This is an optimization exercise on Yosys and OpenROAD, whose aim is small area, a short achievable clock period and few clock cycles, not a production implementation. Only simulation tests tie the RTL to the original design; equivalence was not proved. Not every run is shown, and edits may drop behaviour that the tests do not exercise.

Run 1, metal 1:
Scale bar: 100 um.
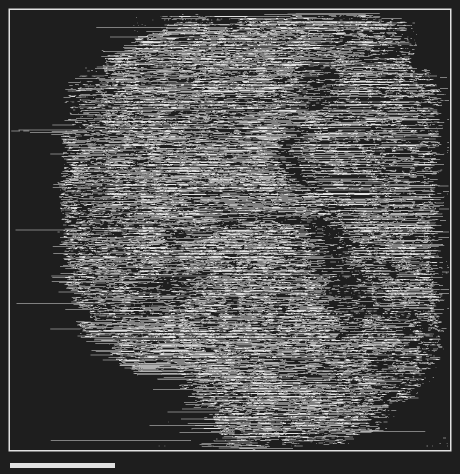
Run 1, M2 wires:
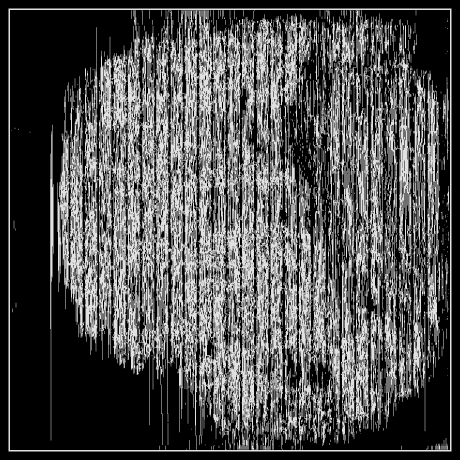
Run 1, metal 3:
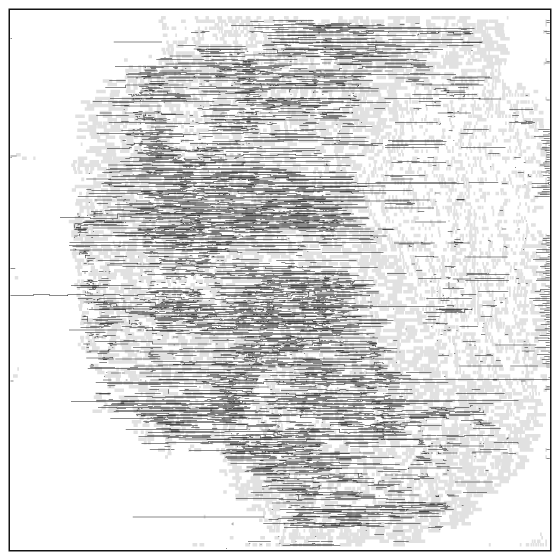
Run 1, M4 wires:
Scale bar: 100 um.
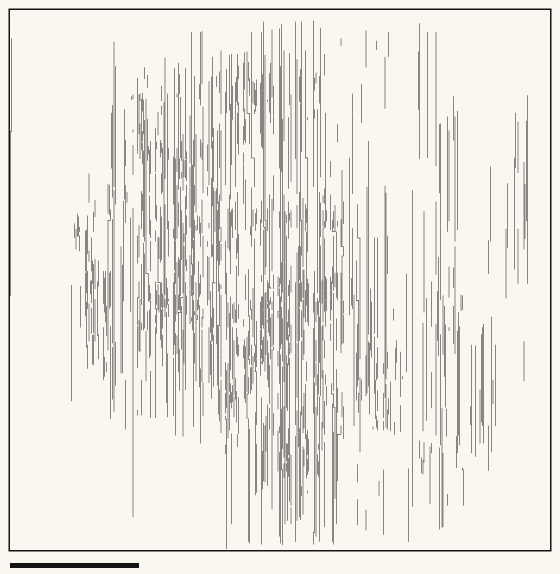
==> flow/design.v, too long to show whole: its modules and the start of the top module <==
// module FA: 10 lines
// module csa: 21 lines
// module counter: 22 lines
// module booth_encoder: 44 lines
// module multiplicand_reg: 18 lines
// module multiplier_shift_reg: 27 lines
// module pp_carry_shift_reg: 28 lines
// module pp_gen: 48 lines
// module mul_datapath: 3282 lines
module mul_datapath (
    input  logic clk,
    input  logic rst_n,
    input  logic start,
    input  logic signed [51:0] multiplicand_i,
    input  logic signed [51:0] multiplier_i,
    output logic signed [103:0] product_o,
    output logic signed [51:0] product_rounded_o,
    output logic done
);
  // ...
==> flow/run.sh <==
#!/bin/bash
# synth_recipe.tcl (not shown) runs the flow's synth.tcl, then flattens the netlist and writes it again
# the make line also repeats each setting of config.mk as NAME=value (left out here)
make -C /OpenROAD-flow-scripts/flow DESIGN_CONFIG=/design/flow/config.mk WORK_HOME=/design/flow/orfs CLKGATE_MAP_FILE= SYNTH_SCRIPT=/design/flow/synth_recipe.tcl finish
==> flow/config.mk <==
export PLATFORM = sky130hd
export DESIGN_NAME = mul_datapath
export DESIGN_NICKNAME = mul_datapath
export VERILOG_FILES = /design/flow/design.v
export SDC_FILE = /design/flow/constraint.sdc
export NUM_CORES = 4
export LEC_CHECK = 0
export ABC_AREA = 1
export CAP_MARGIN = 20
export CORE_MARGIN = 2
export CORE_UTILIZATION = 40
export SLEW_MARGIN = 20
export SYNTH_HIERARCHICAL = 1
export SYNTH_MINIMUM_KEEP_SIZE = 0
==> flow/constraint.sdc <==
create_clock -name core_clock -period 8.0 [get_ports {clk}]
set_input_delay 1.6000 -clock core_clock [delete_from_list [all_inputs] [get_ports {clk}]]
set_output_delay 1.6000 -clock core_clock [all_outputs]
set_load 0.01 [all_outputs]
==> flow_results.org, run 1 <==
** Critical path
- The setup path with the least slack is of type flop to primary output.
- The critical path goes through fa_1 > fa_1 > ha_1 > nand2_1 > nor2_1 > nand2_1 > nor2_1 > inv_1 > nor2_1 > nand3_1 > nand3_1 > nand2_1 > nand2_1 > clkdlybuf4s50_1.
- Critical path's slowest cell :: sky130_fd_sc_hd__ha_1
- In this design, the stage delay of the slowest critical-path cell is 790 ps.
- Data arrives at the worst endpoint at 5400 ps.

** Timing
- Hold timing on the final database bottoms out at a slack of 1100 ps.
- Post-layout minimum cycle time :: 7000 ps
- For the final routed database, the setup TNS stands at 0 ps.
- The count of final max-slew check failures came to 0.
- Setup violation total in the final timing report :: 0
- Maximum frequency from static timing analysis :: 143 MHz
- In this run the tightest slew margin relative to its limit is 0.143.
- RSZ-0062 raised after global routing :: false
- For the pin with the worst max-slew slack, the measured transition is 1290 ps.
- The number of failing hold endpoints at the final stage was 0.

** Global route
- Global-route usage over all layers :: 0.374
- Global-route wire length before repair :: 467000 um
- Summed over all layers, the global routing overflow is 0.

** Clock tree
- CTS Hold Bufs :: 0
- Post-CTS clock slew at the launch and capture registers of the worst setup and hold paths :: 60 ps
- CTS tree :: yes
- Cts bufs inserted :: 48
- Root Buffer Master :: sky130_fd_sc_hd__clkbuf_16

** Layout
- Nets :: 9026
- Relative to the synthesized area, the layout overhead comes to 8.30%.
- The register with the most flip-flops in the layout has 393 of them.

** Placement
- Summed over all nets, the half-perimeter wirelength after detailed placement is 240000 um.
- Placer congestion estimate :: 1.02
- Before CTS, the worst setup slack after placement is 1490 ps.

** Floorplan
- For this configuration, the core starts out at a cell density of 0.404.
- The die is 418 um wide.
- Number of top-level design ports :: 264
- Floorplan core area :: 170000 um^2

** Route
- After detailed routing, the average wire length per cell comes to 33.9 um.
- Before antenna repair, the detailed router went through 7 iterations.
- Dividing the detail-routed via count by the number of cells gives 6.42.
- After detailed routing, the number of remaining DRC violations is 0.

** Logic synthesis
- Synthesis inferred 394 register bits.
- Number of unique standard cell types used by synthesis :: 41
- Number of synthesized flops with an enable pin :: 0
- Fraction of synthesized cell area taken by the top area cell type :: 0.352
- Of all flip-flops after synthesis, the portion carrying an async set or reset was 0.00254.

** Run
- The tool flagged a number of max-cap violations equal to 0.

** Run status
- Status :: complete, no violations
Testbench counts for the RTL of run 1, summed over its fixed seeds: cycles 1,608.
-- 'metal 1' (at the start) --
The longest straight run is 133 um. 8293 nets have wire on it. The layer carries 114 mm of wire.
vias after detailed routing: 62900
met1 track demand over resource: 0.433
total wire length: 332000 um

-- 'M2 wires' (at the start) --
The wires run mostly vertical. The layer holds 42% of the routed length. The longest straight run is 248 um.

-- 'metal 3' (at the start) --
The longest straight run is 162 um. The wires run mostly horizontal. The layer carries 49.6 mm of wire. 1195 nets have wire on it.

-- 'M4 wires' (at the start) --
The longest straight run is 245 um. 441 nets have wire on it. The wires run mostly vertical. The layer holds 9.2% of the routed length. The layer carries 30.5 mm of wire.

run 1: cell type report:
cell class	instances	area, um^2
fill	16500	95600
clock buffer	61	1340
multi-input combinational	5948	55400
antenna	11	27.5
sequential	394	7890
inverter	703	2650
clock inverter	29	348
timing repair buffer	428	3820
tap	2218	2780
run 1: logic make-up after synthesis:
family | synth area share
compound gates | 0.139
xor+xnor | 0.181
fa+ha+maj | 0.387
buf+inv | 0.0849
flops | 0.115
other cells | 0.0000547
simple gates | 0.0940
run 1: critical path, delay by kind of cell, from the launching register on:
kind / cells / cell delay, ps
flip-flops: 1 / 310
buffers and inverters: 2 / 640
AND/OR/NAND/NOR: 9 / 1750
adder cells (fa/ha/maj): 3 / 1970
run 1: routing by layer:
metal,vias up,wire length (um),GRT usage
li1,24800,-,-
met1,30800,114000,0.433
met2,5605,138000,0.546
met3,1693,49600,0.168
met4,14,30500,0.268
met5,-,132,0.00528
run 1: stage by stage:
step / instance area, um^2
2_1_floorplan: 68800
3_3_place_gp: 72400
3_5_place_dp: 72500
4_1_cts: 74200
5_1_grt: 74300
6_report: 74300
run 1: cells in the final DEF, fill, tap and decap left out, types with 22 or more instances in the layout:
cell type,count
sky130_fd_sc_hd__a211oi_1,24
sky130_fd_sc_hd__a21oi_1,115
sky130_fd_sc_hd__buf_4,232
sky130_fd_sc_hd__clkbuf_16,48
sky130_fd_sc_hd__clkdlybuf4s50_1,185
sky130_fd_sc_hd__conb_1,52
sky130_fd_sc_hd__dfxtp_1,393
sky130_fd_sc_hd__fa_1,1206
sky130_fd_sc_hd__ha_1,190
sky130_fd_sc_hd__inv_1,600
sky130_fd_sc_hd__inv_2,89
sky130_fd_sc_hd__nand2_1,1040
sky130_fd_sc_hd__nand2_2,33
sky130_fd_sc_hd__nand3_1,93
sky130_fd_sc_hd__nand4_1,22
sky130_fd_sc_hd__nor2_1,237
sky130_fd_sc_hd__nor2_2,57
sky130_fd_sc_hd__o21ai_4,23
sky130_fd_sc_hd__o22ai_1,1325
sky130_fd_sc_hd__xor2_1,1401
## Run 2: what changed since run 1
==> flow/flow/run.sh (new file) <==
#!/bin/bash
# The standard layout, with plain buffers (buf_4) on the ports instead of the
# delay cells buffer_ports picks by default.
set -euo pipefail
export BUFFER_PORTS_ARGS="-buffer_cell sky130_fd_sc_hd__buf_4"
bash standard.sh finish > standard_flow.log 2>&1
==> flow/standard.sh (new file) <==
#!/bin/bash
# synth_recipe.tcl (not shown) runs the flow's synth.tcl, then flattens the netlist and writes it again
# the make line also repeats each setting of config.mk as NAME=value (left out here)
make -C /OpenROAD-flow-scripts/flow DESIGN_CONFIG=/design/flow/config.mk WORK_HOME=/design/flow/orfs CLKGATE_MAP_FILE= SYNTH_SCRIPT=/design/flow/synth_recipe.tcl "${@:-finish}"
removed: flow/run.sh
Run 2, M4 wires:
Scale bar: 100 um.
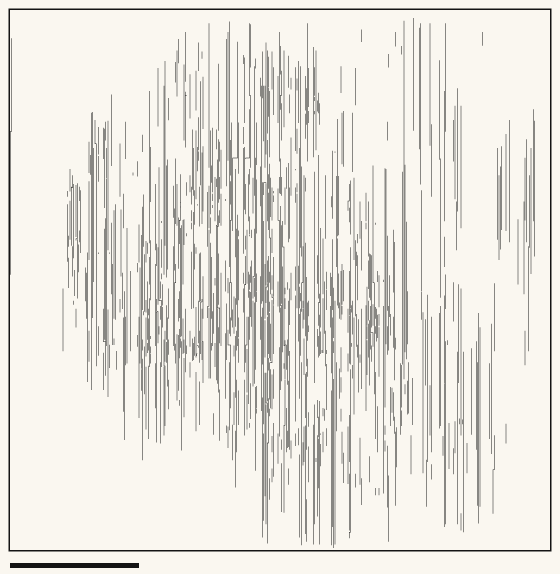
432 nets have wire on it. The layer holds 9.6% of the routed length. The wires run mostly vertical. The layer carries 32.0 mm of wire. The longest straight run is 277 um.
total wire length: 332000 um
vias after detailed routing: 62500

Run 2, M2 wires:
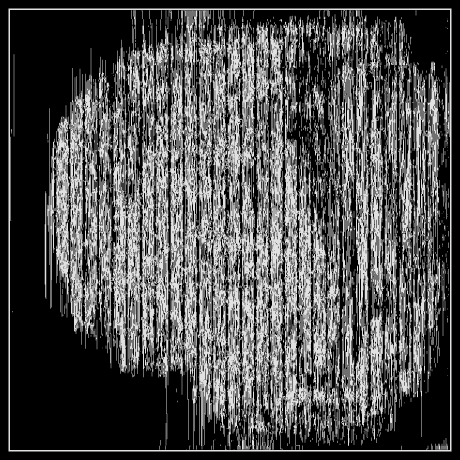
The longest straight run is 149 um. The layer holds 41% of the routed length. The layer carries 137 mm of wire. 7591 nets have wire on it.
met2 track demand over resource in global routing: 0.545

Run 2, placement view:
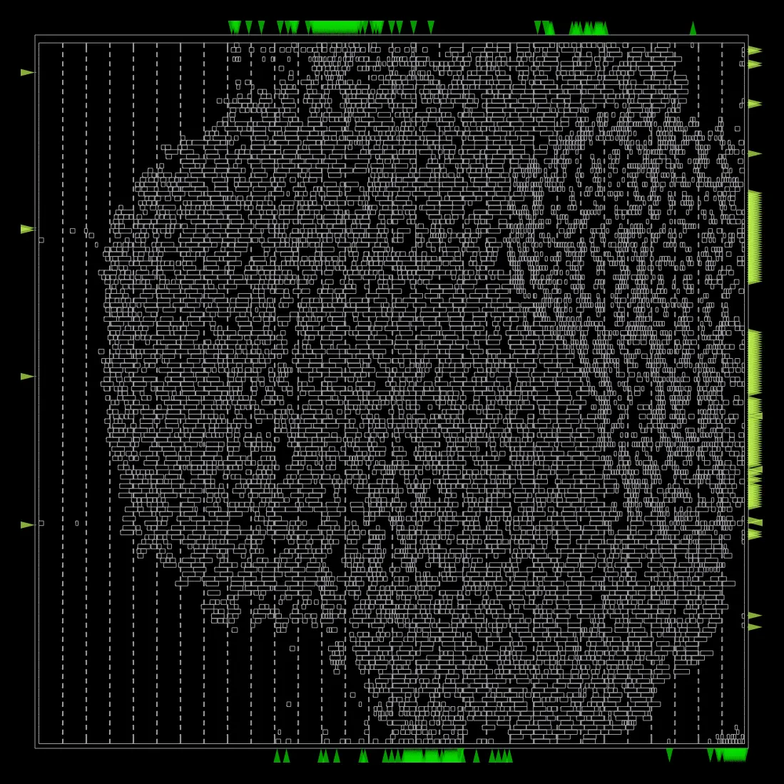
sequential cell area share: 0.107
filler cell count in the final layout: 16700
number of flip-flops and latches: 394
number of placement rows: 151
number of well taps: 2218

Run 2, worst path highlighted:
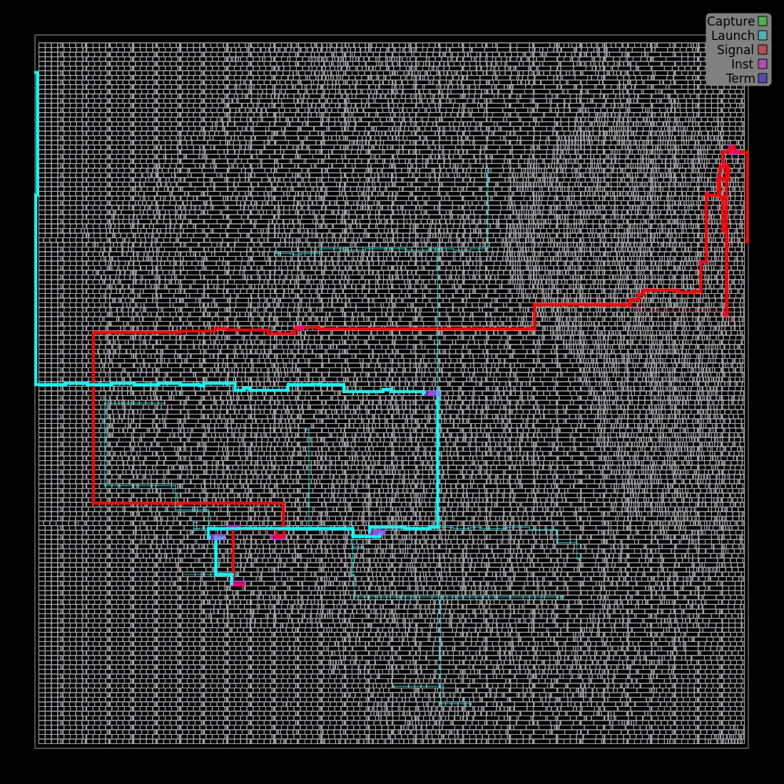
count of placed standard cells in the final layout, fillers left out: 9799
post-layout minimum cycle time: 6800 ps
fraction of the core area covered by cells at the end of the flow: 0.435

==> run 2 against run 1 <==
Largest cell class unchanged. Synthesized cell count unchanged. Count of clock-buffer cells in the layout unchanged. Critical path depth unchanged. Highest routed layer unchanged. Worst hold slack worse by 410 ps. Die area unchanged. Maximum frequency up 2.9%. Sequential share of layout area up 0.064 points. Sequential cell count unchanged.
==> flow_results.org, run 2 <==
** Run
- The number of max-cap violations came to 0 (unchanged).

** Placement
- Total instance count after detailed placement :: 9690
- Placed wire-length estimate :: 241000 um (+0.35%)
- Placer congestion estimate :: 1.08 (+5.2%)
- Cell area after placement :: 71900 um^2 (-0.73%)
- Post-placement worst setup slack :: 1500 ps (+12.2 ps)
- Buffers added on ports :: 211

** Floorplan
- Floorplan core area :: 170000 um^2 (unchanged)
- Die boundary height :: 418 um
- The number of ports placed on the die boundary is 264 (unchanged).
- The initial standard-cell utilization of the core came to 0.404 (unchanged).
- The floorplan die width is 418 um (unchanged).
- Die area :: 175000 um^2

** Logic synthesis
- Share of the yosys chip area belonging to registers :: 0.115
- Cell type with the largest total area after synthesis :: sky130_fd_sc_hd__fa_1
- Most numerous cell in the Yosys netlist :: sky130_fd_sc_hd__xor2_1
- Mean post-synth cell area :: 8.88 um^2
- Share of synthesized flip-flops with an asynchronous set or reset :: 0.00254 (unchanged)
- Fraction of synthesized cell area taken by the top area cell type :: 0.352 (unchanged)
- The synthesized netlist occupies a cell area of 68600 um^2.
- For this run, the number of Yosys warnings is 7.
- Commonest register cell after synthesis :: sky130_fd_sc_hd__dfxtp_1
- Ranking of synthesized cells by area :: sky130_fd_sc_hd__fa_1 35%, sky130_fd_sc_hd__xor2_1 18%, sky130_fd_sc_hd__o22ai_1 12%
- The commonest cells after synthesis are 1404 x sky130_fd_sc_hd__xor2_1, 1325 x sky130_fd_sc_hd__o22ai_1, 1206 x sky130_fd_sc_hd__fa_1.
- Number of synthesized flops with an enable pin :: 0 (unchanged)
- Synthesis produced 7725 cells.
- #FFs+latches synth :: 394 (unchanged)
- Number of unique standard cell types used by synthesis :: 41 (unchanged)

** Clock tree
- Sink count of the clock tree :: 394
- The H-tree was split into 2 levels.
- Post-CTS clock slew at the launch and capture registers of the worst setup and hold paths :: 60 ps (about the same)
- The clock passes through at most 3 buffers.
- Root Buffer Master :: sky130_fd_sc_hd__clkbuf_16
- Cts bufs inserted :: 50 (+4.2%)
- CTS Hold Bufs :: 0 (unchanged)
- In this run the post-CTS setup repair buffer count came out at 0.
- CTS tree :: yes
- Resized cells post-CTS :: 0

** Route
- The detail route stage leaves a number of antenna-violating nets equal to 0.
- Post-route DRC violation count :: 0 (unchanged)
- The detail-routed net length per standard cell is 33.9 um (about the same).
- For this block, the initial DRC count from the detailed router was 8646.
- First-pass detailed-route iteration total :: 10 (+3)
- The post-detailed-route via-to-cell ratio is 6.38 (-0.64%).

** Timing
- The count of final max-slew check failures came to 0 (unchanged).
- RSZ-0062 raised after global routing :: false
- The max-slew headroom at the worst pin came to 0.219 (+0.0759).
- Part of the cycle the worst path needs :: 0.850
- The actual slew at the worst max-slew pin is 1170 ps (-115 ps).
- The number of failing hold endpoints at the final stage was 0 (unchanged).
- The hold slack was 689 ps (-413 ps).
- Maximum frequency from static timing analysis :: 147 MHz (+2.9%)
- After layout, the worst setup slack is 1200 ps.
- Sum of negative setup slack :: 0 ps (unchanged)
- Setup violation total in the final timing report :: 0 (unchanged)

** Critical path
- Arrival time reported for the critical path endpoint :: 5200 ps (-200 ps)
- Highest net fanout along the worst path :: 4
- Endpoint type of the worst setup path :: primary output
- Data required time at the worst endpoint :: 6400 ps
- By startpoint and endpoint, the worst setup path is classified as flop to primary output.
- The worst setup path is launched from a flop.

** Global route
- Vias in the first global route :: 63800
- The wire length of the first global-routing pass is 468000 um (+0.17%).
- Total overflow reported by the global router :: 0 (unchanged)
- Antenna violations before repair :: 24
- The global routing stage identified its most utilized layer as met2.
- The global-route met1 utilization is 0.436 (+0.00278).
- The total global-route track usage was 0.375 (+0.00117).
- The met3 routing resource usage after global routing is 0.162 (-0.00598).
- Entering global routing, the biggest net connects 51 pins.

** Layout
- Flip-flop count of the largest register after layout :: 393 (unchanged)
- Area growth from synthesis to layout :: 7.65%
- The library cells used most frequently in the layout, excluding fill and tap cells, are 1399 x sky130_fd_sc_hd__xor2_1, 1325 x sky130_fd_sc_hd__o22ai_1, 1206 x sky130_fd_sc_hd__fa_1, 1040 x sky130_fd_sc_hd__nand2_1, 600 x sky130_fd_sc_hd__inv_1.
- Nets :: 9029 (+0.033%)
- Of the cells placed in the final design, the portion with a size suffix greater than 1 is 0.103.
- Final standard cell area without fillers :: 73800 um^2 (-0.60%)
- Leaving out fill and tap cells, the most frequent cell in the layout is sky130_fd_sc_hd__xor2_1.

** Min path
- Class of the tightest hold or removal check :: input port to async pin

** Run status
- The run finished with no timing, DRC or antenna violations.
[run 2: cell count changes in the layout (fill, tap and decap cells not counted), moves of 3 or more]
cell / previous run / this run
sky130_fd_sc_hd__buf_4: 232 / 425
sky130_fd_sc_hd__clkdlybuf4s50_1: 185 / 0
sky130_fd_sc_hd__inv_6: 0 / 5
sky130_fd_sc_hd__buf_12: 8 / 4
sky130_fd_sc_hd__clkinvlp_4: 9 / 5
sky130_fd_sc_hd__clkbuf_8: 9 / 6
sky130_fd_sc_hd__clkinv_8: 3 / 0
sky130_fd_sc_hd__nand2_2: 33 / 36
sky130_fd_sc_hd__nand2_4: 3 / 0
[run 2: per-layer routing]
| metal | up-vias | wire [um] |
|---|---|---|
| met2 | 5350 | 137000 |
| met5 | - | 168 |
| met1 | 30700 | 115000 |
| met4 | 24 | 32000 |
| met3 | 1648 | 47900 |
| li1 | 24800 | - |
[run 2: final cells by class]
class | count | area, um^2
Fill cell | 16700 | 96000
Clock buffer | 61 | 1350
Multi-Input combinational cell | 5948 | 55400
Sequential cell | 394 | 7890
Inverter | 703 | 2650
Tap cell | 2218 | 2780
Timing Repair Buffer | 429 | 3270
Antenna cell | 13 | 32.5
Clock inverter | 33 | 435
[run 2: worst max-delay path: stages (launching register included)]
cell	delay, ps
sky130_fd_sc_hd__dfxtp_1	370
sky130_fd_sc_hd__fa_1	480
sky130_fd_sc_hd__fa_1	940
sky130_fd_sc_hd__ha_1	640
sky130_fd_sc_hd__nand2_1	210
sky130_fd_sc_hd__nor2_1	320
sky130_fd_sc_hd__nand2_1	200
sky130_fd_sc_hd__nor2_1	170
sky130_fd_sc_hd__inv_1	90
sky130_fd_sc_hd__nor2_1	350
sky130_fd_sc_hd__nand3_1	290
sky130_fd_sc_hd__nand3_1	160
sky130_fd_sc_hd__nand2_1	50
sky130_fd_sc_hd__nand2_1	50
sky130_fd_sc_hd__buf_4	120
[run 2: logic make-up (layout without fill, tap and decap cells)]
logic type / Yosys count / in the layout / synth area share
fa+ha+maj: 1396 / 1396 / 0.387
other cells: 1 / 65 / 0.0000547
xor+xnor: 1414 / 1414 / 0.181
compound gates: 1543 / 1543 / 0.139
simple gates: 1543 / 1543 / 0.0940
flops: 394 / 394 / 0.115
buf+inv: 1434 / 1226 / 0.0849
## Run 3: large edit since run 2, in outline
flow/design.v: 3523 -> 3431 lines; modules unchanged: 8
  mul_datapath: edited, 3282 -> 3190 lines
--- a/flow/config.mk
+++ b/flow/config.mk
@@ -10,4 +10,5 @@
 export CORE_MARGIN = 2
 export CORE_UTILIZATION = 40
+export SETUP_SLACK_MARGIN = 3
 export SLEW_MARGIN = 20
 export SYNTH_HIERARCHICAL = 1
Run 3, metal 3:
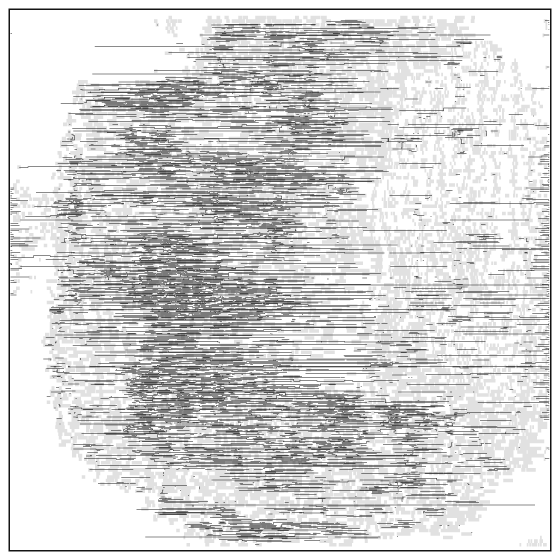
1462 nets have wire on it. The layer holds 16% of the routed length. The wires run mostly horizontal. The layer carries 59.8 mm of wire. The longest straight run is 278 um.
total wire length: 366000 um
met3 Track Usage GR: 0.202
vias after detailed routing: 65400

Run 3, M4 wires:
Scale bar: 100 um.
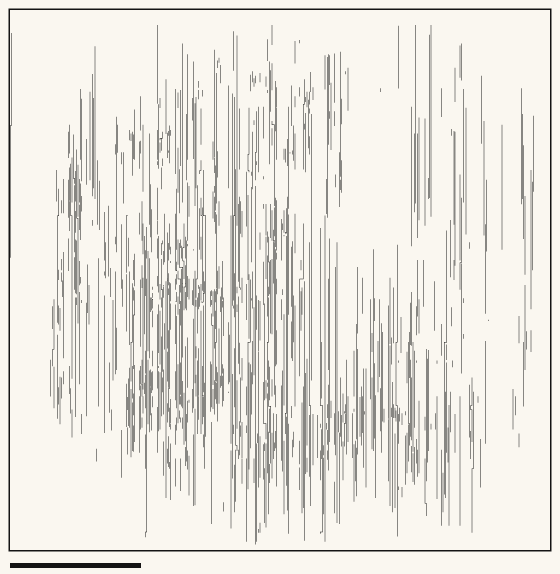
The layer carries 30.0 mm of wire. The wires run mostly vertical. 522 nets have wire on it. The longest straight run is 273 um. The layer holds 8.2% of the routed length.

Run 3, M2 wires:
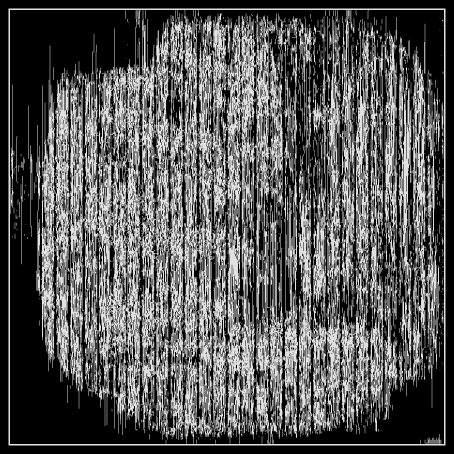
The layer carries 146 mm of wire. The wires run mostly vertical. 7899 nets have wire on it.
met2 track demand over resource in global routing: 0.583

Run 3, metal 1:
Scale bar: 100 um.
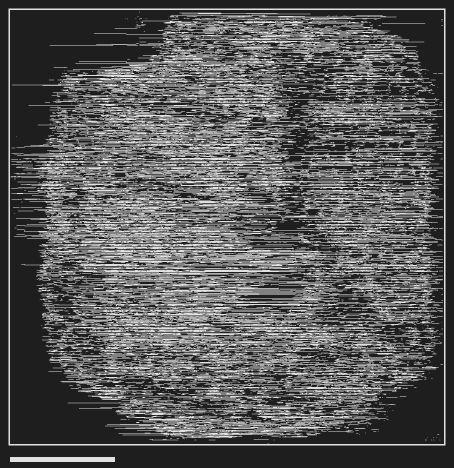
The layer carries 129 mm of wire. 8465 nets have wire on it.
met1 track demand over resource: 0.502

==> run 3 against run 2 <==
Maximum frequency rose by 30%. Critical path depth fell by 4. Sequential cell count fell by 92.
==> flow_results.org, run 3 <==
** Layout
- Nets :: 9270 (+2.7%)
- The proportion of layout cells with a drive suffix above 1 was 0.265 (+0.162).
- The post-route non-filler standard cell count came to 9995 (+2.0%).
- Compared with the post-synthesis result, the final layout area differs by 23.7%.
- The library cell used most frequently in the layout, excluding fill and tap cells, is sky130_fd_sc_hd__xor2_1.
- The multi-input combinational cell area came to 61100 um^2 (+10%).
- Fraction of the core area covered by cells at the end of the flow :: 0.499 (+0.0644)
- Commonest cells after routing, fill and taps aside :: 1350 x sky130_fd_sc_hd__xor2_1, 1197 x sky130_fd_sc_hd__o22ai_1, 1011 x sky130_fd_sc_hd__fa_1, 797 x sky130_fd_sc_hd__nand2_1, 555 x sky130_fd_sc_hd__inv_1
- Area of all sequential standard cells :: 6100 um^2 (-23%)
- Filler cell count in the final layout :: 15300 (-8.0%)
- Flip-flop count of the largest register after layout :: 301 (-23%)

** Placement
- Total instance count after detailed placement :: 9588 (-1.1%)
- Placed wire-length estimate :: 252000 um (+4.8%)
- The final weighted congestion of routability-driven global placement is 1.03 (-4.7%).
- Buffers added on ports :: 211 (unchanged)

** Logic synthesis
- The post-synthesis register bit count is 302 (-23%).
- Commonest cells in the netlist :: 1401 x sky130_fd_sc_hd__xor2_1, 1325 x sky130_fd_sc_hd__o22ai_1, 1206 x sky130_fd_sc_hd__fa_1
- Of all cell types, the one taking the most synthesized area is sky130_fd_sc_hd__fa_1.
- By area the synthesized netlist is led by sky130_fd_sc_hd__fa_1 36%, sky130_fd_sc_hd__xor2_1 18%, sky130_fd_sc_hd__o22ai_1 12%.
- Share of the yosys chip area belonging to registers :: 0.0907 (-0.0244)
- Number of unique standard cell types used by synthesis :: 41 (unchanged)
- The post-synthesis async set-or-reset flop share was 0.00331 (+0.000773).
- Post-synthesis instance total :: 7635 (-1.2%)
- The area share of the leading cell type in the synthesized netlist is 0.362 (+0.00986).
- Post-Synthesis Cell Area :: 66700 um^2 (-2.7%)
- The average cell area after synthesis came to 8.74 um^2 (-1.6%).
- Most numerous cell in the Yosys netlist :: sky130_fd_sc_hd__xor2_1
- The number of warnings reported in the yosys synthesis log was 7 (unchanged).
- For this run, the leading register cell type out of synthesis is sky130_fd_sc_hd__dfxtp_1.
- Number of synthesized flops with an enable pin :: 0 (unchanged)

** Timing
- The actual slew at the worst max-slew pin is 1250 ps (+83.7 ps).
- Final-report max-slew violation count :: 0 (unchanged)
- The number of setup violations in the final report was 0 (unchanged).
- RSZ-0062 raised after global routing :: true
- Sum of negative setup slack :: 0 ps (unchanged)
- Number of hold violations in the final report :: 0 (unchanged)
- The highest clock rate is 191 MHz (+30%).
- Post-layout minimum cycle time :: 5250 ps (-1550 ps)
- Worst rel slew slack :: 0.161 (-0.0575)
- The share of the clock period used by the worst path came to 0.656 (-0.194).

** Route
- The DRC marker count from the first detailed-route iteration is 10300 (+19%).
- Number of vias per cell after detailed routing :: 6.54 (+2.5%)
- The detail-routed net length per standard cell was 36.6 um (+8.0%).
- Post-route DRC violation count :: 0 (unchanged)
- Antenna violation net count after detailed routing :: 0 (unchanged)
- The detailed-routing iteration count for the pre-antenna-repair pass came to 10 (unchanged).

** Clock tree
- TritonCTS built the clock tree.
- CTS Hold Bufs :: 0 (unchanged)
- H-tree depth reported by CTS :: 2 (unchanged)
- The buffer levels on the longest clock path is 3 (unchanged).
- Cts bufs inserted :: 43 (-14%)
- Root Buffer Master :: sky130_fd_sc_hd__clkbuf_16
- The post-CTS clock slew at the launch and capture registers of the worst setup and hold paths came to 60 ps (about the same).
- The clock sink count came to 302 (-23%).

** Global route
- The number of global-route vias before repair was 65000 (+1.9%).
- The sum of overflow across all layers after global routing came to 0 (unchanged).
- Maximum number of pins on one net before global-route repair :: 54 (+5.9%)
- Antenna violations before repair :: 20 (-17%)
- The wire length of the first global-routing pass was 494000 um (+5.6%).
- The total global-route track usage is 0.412 (+0.0371).

** Critical path
- The data arrival time of the critical path was 5780 ps (+580 ps).
- Data required time at the worst endpoint :: 8530 ps (+2130 ps)
- Highest net fanout along the worst path :: 10 (+6)
- STA classifies the critical path endpoint as a flop.
- STA classifies the critical path startpoint as an input port.
- Worst setup path category :: input port to flop

** Floorplan
- Die area :: 170000 um^2 (-2.7%)
- The die boundary height was 412 um (-1.4%).
- The core region area is 165000 um^2 (-2.6%).
- Initial core utilization :: 0.403 (about the same)
- Number of top-level design ports :: 264 (unchanged)
- The placement row count came to 149 (-1.3%).
- The floorplan die width came to 412 um (-1.4%).

** Min path
- In this run the worst hold path is classified as input port to async pin.

** Run
- The number of max-cap violations was 0 (unchanged).

** Run status
- The flow ran to the end and the layout has no timing, DRC or antenna violations.
Testbench counts for the RTL of run 3, summed over its fixed seeds: cycles 1,608.
-- run 3: final cells by class --
class,instances,share of cell area
Clock buffer,54,0.0141
Clock inverter,23,0.00347
Inverter,691,0.0393
Antenna cell,7,0.000212
Tap cell,2189,0.0332
Sequential cell,302,0.0739
Multi-Input combinational cell,5977,0.740
Timing Repair Buffer,740,0.0945
Timing Repair inverter,12,0.00130
-- run 3: what timing repair did --
action	4_1_cts	5_1_grt
cloned	25	22
buffers inserted	149	127
resized for setup	857	694
setup endpoints to repair	289	164
pin swaps	174	312
-- run 3: per-layer routing --
metal | wire length (um) | up-vias | share of wire | global-route usage
met4 | 30000 | 42 | 0.082 | 0.244
met5 | 1070 | - | 0.0029 | 0.0133
met3 | 59800 | 1664 | 0.16 | 0.202
li1 | - | 25200 | - | -
met1 | 129000 | 32300 | 0.35 | 0.502
met2 | 146000 | 6151 | 0.40 | 0.583
-- run 3: stage by stage --
step	hold slack [ps]	instance area (um^2)	setup WS (ps)
final	749	82500	2750
after global routing	731	82500	2870
after CTS	714	78200	2930
after detailed placement	1380	71200	1440
after global placement	1380	71200	1440
after floorplan	1300	68900	2660
-- run 3: cell families (layout without fill, tap and decap cells) --
| family | after synthesis | in the layout | synth area share |
|---|---|---|---|
| buf+inv | 1422 | 1520 | 0.0864 |
| other cells | 1 | 59 | 0.0000562 |
| flops | 302 | 302 | 0.0907 |
| simple gates | 1561 | 1571 | 0.0974 |
| xor+xnor | 1414 | 1414 | 0.186 |
| compound gates | 1539 | 1544 | 0.142 |
| fa+ha+maj | 1396 | 1396 | 0.397 |
-- run 3: critical path, cell delays in order --
cell and delay, ps:
sky130_fd_sc_hd__buf_4 110, sky130_fd_sc_hd__inv_2 450, sky130_fd_sc_hd__buf_4 430, sky130_fd_sc_hd__o22ai_1 160, sky130_fd_sc_hd__xor2_1 330, sky130_fd_sc_hd__fa_1 510
sky130_fd_sc_hd__fa_1 570, sky130_fd_sc_hd__fa_1 530, sky130_fd_sc_hd__fa_2 620, sky130_fd_sc_hd__fa_2 430
## Run 4: what changed since run 3
--- a/flow/config.mk
+++ b/flow/config.mk
@@ -11,3 +11,3 @@
 export CORE_UTILIZATION = 40
-export SETUP_SLACK_MARGIN = 3
+export SETUP_SLACK_MARGIN = 4
 export SLEW_MARGIN = 20
Run 4, worst path highlighted:
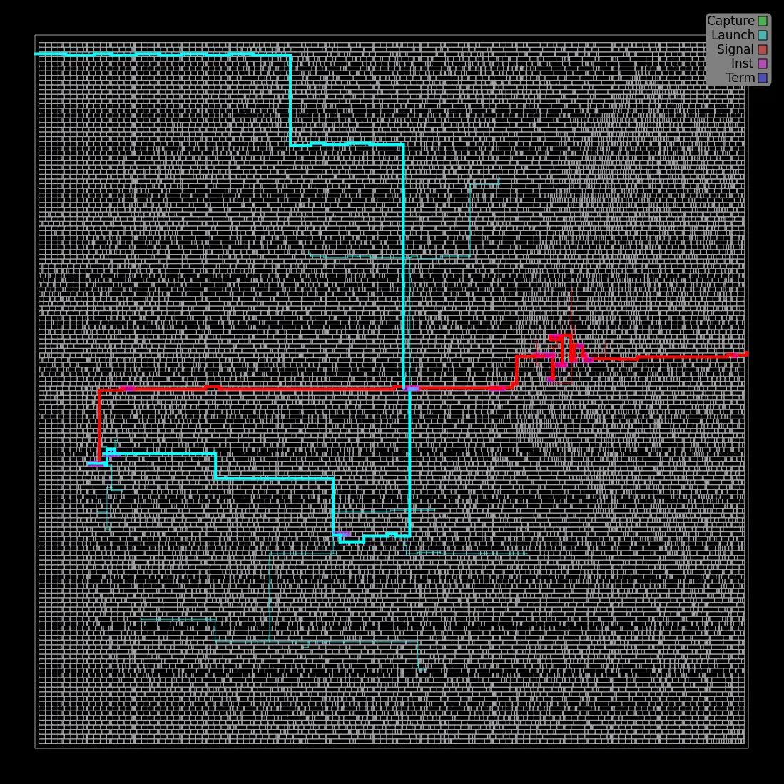
sum of negative setup slack: 0 ps
post-layout minimum cycle time: 5150 ps

Run 4, metal 1:
Scale bar: 100 um.
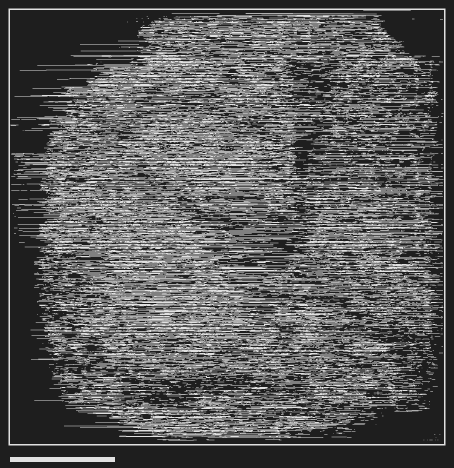
The layer carries 131 mm of wire. The longest straight run is 156 um. The wires run mostly horizontal. 8682 nets have wire on it.

Run 4, metal 3:
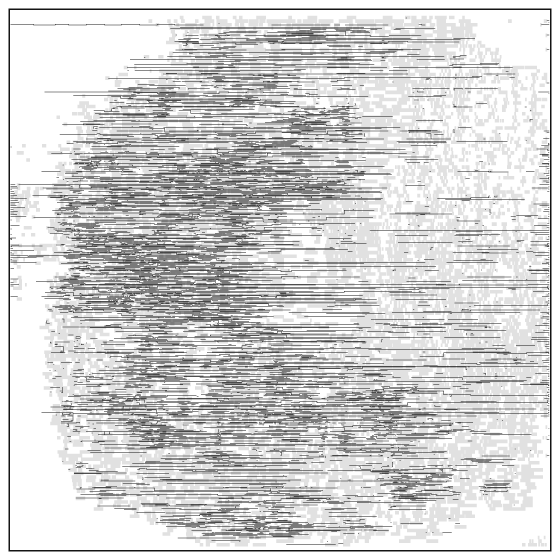
The layer holds 16% of the routed length. The layer carries 59.8 mm of wire. 1482 nets have wire on it. The longest straight run is 298 um.

Run 4, placement view:
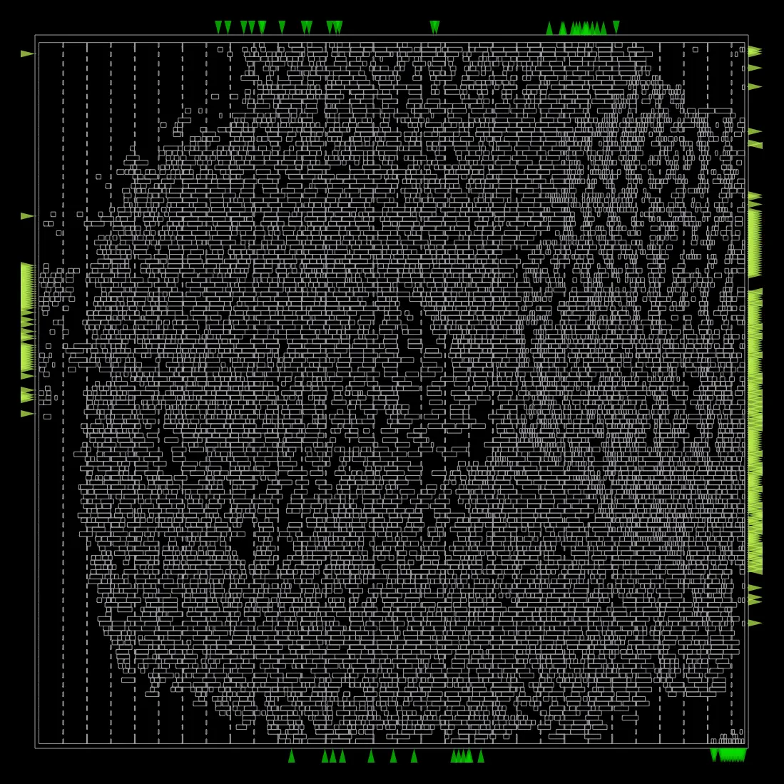
fraction of the core area covered by cells at the end of the flow: 0.562
count of placed standard cells in the final layout, fillers left out: 10300

==> run 4 against run 3 <==
Still clean on timing, DRC and antenna. Global-route usage is 2.0 points higher. Sequential share of layout area fell by 0.80 points. Core utilization grew 6.3 points. Sequential cell count unchanged. Non-clock buffer count is 240 higher. Routed wire length up 3.4%. Via count is 1.9% higher. Cell count up 2.6%. Setup slack improved by 100 ps. Critical path type is now flop to primary output. Critical endpoint is now product_o[52]. Largest cell class unchanged. Highest routed layer unchanged.
==> flow_results.org, run 4 <==
** Critical path
- Traced cell by cell, the critical path runs through fa_2 > ha_4 > nand2_4 > buf_12 > nor2_4 > buf_12 > nand2_8 > nor2_4 > and3_4 > a21oi_2 > xnor2_2 > buf_4.
- The number of buffers and inverters on the critical path was 3 (unchanged).
- The critical path's largest stage delay is 620 ps (about the same).
- On the critical path, the stage with the largest delay is an instance of sky130_fd_sc_hd__fa_2.
- Kind of cell with the highest combined delay on the critical path :: adder cells
- Data required time at the worst endpoint :: 6400 ps (-2130 ps)
- The critical path in this run is classified as flop to primary output.
- Arrival time reported for the critical path endpoint :: 3550 ps (-2230 ps)
- Logic depth of the worst setup path including buffers :: 12 (+2)

** Timing
- The share of the clock period used by the worst path came to 0.643 (-0.0125).
- Setup repair after global routing could not meet its margin everywhere.
- The max-slew headroom at the worst pin came to 0.150 (-0.0109).
- The number of setup violations in the final report came to 0 (unchanged).
- The highest clock rate is 194 MHz (+1.9%).

** Floorplan
- Die boundary height :: 412 um (unchanged)
- Initial core utilization :: 0.403 (unchanged)
- Die width :: 412 um (unchanged)
- The core region area is 165000 um^2 (unchanged).
- The number of ports placed on the die boundary is 264 (unchanged).

** Layout
- Filler cell count in the final layout :: 13900 (-9.3%)
- Area of the multi-input gates :: 67400 um^2 (+10%)
- Leaving out fill and tap cells, the most frequent cells in the layout are 1235 x sky130_fd_sc_hd__xor2_1, 1017 x sky130_fd_sc_hd__o22ai_1, 648 x sky130_fd_sc_hd__fa_1, 578 x sky130_fd_sc_hd__nand2_1, 558 x sky130_fd_sc_hd__fa_2.
- The number of nets in the layout is 9518 (+2.7%).
- Leaving out fill and tap cells, the most frequent cell in the layout is sky130_fd_sc_hd__xor2_1.
- The combined flip-flop and latch cell area is 6130 um^2 (+0.55%).

** Logic synthesis
- The largest total area in the synthesized netlist belongs to sky130_fd_sc_hd__fa_1.
- The share of the yosys chip area belonging to registers is 0.0907 (unchanged).
- Sorting the synthesized cells by how often they occur yields 1401 x sky130_fd_sc_hd__xor2_1, 1325 x sky130_fd_sc_hd__o22ai_1, 1206 x sky130_fd_sc_hd__fa_1.
- The average cell area after synthesis came to 8.74 um^2 (unchanged).
- The number of distinct library cell variants in the gate-level netlist after synthesis came to 41 (unchanged).
- The post-synthesis async set-or-reset flop share was 0.00331 (unchanged).
- Ranking of synthesized cells by area :: sky130_fd_sc_hd__fa_1 36%, sky130_fd_sc_hd__xor2_1 18%, sky130_fd_sc_hd__o22ai_1 12%
- The number of warnings reported in the yosys synthesis log came to 7 (unchanged).
- The number of flops mapped to enable cells by yosys is 0 (unchanged).
- Commonest register cell after synthesis :: sky130_fd_sc_hd__dfxtp_1
- The number of instances in the synthesized netlist was 7635 (unchanged).
- The area of the mapped netlist is 66700 um^2 (unchanged).

** Clock tree
- The buffer levels on the longest clock path was 3 (unchanged).
- TritonCTS built the clock tree.
- Sink count of the clock tree :: 302 (unchanged)
- The post-CTS clock slew at the launch and capture registers of the worst setup and hold paths was 60 ps (about the same).
- The maximum level of the CTS H-tree is 2 (unchanged).
- In this run the clock root is driven by a sky130_fd_sc_hd__clkbuf_16.
- The CTS buffer count is 43 (unchanged).

** Run status
- Status :: complete, no violations

** Route
- The post-detailed-route via-to-cell ratio came to 6.49 (-0.67%).
- The number of nets still failing antenna checks after routing was 0 (unchanged).
- Vias after detailed routing :: 66600 (+1.9%)

** Min path
- The tightest min-delay check is of the input port to async pin type.

** Global route
- The sum of overflow across all layers after global routing is 0 (unchanged).
- Antenna violations before repair :: 14 (-30%)

** Placement
- Buffers added on ports :: 211 (unchanged)
- The HPWL after detailed placement was 253000 um (+0.17%).
- The pre-CTS setup slack is 1440 ps (+9.28 ps).

** Run
- The number of max-cap violations was 0 (unchanged).
==> run 4: cell counts after synthesis <==
No cell type changed its count.
==> run 4: what timing repair did <==
action,in CTS,in global routing
pin swaps,651,658
buffers inserted,388,126
cloned,51,10
setup endpoints to repair,356,331
gates resized for setup,2358,889
hold buffers,0,0
==> run 4: through the flow <==
stage,cells,cell area [um^2]
after floorplan,7686,70400
after global placement,9583,72000
after detailed placement,9584,72000
after CTS,10100,87700
after global routing,10200,93000
final,10300,93000
==> run 4: cell type report <==
cell class	count	share of cell area
diodes	18	0.000484
clock buffers	52	0.0124
clock inverters	25	0.00342
inverters	691	0.0354
multi-input cells	5980	0.725
flip-flops and latches	302	0.0659
well taps	2189	0.0294
repair buffers	980	0.126
repair inverters	17	0.00231
==> run 4: logic make-up (layout without fill, tap and decap cells) <==
kind of cell,after synthesis,count (layout),share of synthesized area
compound gates,1539,1544,0.142
xor+xnor,1414,1414,0.186
fa+ha+maj,1396,1396,0.397
buf+inv,1422,1765,0.0864
flops,302,302,0.0907
other cells,1,70,0.0000562
simple gates,1561,1574,0.0974
==> run 4: per-layer routing <==
metal  part of all wire  track usage
met1               0.35        0.519
met2               0.41        0.618
met3               0.16        0.200
met4              0.088        0.283
met5             0.0012      0.00339
--- run 5: outline of the changes from run 4 ---
flow/design.v: 3431 -> 4535 lines; modules unchanged: 8
  mul_datapath: edited, 3190 -> 4294 lines
--- a/flow/config.mk
+++ b/flow/config.mk
@@ -10,5 +10,5 @@
 export CORE_MARGIN = 2
 export CORE_UTILIZATION = 40
-export SETUP_SLACK_MARGIN = 4
+export SETUP_SLACK_MARGIN = 3
 export SLEW_MARGIN = 20
 export SYNTH_HIERARCHICAL = 1
Run 5, M2 wires:
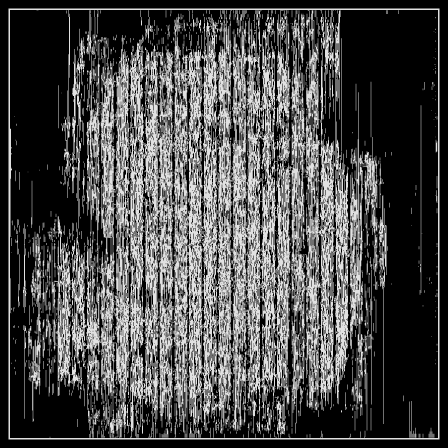
The layer holds 41% of the routed length. The wires run mostly vertical. 6988 nets have wire on it. The layer carries 118 mm of wire.
met2 track demand over resource in global routing: 0.500
vias after detailed routing: 57400
total wire length: 289000 um

Run 5, metal 3:
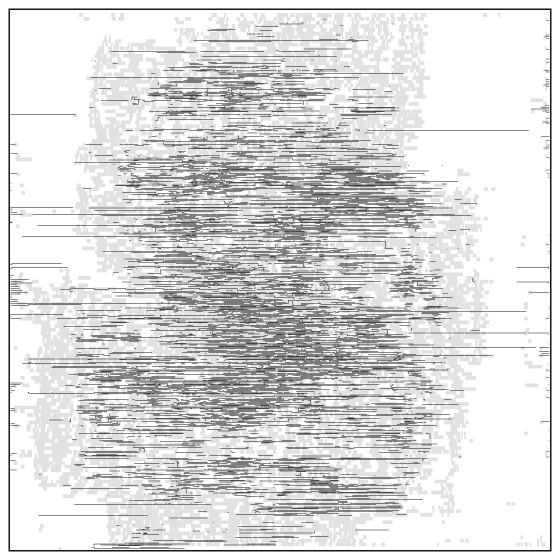
The layer holds 15% of the routed length. The layer carries 44.4 mm of wire. The longest straight run is 198 um. 1178 nets have wire on it.

Run 5, M4 wires:
Scale bar: 100 um.
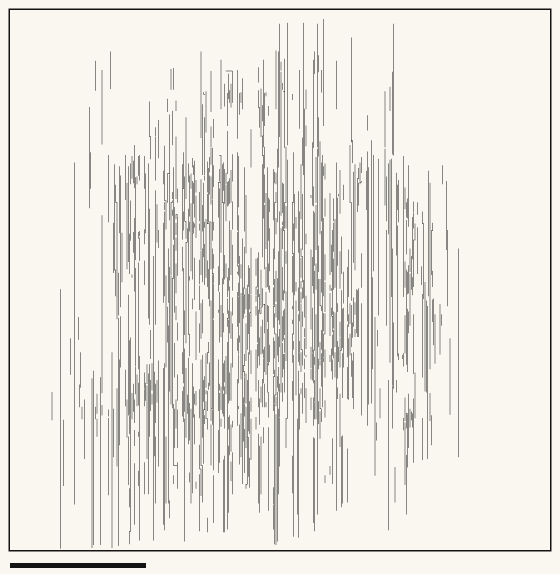
The longest straight run is 269 um. 486 nets have wire on it. The layer holds 9.9% of the routed length. The layer carries 28.4 mm of wire. The wires run mostly vertical.

Run 5, worst path highlighted:
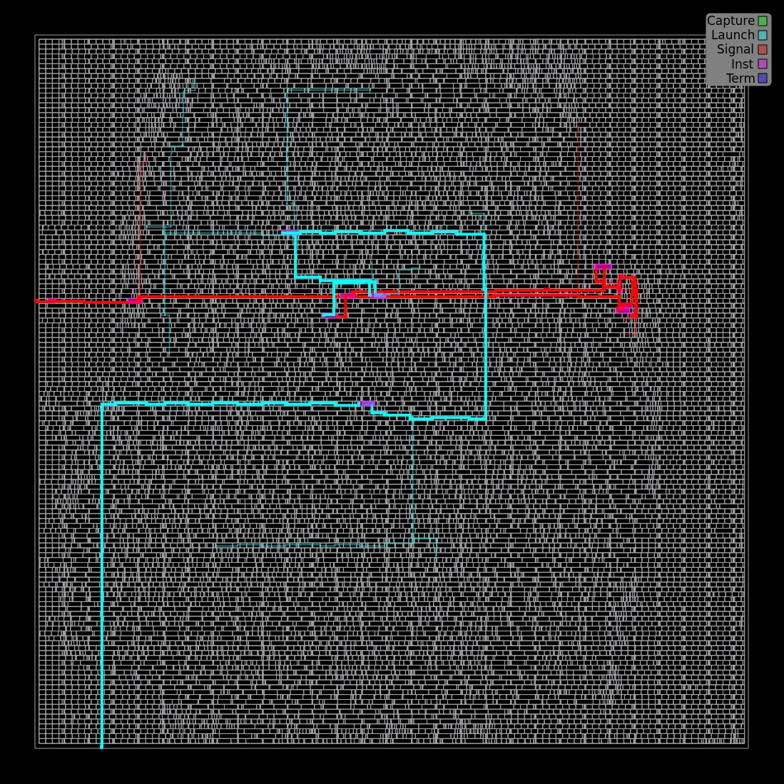
post-route worst setup slack: 2750 ps
count of placed standard cells in the final layout, fillers left out: 8663

==> run 5 against run 4 <==
Highest routed layer unchanged. Still clean. Sequential share of layout area grew 1.4 points. Synthesized cell count decreased by 16%. Count of clock-buffer cells in the layout is 3 lower. Synthesized area down 7.5%. Die area is 7.4% lower. Critical endpoint is now product_o[64]. Maximum frequency decreased by 2.1%. Core utilization down 6.7 points. Design area fell by 18%. Cell count is 16% lower. Largest cell class unchanged. First-iteration DRC count decreased by 12%.
==> flow_results.org, run 5 <==
** Logic synthesis
- Post-Synthesis Cell Area :: 61700 um^2 (-7.5%)
- The number of instances in the synthesized netlist was 6448 (-16%).
- Yosys warning total :: 7 (unchanged)
- The number of distinct library cell variants in the gate-level netlist after synthesis was 38 (-7.3%).
- Most numerous cell in the Yosys netlist :: sky130_fd_sc_hd__xor2_1
- Share of the yosys chip area belonging to registers :: 0.0980 (+0.00735)
- Ranking of synthesized cells by area :: sky130_fd_sc_hd__fa_1 39%, sky130_fd_sc_hd__xor2_1 20%, sky130_fd_sc_hd__o22ai_1 13%
- Commonest register cell after synthesis :: sky130_fd_sc_hd__dfxtp_1
- The synthesized design spends more area on one cell type than any other, namely sky130_fd_sc_hd__fa_1.
- The average cell area after synthesis was 9.57 um^2 (+9.5%).
- The commonest cells after synthesis are 1389 x sky130_fd_sc_hd__xor2_1, 1325 x sky130_fd_sc_hd__o22ai_1, 1212 x sky130_fd_sc_hd__fa_1.
- The number of flops mapped to enable cells by yosys came to 0 (unchanged).
- The post-synthesis async set-or-reset flop share was 0.00331 (unchanged).
- Fraction of synthesized cell area taken by the top area cell type :: 0.393
- In this run, synthesis produced a sequential element count of 302.

** Layout
- Area of all sequential standard cells :: 6060 um^2 (-1.1%)
- Share of final-layout standard cells stronger than drive strength 1 :: 0.249
- Leaving out fill and tap cells, the most frequent cell in the layout is sky130_fd_sc_hd__xor2_1.
- The layout filler cell count came to 13600 (-2.1%).
- Flip-flop count of the largest register after layout :: 301
- Area of the multi-input gates :: 56800 um^2 (-16%)
- Compared with the post-synthesis result, the final layout area differs by 23.4%.
- The number of nets in the layout came to 8093 (-15%).
- The library cells used most frequently in the layout, excluding fill and tap cells, are 1355 x sky130_fd_sc_hd__xor2_1, 1213 x sky130_fd_sc_hd__o22ai_1, 1002 x sky130_fd_sc_hd__fa_1, 494 x sky130_fd_sc_hd__buf_4, 335 x sky130_fd_sc_hd__nand2_1.

** Route
- Antenna violation net count after detailed routing :: 0 (unchanged)
- The first routing iteration left 8722 violations.
- In the final routed layout, each cell accounts on average for 33.3 um.
- Number of vias per cell after detailed routing :: 6.62 (+2.0%)
- After detailed routing, the number of remaining DRC violations is 0.
- First-pass detailed-route iteration total :: 10

** Global route
- Entering global routing, the biggest net connects 53 pins.
- Met1 track demand over resource :: 0.420 (-0.0988)
- The number of antenna violations at the first check in global routing came to 9 (-5).
- Global-route usage over all layers :: 0.351
- The number of global-route vias before repair came to 58500.
- The first global-routing pass estimated 406000 um of wire.
- Peak-usage layer in the global routing report :: met2
- The met3 routing resource usage after global routing is 0.156 (-0.0439).
- The sum of overflow across all layers after global routing was 0 (unchanged).

** Floorplan
- The number of ports placed on the die boundary came to 264 (unchanged).
- Die width :: 397 um (-3.8%)
- Number of placement rows :: 144
- Floorplan core area :: 154000 um^2 (-7.1%)
- Initial core utilization :: 0.402 (-0.00191)
- The die covers 157000 um^2.
- The die boundary height came to 397 um (-3.8%).

** Clock tree
- CTS Hold Bufs :: 0 (unchanged)
- Clock tree buffer depth :: 3 (unchanged)
- Sink count of the clock tree :: 302 (unchanged)
- Cts bufs inserted :: 40 (-7.0%)
- The post-CTS clock slew at the launch and capture registers of the worst setup and hold paths is 70 ps (about the same).
- The maximum level of the CTS H-tree was 2 (unchanged).
- CTS tree :: yes
- In this run the clock root is driven by a sky130_fd_sc_hd__clkbuf_16.

** Timing
- The count of final max-slew check failures came to 0.
- The number of failing hold endpoints at the final stage came to 0.
- Tightest hold margin :: 706 ps
- The number of setup violations in the final report came to 0 (unchanged).
- The minimum period implied by the final worst setup slack is 5250 ps (+108 ps).
- RSZ-0062 raised after global routing :: true
- Slew @ Worst Pin :: 845 ps
- The final total negative setup slack came to 0 ps (unchanged).
- The share of the clock period used by the worst path came to 0.657 (+0.0135).
- Maximum frequency from static timing analysis :: 190 MHz (-2.1%)
- Worst rel slew slack :: 0.437 (+0.287)

** Run
- The number of max-cap violations came to 0 (unchanged).

** Critical path
- Traced cell by cell, the critical path runs through fa_2 > ha_4 > nand2_1 > nor2_1 > inv_1 > nor2_2 > nand2_1 > nand2_1 > a21oi_4 > nand2_8 > fa_2 > buf_6.
- Highest net fanout along the worst path :: 3
- The required arrival time at the worst endpoint came to 6400 ps (about the same).
- The data arrival time of the critical path came to 3650 ps (+100 ps).
- The cell that appears most often on the critical path is sky130_fd_sc_hd__nand2_1.
- CP peak stage delay :: 730 ps (+110 ps)
- The largest individual stage delay along the critical path comes from the cell sky130_fd_sc_hd__fa_2.
- Endpoint type of the worst setup path :: primary output
- STA classifies the critical path startpoint as a flop.
- The worst setup path is of the flop to primary output kind.

** Min path
- The path class of the tightest hold or removal check is input port to async pin.

** Placement
- Placed wire-length estimate :: 174000 um (-31%)
- The port buffer count is 211 (unchanged).
- Routability-driven placement finished with a final weighted congestion of 0.973.

** Run status
- Status :: complete, no violations
Testbench counts for the RTL of run 5, summed over its fixed seeds: cycles 1,608.
-- run 5: critical path: cells and delay by family (launching register included) --
family / cells / cell delay, ps
AO/OA/AOI/OAI: 1 / 250
flip-flops: 1 / 330
buffers and inverters: 2 / 230
AND/OR/NAND/NOR: 6 / 560
adder cells (fa/ha/maj): 3 / 1600
-- run 5: per-stage QoR --
stage	util	setup slack (ps)	instance area [um^2]	cells
after CTS	0.467	2730	71800	8460
after detailed placement	0.428	1410	65800	8198
after global placement	0.428	1310	65700	8194
final	0.496	2750	76200	8663
after floorplan	-	2690	64700	6499
after global routing	0.496	2690	76200	8662
-- run 5: area by class of cell --
| type | count | area share |
|---|---|---|
| diodes | 3 | 0.0000985 |
| inverters | 342 | 0.0209 |
| clock inverters | 25 | 0.00478 |
| flip-flops and latches | 302 | 0.0796 |
| clock buffers | 49 | 0.0140 |
| well taps | 2044 | 0.0336 |
| repair inverters | 1 | 0.0000985 |
| multi-input cells | 5180 | 0.746 |
| repair buffers | 717 | 0.101 |
-- run 5: logic make-up after synthesis --
family                     after synthesis  synth area share
DFF                                    302            0.0980
and+or+nand+nor                        733            0.0480
xor gates and xnor gates              1395             0.198
other                                    1         0.0000608
adders and majority gates             1402             0.432
buffers and inverters                 1081            0.0703
AOI/OAI and AO/OA                     1534             0.154
-- run 5: metal layers --
metal	vias to the layer above	part of all wire
met1	28400	0.34
met3	1718	0.15
met2	5295	0.41
met5	-	0.00047
met4	12	0.098
li1	22000	-
-- run 5: what timing repair did --
item,4_1_cts,5_1_grt
gates resized for setup,485,520
endpoints found under the setup margin,274,171
pin swaps,107,260
cloned,65,22
setup buffers,123,178
## Run 6: what changed since run 5
--- a/flow/config.mk
+++ b/flow/config.mk
@@ -15 +15,2 @@
 export SYNTH_MINIMUM_KEEP_SIZE = 0
+export TNS_END_PERCENT = 10
Run 6, metal 3:
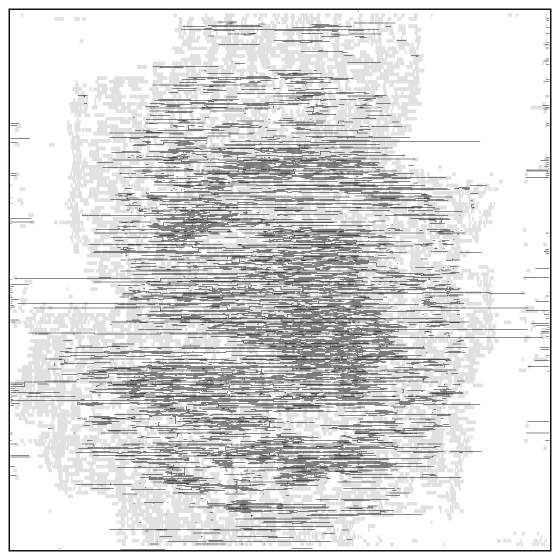
The layer holds 16% of the routed length. The wires run mostly horizontal. The layer carries 44.6 mm of wire. The longest straight run is 193 um. 1193 nets have wire on it.

Run 6, M4 wires:
Scale bar: 100 um.
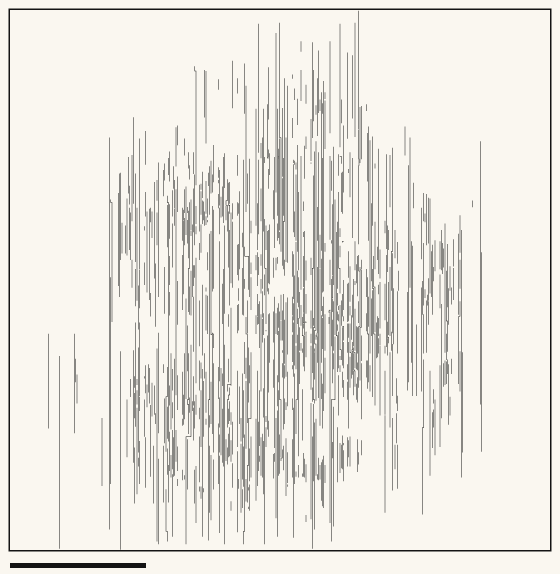
The longest straight run is 288 um. 483 nets have wire on it. The wires run mostly vertical. The layer carries 28.0 mm of wire.
vias after detailed routing: 57200
total wire length: 288000 um

Run 6, metal 1:
Scale bar: 100 um.
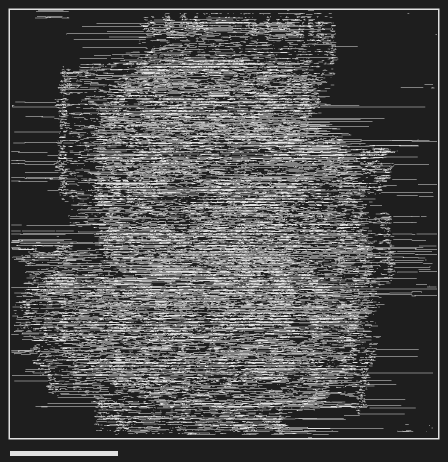
The layer carries 98.8 mm of wire. The longest straight run is 156 um. The wires run mostly horizontal. The layer holds 34% of the routed length. 7279 nets have wire on it.
met1 track demand over resource: 0.424

Run 6, worst path highlighted:
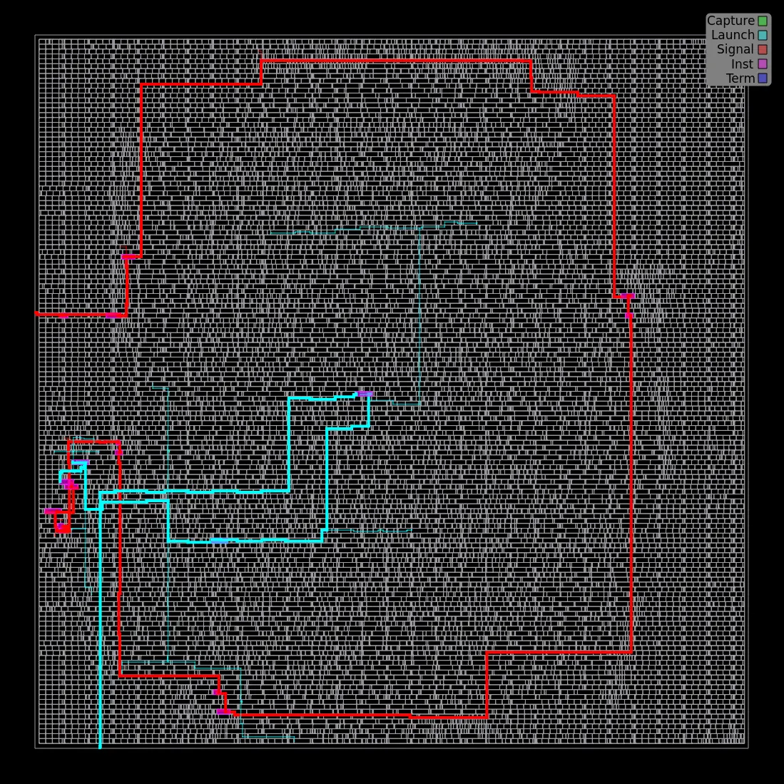
post-layout minimum cycle time: 5310 ps
post-route worst setup slack: 2690 ps
count of placed standard cells in the final layout, fillers left out: 8621

==> run 6 against run 5 <==
First-iteration DRC count up 4.9%. Synthesized area unchanged.
==> flow_results.org, run 6 <==
** Floorplan
- The number of ports placed on the die boundary was 264 (unchanged).
- The area of the die is 157000 um^2 (unchanged).

** Run status
- Status :: complete, no violations

** Critical path
- Arrival time reported for the critical path endpoint :: 3710 ps (+60 ps)
- The critical path in this run is classified as flop to primary output.
- On the critical path, the stage with the largest delay is an instance of sky130_fd_sc_hd__fa_1.

** Route
- DR WL/cell :: 33.4 um (+0.26%)
- The post-detailed-route via-to-cell ratio was 6.64 (+0.21%).
- First-pass detailed-route iteration total :: 22 (+12)

** Global route
- The wire length of the first global-routing pass was 399000 um (-1.8%).
- The largest net degree at the start of global routing came to 53 (unchanged).
- The layer flagged by global routing as most heavily used is met2.
- Vias in the first global route :: 57000 (-2.5%)
- The sum of overflow across all layers after global routing was 0 (unchanged).
- The met3 routing resource usage after global routing was 0.138 (-0.0182).

** Timing
- The max-slew headroom at the worst pin is 0.359 (-0.0779).
- Setup violation total in the final timing report :: 0 (unchanged)
- The actual slew at the worst max-slew pin is 961 ps (+117 ps).
- Setup repair after global routing could not meet its margin everywhere.
- Part of the cycle the worst path needs :: 0.664 (+0.00707)
- The count of final max-slew check failures came to 0 (unchanged).

** Logic synthesis
- The post-synthesis async set-or-reset flop share came to 0.00331 (unchanged).
- The share of the yosys chip area belonging to registers is 0.0980 (unchanged).
- The number of warnings reported in the yosys synthesis log came to 7 (unchanged).
- #FFs+latches synth :: 302 (unchanged)
- Number of unique standard cell types used by synthesis :: 38 (unchanged)
- Yosys instantiated no cell more often than sky130_fd_sc_hd__xor2_1.
- Fraction of synthesized cell area taken by the top area cell type :: 0.393 (unchanged)
- Commonest cells in the netlist :: 1389 x sky130_fd_sc_hd__xor2_1, 1325 x sky130_fd_sc_hd__o22ai_1, 1212 x sky130_fd_sc_hd__fa_1

** Placement
- Placer congestion estimate :: 0.983 (+1.0%)
- The port buffer count was 211 (unchanged).
- The instance count after placement with tap cells included is 8197 (-0.012%).

** Layout
- Share of final-layout standard cells stronger than drive strength 1 :: 0.209 (-0.0406)
- Most common library cell in the layout ignoring fill and taps :: sky130_fd_sc_hd__xor2_1
- Commonest cells after routing, fill and taps aside :: 1373 x sky130_fd_sc_hd__xor2_1, 1278 x sky130_fd_sc_hd__o22ai_1, 1074 x sky130_fd_sc_hd__fa_1, 471 x sky130_fd_sc_hd__buf_4, 352 x sky130_fd_sc_hd__nand2_1
- Flip-flop count of the largest register after layout :: 301 (unchanged)

** Clock tree
- The post-cts hold buffer count is 0 (unchanged).
- CTS tree :: yes
- The CTS buffer count was 41 (+2.5%).
- The buffer levels on the longest clock path is 3 (unchanged).
- Post-CTS clock slew at the launch and capture registers of the worst setup and hold paths :: 80 ps (about the same)
- Root Buffer Master :: sky130_fd_sc_hd__clkbuf_16

** Min path
- Class of the tightest hold or removal check :: input port to async pin
## run 6: final cells by class
cell class	instances	area, um^2
diodes	7	17.5
inverters	342	1540
fillers	13800	79300
clock inverters	23	355
repair buffers	682	7290
flip-flops and latches	302	6060
multi-input cells	5169	55400
clock buffers	52	1130
well taps	2044	2560
## run 6: timing repair
item	CTS	global route
resized for setup	354	501
pin swaps	98	190
setup buffers	109	164
gates cloned	40	29
endpoints found under the setup margin	276	228
## run 6: cells by family after synthesis
family / share of synthesized area
other: 0.0000608
buffers and inverters: 0.0703
adders and majority gates: 0.432
AOI/OAI and AO/OA: 0.154
DFF: 0.0980
xor gates and xnor gates: 0.198
and+or+nand+nor: 0.0480
## run 6: layer usage
layer	vias up	part of all wire	wire (um)
met5	-	0.00057	163
met4	10	0.097	28000
met3	1671	0.15	44600
met2	5393	0.40	116000
met1	28300	0.34	98800
li1	21900	-	-
## run 6: per-stage QoR
| stage | worst slack (ps) | instance area (um^2) | hold WS [ps] | util |
|---|---|---|---|---|
| after floorplan | 2680 | 63600 | 1300 | - |
| after global placement | 1340 | 65200 | 1380 | 0.424 |
| after detailed placement | 1270 | 65300 | 1380 | 0.425 |
| after CTS | 2640 | 70100 | 680 | 0.456 |
| after global routing | 2590 | 74300 | 676 | 0.484 |
| final | 2690 | 74300 | 697 | 0.484 |
## Run 7: what changed since run 6
--- a/flow/config.mk
+++ b/flow/config.mk
@@ -11,3 +11,3 @@
 export CORE_UTILIZATION = 40
-export SETUP_SLACK_MARGIN = 3
+export SETUP_SLACK_MARGIN = 3.5
 export SLEW_MARGIN = 20
Run 7, placement view:
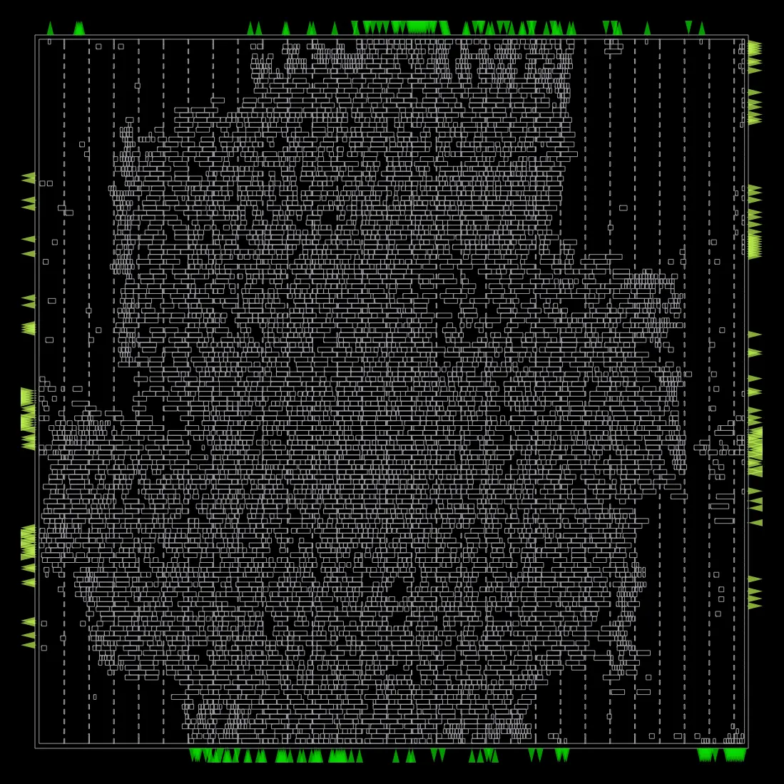
floorplan core area: 154000 um^2
sequential cell area share: 0.0810
number of flip-flops and latches: 302
fraction of the core area covered by cells at the end of the flow: 0.488
filler cell count in the final layout: 13700

Run 7, metal 3:
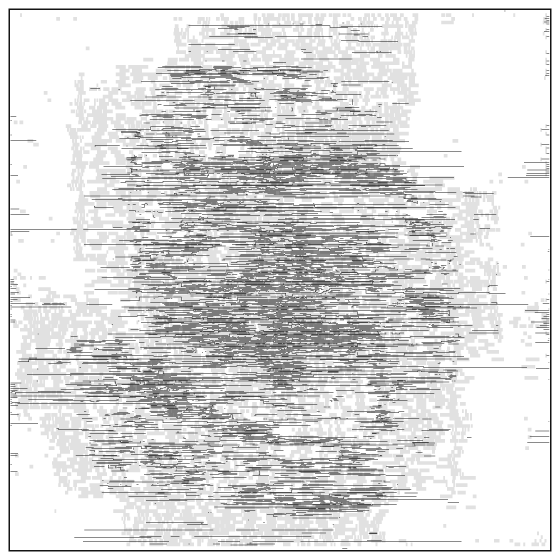
1196 nets have wire on it. The longest straight run is 205 um. The layer carries 45.9 mm of wire. The layer holds 16% of the routed length.
total wire length: 288000 um
vias after detailed routing: 57600
met3 Track Usage GR: 0.112

Run 7, metal 1:
Scale bar: 100 um.
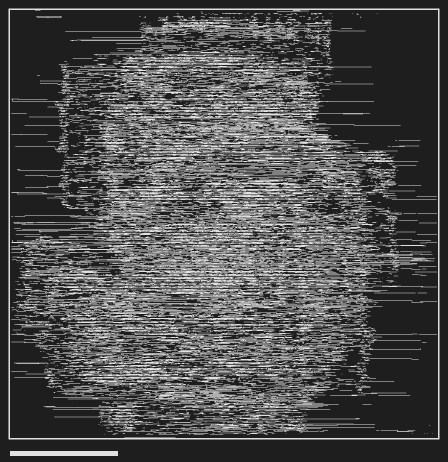
met1 track demand over resource: 0.423

Run 7, M4 wires:
Scale bar: 100 um.
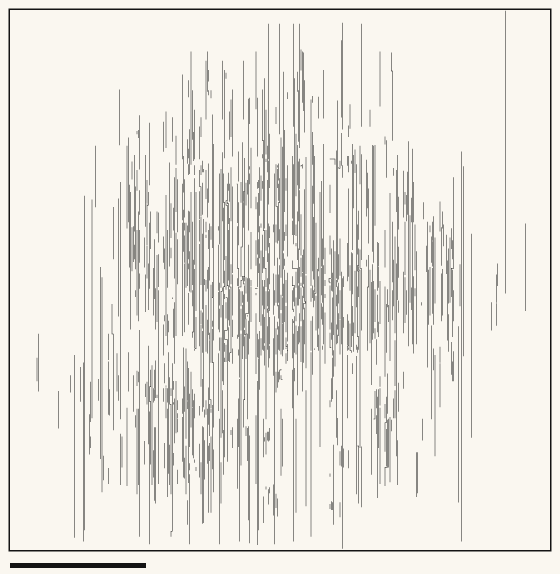

==> run 7 against run 6 <==
Still clean on timing, DRC and antenna. Routed wire length grew 0.14%. Worst hold slack got worse by 13 ps. Non-clock buffer count fell by 9. Critical path depth did not move. Via count is 0.70% higher. Sequential share of layout area about the same. Sequential cell count is the same. Count of clock-buffer cells in the layout shrank 2. Die area unchanged. Cell count is essentially flat. Largest cell class unchanged. Highest routed layer unchanged.
==> flow_results.org, run 7 <==
** Clock tree
- H-tree depth reported by CTS :: 2
- The post-cts hold buffer count came to 0 (unchanged).
- The cell sitting at the root of the clock tree is a sky130_fd_sc_hd__clkbuf_16.
- CTS tree :: yes
- The CTS buffer count was 40 (-2.4%).
- Post-CTS clock slew at the launch and capture registers of the worst setup and hold paths :: 60 ps (-20 ps)
- Sink count of the clock tree :: 302
- The buffer levels on the longest clock path was 3 (unchanged).

** Critical path
- In this run the number of cells on the critical path is 15.
- Highest net fanout along the worst path :: 10
- CP peak stage delay :: 590 ps
- Arrival time reported for the critical path endpoint :: 3650 ps (-60 ps)
- Kind of cell with the highest combined delay on the critical path :: adder cells
- Critical path's slowest cell :: sky130_fd_sc_hd__fa_1
- The number of buffers and inverters on the critical path is 3.
- Critical Path Start Type :: flop
- The critical path is of the flop to primary output type.
- Top cell by count, worst path :: sky130_fd_sc_hd__nand2_2
- The worst setup path is captured at a primary output.
- STA puts the critical path data required time at 6400 ps.
- CP cell instances :: fa_1 > ha_4 > nand2_2 > nand2_2 > a21oi_2 > nand2_2 > nand2_2 > nand2_4 > nand2_4 > nand2_8 > buf_4 > clkbuf_16 > fa_2 > xor2_1 > buf_4

** Timing
- Post-layout minimum cycle time :: 5250 ps (-56.2 ps)
- The number of setup violations in the final report came to 0 (unchanged).
- In the final timing run, aggregate negative setup slack is 0 ps.
- The actual slew at the worst max-slew pin was 821 ps (-140 ps).
- Setup repair after global routing could not meet its margin everywhere.
- Maximum frequency from static timing analysis :: 190 MHz
- Final-report max-slew violation count :: 0 (unchanged)
- Worst rel slew slack :: 0.453 (+0.0935)
- The number of failing hold endpoints at the final stage was 0.
- Part of the cycle the worst path needs :: 0.657 (-0.00703)

** Min path
- The tightest min-delay check is of the input port to async pin type.

** Logic synthesis
- Ranking of synthesized cells by area :: sky130_fd_sc_hd__fa_1 39%, sky130_fd_sc_hd__xor2_1 20%, sky130_fd_sc_hd__o22ai_1 13%
- The number of warnings reported in the yosys synthesis log came to 7 (unchanged).
- After synthesis the cells add up to 61700 um^2.
- Cell type with the largest total area after synthesis :: sky130_fd_sc_hd__fa_1
- The area share of the leading cell type in the synthesized netlist is 0.393 (unchanged).
- Share of the yosys chip area belonging to registers :: 0.0980 (unchanged)
- Post-synthesis instance total :: 6448
- Commonest register cell after synthesis :: sky130_fd_sc_hd__dfxtp_1
- The post-synthesis async set-or-reset flop share is 0.00331 (unchanged).
- #FFs+latches synth :: 302 (unchanged)
- Commonest cells in the netlist :: 1389 x sky130_fd_sc_hd__xor2_1, 1325 x sky130_fd_sc_hd__o22ai_1, 1212 x sky130_fd_sc_hd__fa_1
- Most numerous cell in the Yosys netlist :: sky130_fd_sc_hd__xor2_1
- The synthesized design contains 0 enable-type register cells.
- The number of distinct library cell variants in the gate-level netlist after synthesis came to 38 (unchanged).
- Mean post-synth cell area :: 9.57 um^2

** Global route
- The number of global-route vias before repair came to 56200 (-1.4%).
- Maximum number of pins on one net before global-route repair :: 53 (unchanged)
- Global-route wire length before repair :: 386000 um (-3.1%)
- Antenna violations before repair :: 7
- Global-route usage over all layers :: 0.331
- Total overflow reported by the global router :: 0 (unchanged)

** Route
- First-pass detailed-route iteration total :: 11 (-50%)
- The met2 wirelength from detailed routing is 115000 um (-1.4%).
- Top routing layer used :: met5
- The routed wire length on met3 is 45900 um (+2.9%).
- The first routing iteration left 9903 violations.
- The post-detailed-route via-to-cell ratio came to 6.69 (+0.75%).
- In this run the remaining antenna-violating nets after routing total 0.
- DR WL/cell :: 33.5 um (+0.20%)
- Met1 wire length :: 98200 um (-0.67%)
- In the routed design, unresolved DRC markers number 0.

** Floorplan
- Initial core utilization :: 0.402
- The number of ports placed on the die boundary was 264 (unchanged).
- The floorplan has 144 rows.
- In this run the horizontal extent of the chip is 397 um.
- Die area :: 157000 um^2 (unchanged)
- Die boundary height :: 397 um

** Placement
- The HPWL after detailed placement is 173000 um.
- Placer congestion estimate :: 0.957 (-2.7%)
- The port buffer count was 211 (unchanged).
- The post-placement cell area was 65200 um^2 (about the same).

** Layout
- Commonest cells after routing, fill and taps aside :: 1367 x sky130_fd_sc_hd__xor2_1, 1271 x sky130_fd_sc_hd__o22ai_1, 1067 x sky130_fd_sc_hd__fa_1, 453 x sky130_fd_sc_hd__buf_4, 336 x sky130_fd_sc_hd__nand2_1
- In the final design database the tool counted 8045 nets.
- Share of final-layout standard cells stronger than drive strength 1 :: 0.220 (+0.0119)
- Flip-flop count of the largest register after layout :: 301 (unchanged)
- Most common library cell in the layout ignoring fill and taps :: sky130_fd_sc_hd__xor2_1
- From synthesis to final layout, the design area changed by 21.5%.
- The total non-filler cell area in the finished layout came to 75000 um^2 (+0.86%).

** Run
- Across the run, the number of max-cap violations was 0.

** Run status
- Status :: complete, no violations
run 7: cell counts after synthesis:
No cell type changed its count.
run 7: per-layer routing:
metal | track usage | up-vias
li1 | - | 21900
met1 | 0.423 | 28300
met2 | 0.480 | 5648
met3 | 0.112 | 1751
met4 | 0.208 | 22
met5 | 0.00123 | -
run 7: cell families (layout without fill, tap and decap cells):
logic type | Yosys count | count (layout) | share of synthesized area
buffers and inverters | 1081 | 1088 | 0.0703
adder cells (fa/ha/maj) | 1402 | 1402 | 0.432
flip-flops | 302 | 302 | 0.0980
AND/OR/NAND/NOR | 733 | 771 | 0.0480
AO/OA/AOI/OAI | 1534 | 1556 | 0.154
XOR/XNOR | 1395 | 1395 | 0.198
other | 1 | 58 | 0.0000608
run 7: timing repair:
item	4_1_cts	5_1_grt
pin swaps	56	202
buffers inserted	72	194
setup endpoints to repair	326	307
cloned	24	62
resized for setup	222	729
run 7: final cells by class:
cell class | instances | area, um^2 | area share
Multi-Input combinational cell | 5176 | 55900 | 0.746
Timing Repair inverter | 1 | 6.26 | 0.0000834
Tap cell | 2044 | 2560 | 0.0341
Inverter | 342 | 1590 | 0.0211
Sequential cell | 302 | 6070 | 0.0810
Timing Repair Buffer | 673 | 7410 | 0.0988
Antenna cell | 6 | 15.0 | 0.000200
Clock inverter | 22 | 300 | 0.00400
Clock buffer | 50 | 1100 | 0.0147
run 7: through the flow:
step / hold slack [ps] / setup WS [ps] / cells / util
after global placement: 1370 / 1440 / 8185 / 0.424
final: 683 / 2750 / 8616 / 0.488
after floorplan: 1300 / 2680 / 6499 / -
after detailed placement: 1380 / 1480 / 8186 / 0.424
after CTS: 692 / 2720 / 8354 / 0.447
after global routing: 668 / 2620 / 8614 / 0.488
## Run 8: what changed since run 7
==> flow/flow/run.sh (replaced) <==
#!/bin/bash
# The standard layout, with plain buffers (buf_2) on the ports instead of the
# delay cells buffer_ports picks by default.
set -euo pipefail
export BUFFER_PORTS_ARGS="-buffer_cell sky130_fd_sc_hd__buf_2"
bash standard.sh finish > standard_flow.log 2>&1
--- a/flow/config.mk
+++ b/flow/config.mk
@@ -11,3 +11,3 @@
 export CORE_UTILIZATION = 40
-export SETUP_SLACK_MARGIN = 3.5
+export SETUP_SLACK_MARGIN = 3
 export SLEW_MARGIN = 20
Run 8, metal 3:
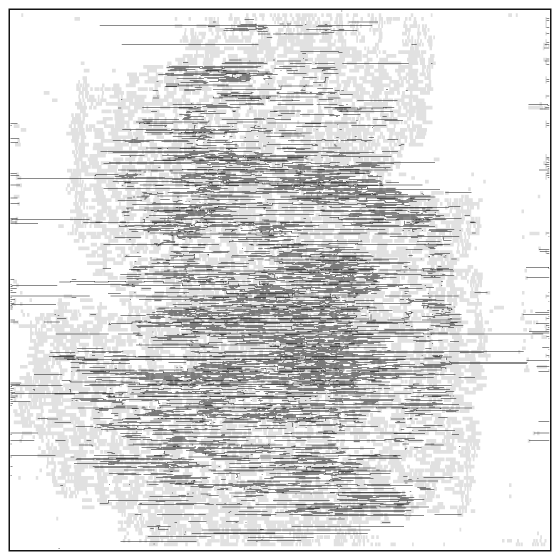
1117 nets have wire on it. The longest straight run is 175 um. The wires run mostly horizontal. The layer holds 15% of the routed length. The layer carries 42.5 mm of wire.
total wire length: 283000 um
vias after detailed routing: 56700
met3 Track Usage GR: 0.107

Run 8, placement view:
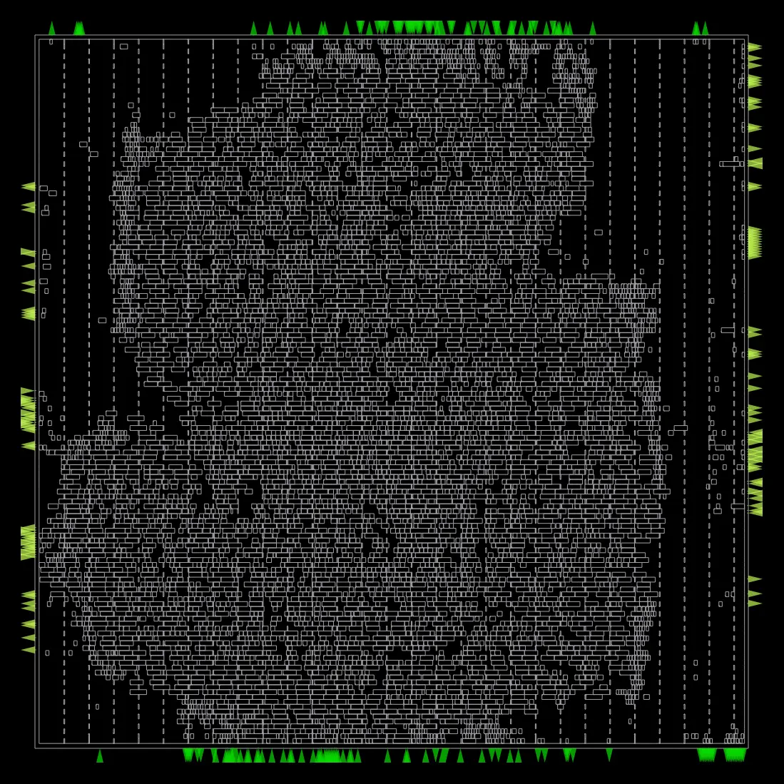
fraction of the core area covered by cells at the end of the flow: 0.475
number of placement rows: 144
filler cell count in the final layout: 14000

Run 8, metal 1:
Scale bar: 100 um.
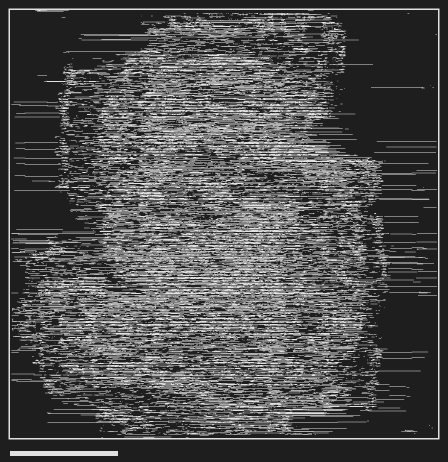
met1 track demand over resource: 0.419

Run 8, worst path highlighted:
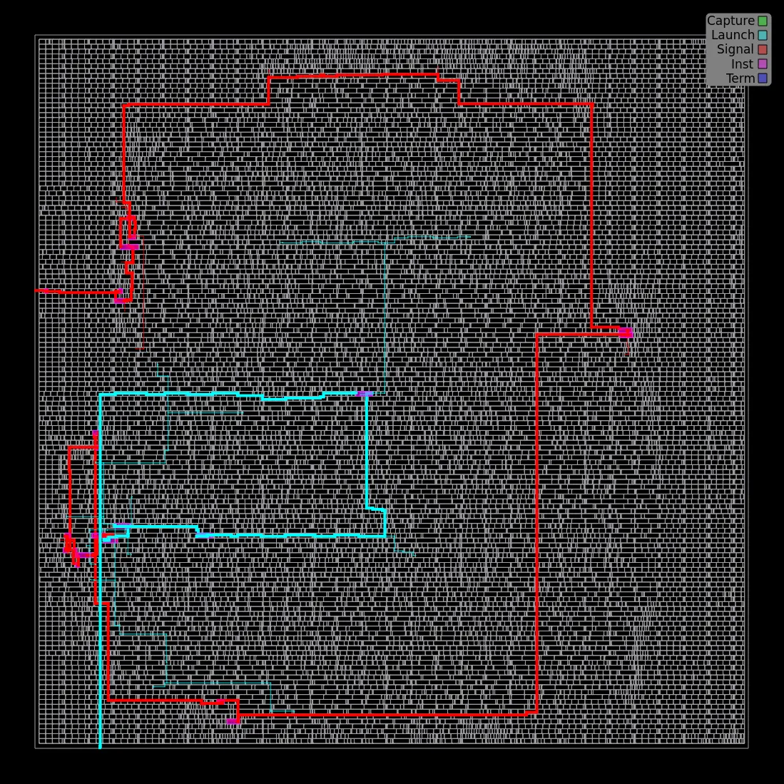
post-route worst setup slack: 2720 ps
count of placed standard cells in the final layout, fillers left out: 8582
post-layout minimum cycle time: 5280 ps

==> run 8 against run 7 <==
First-iteration DRC count decreased by 2.2%. Still clean. Setup slack got worse by 25 ps. Highest routed layer unchanged. Critical endpoint is now product_o[68]. Worst hold slack improved by 15 ps. Critical path type unchanged. Sequential share of layout area increased by 0.19 points.
==> flow_results.org, run 8 <==
** Critical path
- The critical path is of the flop to primary output type.
- The number of buffers and inverters on the critical path came to 4 (+1).
- The required arrival time at the worst endpoint was 6400 ps (about the same).
- Critical path's slowest cell :: sky130_fd_sc_hd__fa_1
- The number of cells on the critical path is 18 (+3).
- CP cell instances :: fa_1 > ha_4 > nand2_2 > nand2_2 > a21oi_2 > nand2_2 > nand2_2 > nand2_4 > nand2_4 > nand2_8 > nand2_8 > nand2_8 > buf_6 > buf_6 > buf_16 > a21oi_4 > nor2_2 > buf_2
- The worst setup path is launched from a flop.

** Logic synthesis
- The number of instances in the synthesized netlist was 6448 (unchanged).
- Cell type with the largest total area after synthesis :: sky130_fd_sc_hd__fa_1
- Share of synthesized flip-flops with an asynchronous set or reset :: 0.00331 (unchanged)
- The number of flops mapped to enable cells by yosys is 0 (unchanged).
- The number of warnings reported in the yosys synthesis log came to 7 (unchanged).
- Most numerous cell in the Yosys netlist :: sky130_fd_sc_hd__xor2_1
- Number of unique standard cell types used by synthesis :: 38 (unchanged)
- Post-Synthesis Cell Area :: 61700 um^2 (unchanged)
- By count the netlist is led by 1389 x sky130_fd_sc_hd__xor2_1, 1325 x sky130_fd_sc_hd__o22ai_1, 1212 x sky130_fd_sc_hd__fa_1.
- Share of the yosys chip area belonging to registers :: 0.0980 (unchanged)
- Among all flip-flop cells after synthesis, the most frequent one is sky130_fd_sc_hd__dfxtp_1.
- Yosys attributes the largest share of cell area to sky130_fd_sc_hd__fa_1 39%, sky130_fd_sc_hd__xor2_1 20%, sky130_fd_sc_hd__o22ai_1 13%.

** Timing
- Setup repair after global routing could not meet its margin everywhere.
- The highest clock rate came to 189 MHz (-0.47%).
- Part of the cycle the worst path needs :: 0.660 (+0.00312)
- Slew @ Worst Pin :: 897 ps (+75.8 ps)
- The number of setup violations in the final report was 0 (unchanged).
- The final total negative setup slack was 0 ps (unchanged).

** Layout
- Area growth from synthesis to layout :: 18.4%
- Commonest cells after routing, fill and taps aside :: 1377 x sky130_fd_sc_hd__xor2_1, 1302 x sky130_fd_sc_hd__o22ai_1, 1106 x sky130_fd_sc_hd__fa_1, 354 x sky130_fd_sc_hd__nand2_1, 296 x sky130_fd_sc_hd__dfxtp_1
- Most common library cell in the layout ignoring fill and taps :: sky130_fd_sc_hd__xor2_1
- Nets :: 8005 (-0.50%)
- Flip-flop count of the largest register after layout :: 301 (unchanged)

** Run
- The number of max-cap violations is 0 (unchanged).

** Clock tree
- H-tree depth reported by CTS :: 2 (unchanged)
- The clock sink count is 302 (unchanged).
- TritonCTS built the clock tree.
- Post-CTS clock slew at the launch and capture registers of the worst setup and hold paths :: 80 ps (+20 ps)
- The post-cts hold buffer count was 0 (unchanged).
- The buffer levels on the longest clock path is 3 (unchanged).
- Cts bufs inserted :: 40 (unchanged)

** Run status
- Status :: complete, no violations

** Global route
- The number of antenna violations at the first check in global routing was 13 (+6).
- Vias in the first global route :: 55900 (-0.60%)
- Total overflow reported by the global router :: 0 (unchanged)
- Global-route wire length before repair :: 385000 um (-0.35%)
- Peak-usage layer in the global routing report :: met2
- Met2 track demand over resource in global routing :: 0.482 (+0.00224)

** Floorplan
- Number of top-level design ports :: 264 (unchanged)
- The initial standard-cell utilization of the core came to 0.402 (unchanged).
- The die boundary height is 397 um (unchanged).

** Route
- The number of nets still failing antenna checks after routing was 0 (unchanged).
- The detail-routed net length per standard cell came to 33.0 um (-1.4%).
- Number of vias per cell after detailed routing :: 6.61 (-1.2%)
- Post-route DRC violation count :: 0 (unchanged)

** Placement
- The HPWL after detailed placement was 175000 um (+0.78%).
- Buffers added on ports :: 211 (unchanged)
-- run 8: per-layer routing --
metal | wire, um | part of all wire
met1 | 98600 | 0.35
met2 | 115000 | 0.41
met3 | 42500 | 0.15
met4 | 26600 | 0.094
met5 | 519 | 0.0018
-- run 8: final cells by class --
class                      count  area (um^2)
antenna                       10         25.0
clock buffer                  49         1090
clock inverter                25          327
fill                       14000        80600
inverter                     342         1510
multi-input combinational   5173        55200
sequential                   302         6060
tap                         2044         2560
timing repair buffer         636         6300
timing repair inverter         1         6.26
-- run 8: stage by stage --
stage	hold slack, ps	area, um^2	instances
after detailed placement	1380	64900	8206
after CTS	684	68600	8367
final	698	73000	8582
after global placement	1370	64800	8201
after global routing	692	73000	8575
after floorplan	1300	63600	6499
-- run 8: timing repair --
item                                    CTS  global route
cloned                                   23            44
gates resized for setup                 249           523
buffers inserted                         64           161
endpoints found under the setup margin  274           262
hold endpoints to repair                  0             0
pin swaps                                68           150
-- run 8: logic make-up after synthesis --
| kind of cell | synth area share |
|---|---|
| buf+inv | 0.0703 |
| simple gates | 0.0480 |
| other cells | 0.0000608 |
| fa+ha+maj | 0.432 |
| xor+xnor | 0.198 |
| flops | 0.0980 |
| compound gates | 0.154 |
==> run 9: too many edits to list; what changed since run 8 <==
flow/design.v: 4535 -> 4482 lines; modules unchanged: 8
  mul_datapath: edited, 4294 -> 4241 lines
==> flow/flow/run.sh (replaced) <==
#!/bin/bash
# The standard layout, with plain buffers (buf_4) on the ports instead of the
# delay cells buffer_ports picks by default.
set -euo pipefail
export BUFFER_PORTS_ARGS="-buffer_cell sky130_fd_sc_hd__buf_4"
bash standard.sh finish > standard_flow.log 2>&1
--- a/flow/config.mk
+++ b/flow/config.mk
@@ -14,3 +14,2 @@
 export SYNTH_HIERARCHICAL = 1
 export SYNTH_MINIMUM_KEEP_SIZE = 0
-export TNS_END_PERCENT = 10
Run 9, placement view:
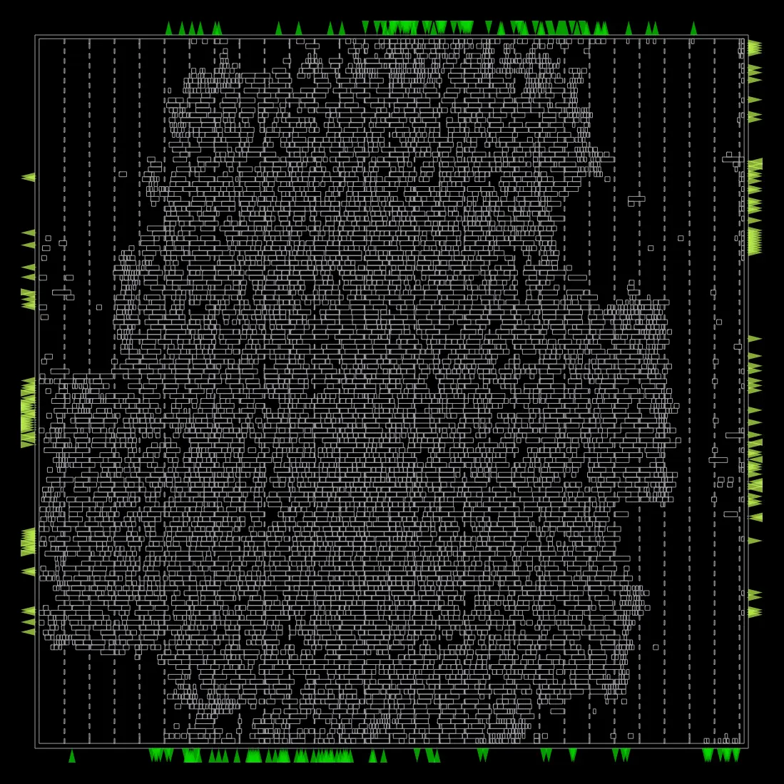
filler cell count in the final layout: 13500
sequential cell area share: 0.0670
fraction of the core area covered by cells at the end of the flow: 0.494
number of placement rows: 143
number of well taps: 2030

Run 9, metal 1:
Scale bar: 100 um.
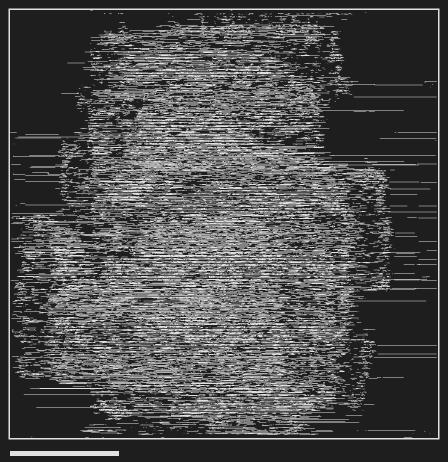
The layer carries 96.6 mm of wire. The wires run mostly horizontal. The layer holds 33% of the routed length. 7370 nets have wire on it. The longest straight run is 135 um.

Run 9, M4 wires:
Scale bar: 100 um.
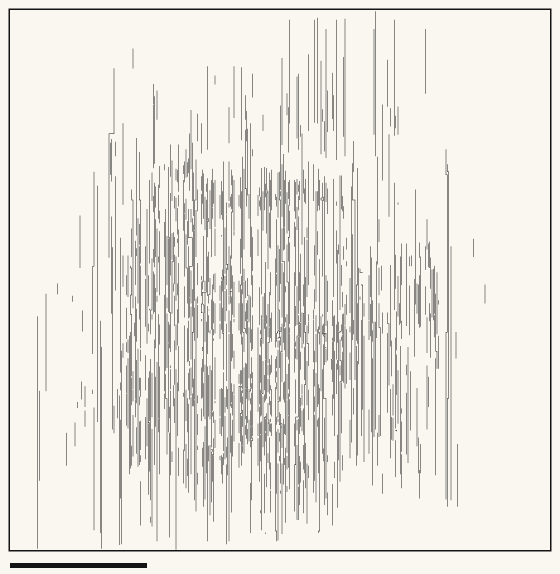
The longest straight run is 186 um. The layer carries 29.0 mm of wire. The layer holds 10% of the routed length. The wires run mostly vertical. 560 nets have wire on it.

Run 9, worst path highlighted:
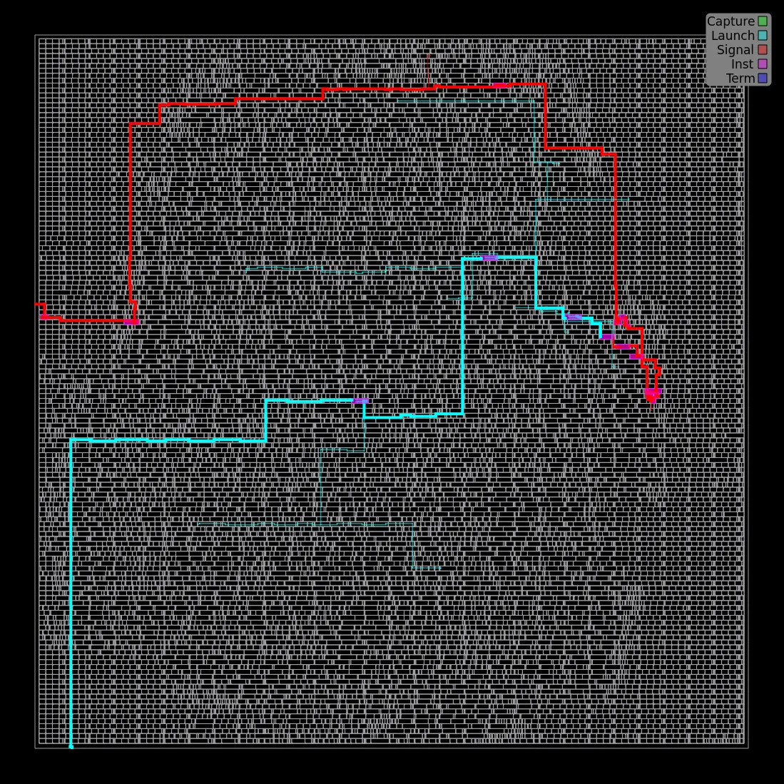
post-route worst setup slack: 2500 ps
count of placed standard cells in the final layout, fillers left out: 8586
post-layout minimum cycle time: 5500 ps

==> run 9 against run 8 <==
Worst hold slack improved by 13 ps. Synthesized cell count shrank 0.82%. Critical endpoint is now product_o[64]. Core utilization is 1.9 points higher. Sequential share of layout area fell by 1.6 points. Maximum frequency fell by 4.0%. Non-clock buffer count grew 92. Critical path depth decreased by 5. Global-route usage up 1.4 points. Synthesized area fell by 1.5%.
==> flow_results.org, run 9 <==
** Route
- Total wire length :: 290000 um (+2.3%)
- The met2 wirelength from detailed routing came to 117000 um (+1.4%).
- The number of nets still failing antenna checks after routing is 0 (unchanged).
- The detailed router finished its first iteration with 9889 violations.
- Met1 wire length :: 96600 um (-2.0%)
- The post-detailed-route via-to-cell ratio is 6.74 (+1.9%).
- Top routing layer used :: met5
- Vias after detailed routing :: 57900 (+2.0%)
- Post-route DRC violation count :: 0 (unchanged)
- DR WL/cell :: 33.7 um (+2.3%)
- Met3 wirelength from detailed routing :: 46700 um (+10%)

** Layout
- The combined flip-flop and latch cell area was 5010 um^2 (-17%).
- Area growth from synthesis to layout :: 23.2%
- The multi-input combinational cell area is 55900 um^2 (+1.3%).
- Flip-flop count of the largest register after layout :: 249 (-17%)
- Leaving out fill and tap cells, the most frequent cell in the layout is sky130_fd_sc_hd__xor2_1.
- The library cells used most frequently in the layout, excluding fill and tap cells, are 1343 x sky130_fd_sc_hd__xor2_1, 1222 x sky130_fd_sc_hd__o22ai_1, 986 x sky130_fd_sc_hd__fa_1, 431 x sky130_fd_sc_hd__buf_4, 318 x sky130_fd_sc_hd__nand2_1.
- Nets :: 8028 (+0.29%)

** Timing
- Headroom to the max-slew limit came out at 0.466.
- Setup repair after global routing could not meet its margin everywhere.
- Sum of negative setup slack :: 0 ps (unchanged)
- The number of setup violations in the final report came to 0 (unchanged).
- Maximum frequency from static timing analysis :: 182 MHz (-4.0%)
- Part of the cycle the worst path needs :: 0.688 (+0.0276)
- Tightest hold margin :: 711 ps (+13.3 ps)
- The actual slew at the worst max-slew pin was 802 ps (-95.3 ps).

** Clock tree
- H-tree depth reported by CTS :: 2 (unchanged)
- Post-CTS clock slew at the launch and capture registers of the worst setup and hold paths :: 70 ps (about the same)
- Sink count of the clock tree :: 250 (-17%)
- Cts bufs inserted :: 37 (-7.5%)
- Clock tree buffer depth :: 3 (unchanged)
- TritonCTS built the clock tree.
- The post-cts hold buffer count is 0 (unchanged).

** Global route
- Vias in the first global route :: 57000 (+2.0%)
- The number of antenna violations at the first check in global routing came to 23 (+10).
- Global-route wire length before repair :: 395000 um (+2.5%)
- The sum of overflow across all layers after global routing is 0 (unchanged).

** Logic synthesis
- Ranked by total cell area, the synthesized netlist is headed by sky130_fd_sc_hd__fa_1 40%, sky130_fd_sc_hd__xor2_1 20%, sky130_fd_sc_hd__o22ai_1 14%.
- The number of warnings reported in the yosys synthesis log came to 7 (unchanged).
- Cell type with the largest total area after synthesis :: sky130_fd_sc_hd__fa_1
- Share of the yosys chip area belonging to registers :: 0.0824 (-0.0156)
- The area of the mapped netlist was 60800 um^2 (-1.5%).
- Counting instances in the post-synthesis netlist gives the leading cell types as 1389 x sky130_fd_sc_hd__xor2_1, 1325 x sky130_fd_sc_hd__o22ai_1, 1212 x sky130_fd_sc_hd__fa_1.
- The number of instances in the synthesized netlist came to 6395 (-0.82%).
- Commonest register cell after synthesis :: sky130_fd_sc_hd__dfxtp_1
- Most numerous cell in the Yosys netlist :: sky130_fd_sc_hd__xor2_1
- The synthesized design contains 250 register bits.
- The number of distinct library cell variants in the gate-level netlist after synthesis is 41 (+7.9%).
- Dividing the synthesized area by the synthesized cell count gives 9.50 um^2.
- The number of flops mapped to enable cells by yosys is 0 (unchanged).
- Share of synthesized flip-flops with an asynchronous set or reset :: 0.00400 (+0.000689)

** Min path
- Class of the tightest hold or removal check :: input port to async pin

** Critical path
- The worst setup path is launched from a flop.
- The worst setup path is of the flop to primary output kind.
- The required arrival time at the worst endpoint was 6400 ps (about the same).

** Placement
- Placer congestion estimate :: 0.961
- The HPWL after detailed placement is 171000 um (-2.2%).
- The port buffer count was 211 (unchanged).

** Floorplan
- The floorplan step set the die width to 394 um.
- The initial standard-cell utilization of the core was 0.401 (about the same).
- The die boundary height is 394 um (-0.76%).
- The region available for standard cell placement spans 151000 um^2.
- Number of top-level design ports :: 264 (unchanged)

** Run
- The number of max-cap violations came to 0 (unchanged).

** Run status
- Status :: complete, no violations
Testbench counts for the RTL of run 9, summed over its fixed seeds: cycles 1,608.
## run 9: cell types whose count changed in the layout (fill, tap and decap cells not counted), sizes merged, moves of 4 or more
cell	delta
buf	+70
clkinvlp	-17
o21ai	-14
dfxtp	-52
clkbuf	+5
bufbuf	+11
nand2	-11
nand4	+4
clkinv	+17
## run 9: layout make-up
cell class / count / share of cell area
Tap cell: 2030 / 0.0339
Timing Repair inverter: 2 / 0.000217
Sequential cell: 250 / 0.0670
Multi-Input combinational cell: 5155 / 0.747
Clock inverter: 23 / 0.00353
Antenna cell: 10 / 0.000334
Inverter: 345 / 0.0210
Timing Repair Buffer: 728 / 0.115
Clock buffer: 43 / 0.0129
## run 9: routing by layer
metal / vias up / track usage
li1: 21800 / -
met1: 28500 / 0.418
met2: 5674 / 0.490
met3: 1878 / 0.148
met4: 42 / 0.239
met5: - / 0.00216
## run 9: kinds of logic after synthesis
family | Yosys count | synth area share
buffers and inverters | 1084 | 0.0713
other | 1 | 0.0000617
xor gates and xnor gates | 1397 | 0.201
DFF | 250 | 0.0824
adders and majority gates | 1402 | 0.438
and+or+nand+nor | 724 | 0.0497
AOI/OAI and AO/OA | 1537 | 0.157
## run 9: timing repair
action,in CTS,in global routing
setup buffers,142,136
cloned,55,29
pin swaps,114,218
gates resized for setup,432,481
setup endpoints to repair,258,162
## run 9: worst max-delay path: stages, from the launching register on
cell	delay, ps
sky130_fd_sc_hd__dfxtp_2	320
sky130_fd_sc_hd__fa_1	490
sky130_fd_sc_hd__fa_1	560
sky130_fd_sc_hd__ha_4	230
sky130_fd_sc_hd__a21o_1	180
sky130_fd_sc_hd__nor2_2	150
sky130_fd_sc_hd__nand2_4	70
sky130_fd_sc_hd__nand2_2	70
sky130_fd_sc_hd__nand2_2	50
sky130_fd_sc_hd__a21oi_2	150
sky130_fd_sc_hd__nand2_4	120
sky130_fd_sc_hd__buf_12	170
sky130_fd_sc_hd__fa_2	570
sky130_fd_sc_hd__buf_6	110
## run 9: stage by stage
step	util	area [um^2]	instances
after floorplan	-	64000	6446
after global placement	0.431	65200	8147
after detailed placement	0.431	65200	8148
after CTS	0.466	70600	8411
after global routing	0.494	74800	8584
final	0.494	74800	8586
==> run 10: too many edits to list; what changed since run 9 <==
flow/design.v: 4482 -> 4412 lines; modules unchanged: 8
  mul_datapath: edited, 4241 -> 4162 lines
  HA: new, 9 lines
==> module HA as of run 10 <==
module HA (
    input  logic a,
    input  logic b,
    output logic sum,
    output logic cout
);
  assign sum = a ^ b;
  assign cout = a & b;
endmodule
Run 10, metal 1:
Scale bar: 100 um.
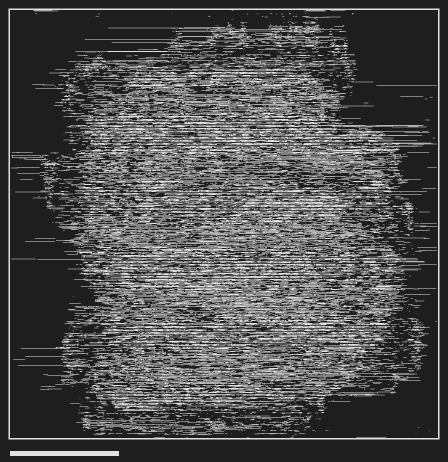
met1 track demand over resource: 0.435
vias after detailed routing: 59800
total wire length: 305000 um

Run 10, worst path highlighted:
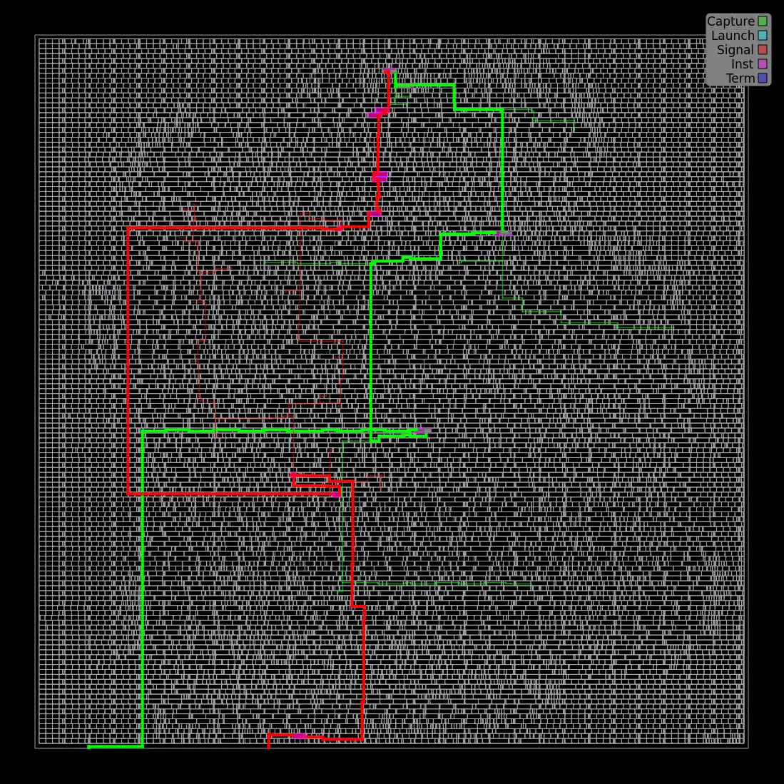
post-layout minimum cycle time: 5380 ps
count of placed standard cells in the final layout, fillers left out: 8704

Run 10, placement view:
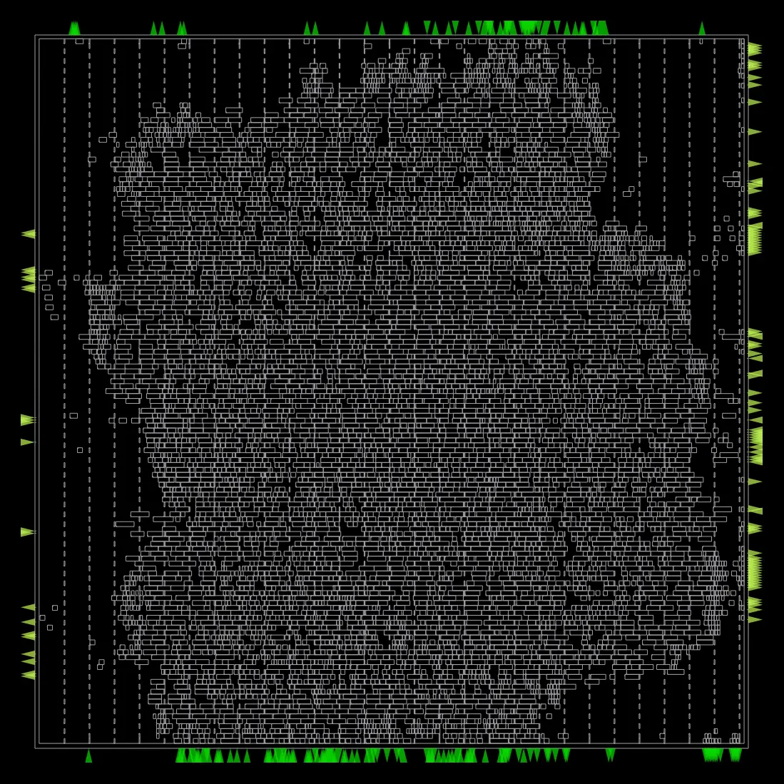
floorplan core area: 151000 um^2
fraction of the core area covered by cells at the end of the flow: 0.522
number of flip-flops and latches: 239

Run 10, M4 wires:
Scale bar: 100 um.
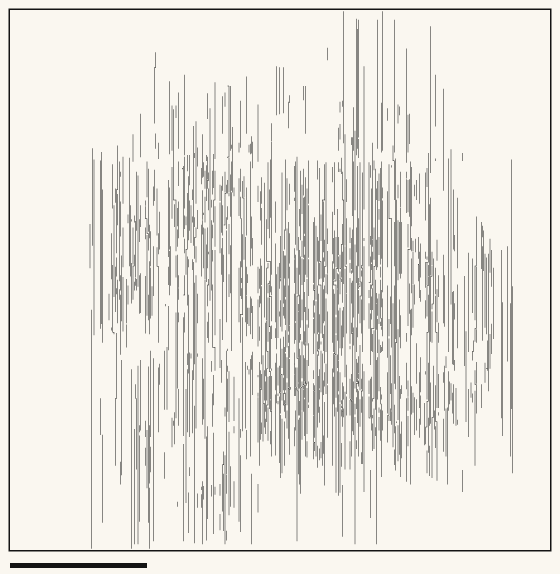
The layer holds 10% of the routed length. The wires run mostly vertical. 607 nets have wire on it.

==> run 10 against run 9 <==
Routed wire length up 5.2%. Synthesized area about the same. Global-route usage up 2.7 points. Via count grew 3.3%. Sequential share of layout area fell by 0.63 points. Still clean. Count of clock-buffer cells in the layout is the same.
==> flow_results.org, run 10 <==
** Run status
- The flow ran to the end and the layout has no timing, DRC or antenna violations.

** Timing
- Sum of negative setup slack :: 0 ps (unchanged)
- The count of final max-slew check failures was 0.
- The actual slew at the worst max-slew pin came to 1220 ps (+416 ps).
- RSZ-0062 raised after global routing :: true
- Maximum frequency from static timing analysis :: 186 MHz (+2.2%)
- Number of hold violations in the final report :: 0
- The share of the clock period used by the worst path was 0.672 (-0.0151).
- Setup violation total in the final timing report :: 0 (unchanged)
- The max-slew headroom at the worst pin came to 0.187 (-0.279).

** Layout
- Nets :: 8143 (+1.4%)
- The library cells used most frequently in the layout, excluding fill and tap cells, are 1228 x sky130_fd_sc_hd__xor2_1, 964 x sky130_fd_sc_hd__o22ai_1, 850 x sky130_fd_sc_hd__fa_1, 401 x sky130_fd_sc_hd__buf_4, 362 x sky130_fd_sc_hd__fa_2.
- Most common library cell in the layout ignoring fill and taps :: sky130_fd_sc_hd__xor2_1
- Area growth from synthesis to layout :: 30.0%
- Share of final-layout standard cells stronger than drive strength 1 :: 0.314
- The number of flip-flops in the largest register came to 238 (-4.4%).
- Final standard cell area without fillers :: 79000 um^2 (+5.5%)

** Logic synthesis
- The number of flops mapped to enable cells by yosys was 0 (unchanged).
- The largest total area in the synthesized netlist belongs to sky130_fd_sc_hd__fa_1.
- The post-synthesis async set-or-reset flop share was 0.00418 (+0.000184).
- The area of the mapped netlist was 60800 um^2 (about the same).
- Most numerous cell in the Yosys netlist :: sky130_fd_sc_hd__xor2_1
- The share of the yosys chip area belonging to registers was 0.0788 (-0.00363).
- Commonest cells in the netlist :: 1339 x sky130_fd_sc_hd__xor2_1, 1275 x sky130_fd_sc_hd__o22ai_1, 1212 x sky130_fd_sc_hd__fa_1
- The post-synthesis register bit count was 239 (-4.4%).
- Mean post-synth cell area :: 9.34 um^2 (-1.8%)
- Yosys warning total :: 7 (unchanged)
- Number of unique standard cell types used by synthesis :: 38 (-7.3%)
- The share of synthesized area in the top cell type comes to 0.399.
- Commonest register cell after synthesis :: sky130_fd_sc_hd__dfxtp_1
- By area the synthesized netlist is led by sky130_fd_sc_hd__fa_1 40%, sky130_fd_sc_hd__xor2_1 19%, sky130_fd_sc_hd__o22ai_1 13%.
- Post-synthesis instance total :: 6510 (+1.8%)

** Critical path
- Along the worst path, the maximum fanout reaches 25.
- Data required time at the worst endpoint :: 8480 ps (+2080 ps)
- The worst setup path is launched from an input port.
- The setup path with the least slack is of type input port to flop.
- Arrival time reported for the critical path endpoint :: 5860 ps
- The worst setup path is captured at a flop.

** Route
- The DRC violation count after routing is 0 (unchanged).
- Antenna violation net count after detailed routing :: 0 (unchanged)
- The detail-routed net length per standard cell came to 35.0 um (+3.8%).
- Number of vias per cell after detailed routing :: 6.87 (+1.9%)
- First DRT Iteration DRCs :: 9544 (-3.5%)
- For this run, the detailed router's first-pass iteration total came to 16.

** Clock tree
- Root Buffer Master :: sky130_fd_sc_hd__clkbuf_16
- Post-CTS clock slew at the launch and capture registers of the worst setup and hold paths :: 70 ps (about the same)
- The buffer levels on the longest clock path was 3 (unchanged).
- TritonCTS built the clock tree.
- The maximum level of the CTS H-tree is 2 (unchanged).
- The post-cts hold buffer count came to 0 (unchanged).
- Cts bufs inserted :: 34 (-8.1%)
- The clock sink count came to 239 (-4.4%).

** Placement
- Buffers added on ports :: 211 (unchanged)
- The post-placement cell area is 66200 um^2 (+1.5%).
- Placer congestion estimate :: 0.982 (+2.2%)
- Placed wire-length estimate :: 178000 um (+4.4%)

** Floorplan
- The die covers 155000 um^2.
- Die width :: 394 um (about the same)
- Number of top-level design ports :: 264 (unchanged)
- The placement row count came to 143 (unchanged).
- The die boundary height is 394 um (about the same).
- Initial core utilization :: 0.401 (about the same)

** Global route
- The number of antenna violations at the first check in global routing was 18 (-22%).
- Entering global routing, the biggest net connects 74 pins.
- Global-route wire length before repair :: 420000 um (+6.4%)
- Global-route usage over all layers :: 0.371
- Vias in the first global route :: 59500 (+4.4%)
- The sum of overflow across all layers after global routing is 0 (unchanged).

** Run
- The number of max-cap violations came to 0 (unchanged).

** Min path
- The path class of the tightest hold or removal check is input port to async pin.
Testbench counts for the RTL of run 10, summed over its fixed seeds: cycles 1,608.
==> run 10: cell types whose count changed after synthesis, sizes merged, moves of 50 or more <==
cell and change:
o22ai -50, xor2 -50, buf +78, o21ai +51, nand2 +51, clkbuf -72, nor2 +52
==> run 10: through the flow <==
stage	cells	hold WS, ps	worst slack, ps	utilization
6_report	8704	735	2620	0.522
5_1_grt	8695	713	2620	0.522
4_1_cts	8551	720	2790	0.491
3_5_place_dp	8260	1380	1360	0.437
3_3_place_gp	8260	1380	1420	0.437
2_1_floorplan	6561	1300	2610	-
==> run 10: kinds of logic after synthesis <==
group / count (synthesis) / share of synthesized area
adders and majority gates: 1402 / 0.438
buffers and inverters: 1110 / 0.0745
AOI/OAI and AO/OA: 1587 / 0.160
DFF: 239 / 0.0788
and+or+nand+nor: 824 / 0.0546
xor gates and xnor gates: 1347 / 0.194
other: 1 / 0.0000617
==> run 10: layout make-up <==
cell class	count	area [um^2]
Antenna cell	15	37.5
Clock buffer	43	946
Clock inverter	18	248
Fill cell	12900	72400
Inverter	365	1980
Multi-Input combinational cell	5224	58300
Sequential cell	239	4800
Tap cell	2030	2540
Timing Repair Buffer	758	10000
Timing Repair inverter	12	161
==> run 10: critical path: stages <==
cell                       delay, ps
sky130_fd_sc_hd__buf_12          130
sky130_fd_sc_hd__buf_4           330
sky130_fd_sc_hd__a211oi_2       1080
sky130_fd_sc_hd__a21oi_1         220
sky130_fd_sc_hd__fa_1            590
sky130_fd_sc_hd__fa_1            470
sky130_fd_sc_hd__fa_1            480
sky130_fd_sc_hd__fa_1            510
sky130_fd_sc_hd__fa_1            420
==> run 10: routing by layer <==
metal / track usage / share of wire
met5: 0.00400 / 0.0015
met4: 0.274 / 0.10
met3: 0.180 / 0.17
met2: 0.522 / 0.40
met1: 0.435 / 0.33
==> run 10: repair_timing <==
item,in CTS,in global routing
cloned,73,25
setup buffers,157,113
resized for setup,771,636
setup endpoints to repair,262,164
pin swaps,232,333

==> layout pictures side by side <==
M2 wires.
(a)
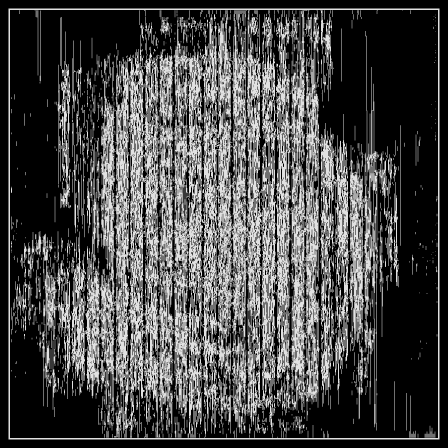
(b)
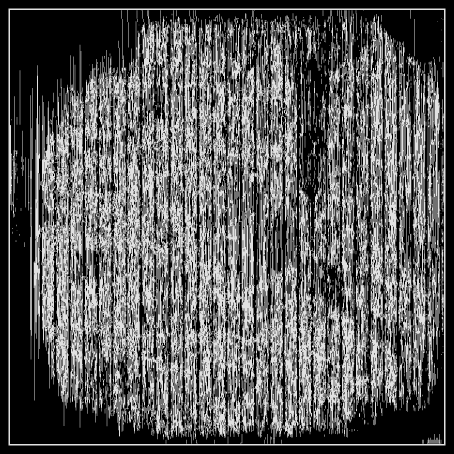
- (a) = run 7
- (b) = run 4

-- what the ideal ports hide --
The results above use ideal ports. As a check the final layouts listed here were re-extracted and re-timed, cells and wires unchanged. Step 1: set_driving_cell puts a clkbuf_16 on clk and a buf_2 on each other input, an assumption about the parent block. Step 2, shift: input delay + t, output delay - t, t = (earliest + latest rising clock arrival at the registers) / 2. This alone moves slack from input paths to output paths. a / b / c = ideal / step 1 / step 2; a / b = the first two.
run | t, ns | setup slack, ns | worst setup path after step 2 | latest minus earliest clock arrival (ns)
run 1 | 0.762 | 1.002 / 0.911 / 1.078 | input to register | 0.077 / 0.077
run 2 | 0.789 | 1.202 / 1.111 / 1.122 | input to register | 0.073 / 0.073
run 3 | 0.737 | 2.754 / 2.603 / 1.866 | input to register | 0.087 / 0.088
run 4 | 0.754 | 2.854 / 2.762 / 2.007 | input to register | 0.060 / 0.059
run 5 | 0.728 | 2.746 / 2.656 / 1.928 | input to register | 0.029 / 0.029
run 6 | 0.736 | 2.690 / 2.602 / 1.970 | input to register | 0.025 / 0.025
run 7 | 0.770 | 2.746 / 2.599 / 1.829 | input to register | 0.040 / 0.040
run 8 | 0.726 | 2.721 / 2.638 / 1.927 | input to register | 0.032 / 0.031
run 9 | 0.734 | 2.500 / 2.415 / 1.865 | input to register | 0.039 / 0.039
run 10 | 0.718 | 2.620 / 2.616 / 1.898 | input to register | 0.058 / 0.057
After both steps every run listed still meets setup and hold. The setup slack of run 7, which loses most, moves by -0.147 ns with the drivers and by -0.917 ns with both steps.
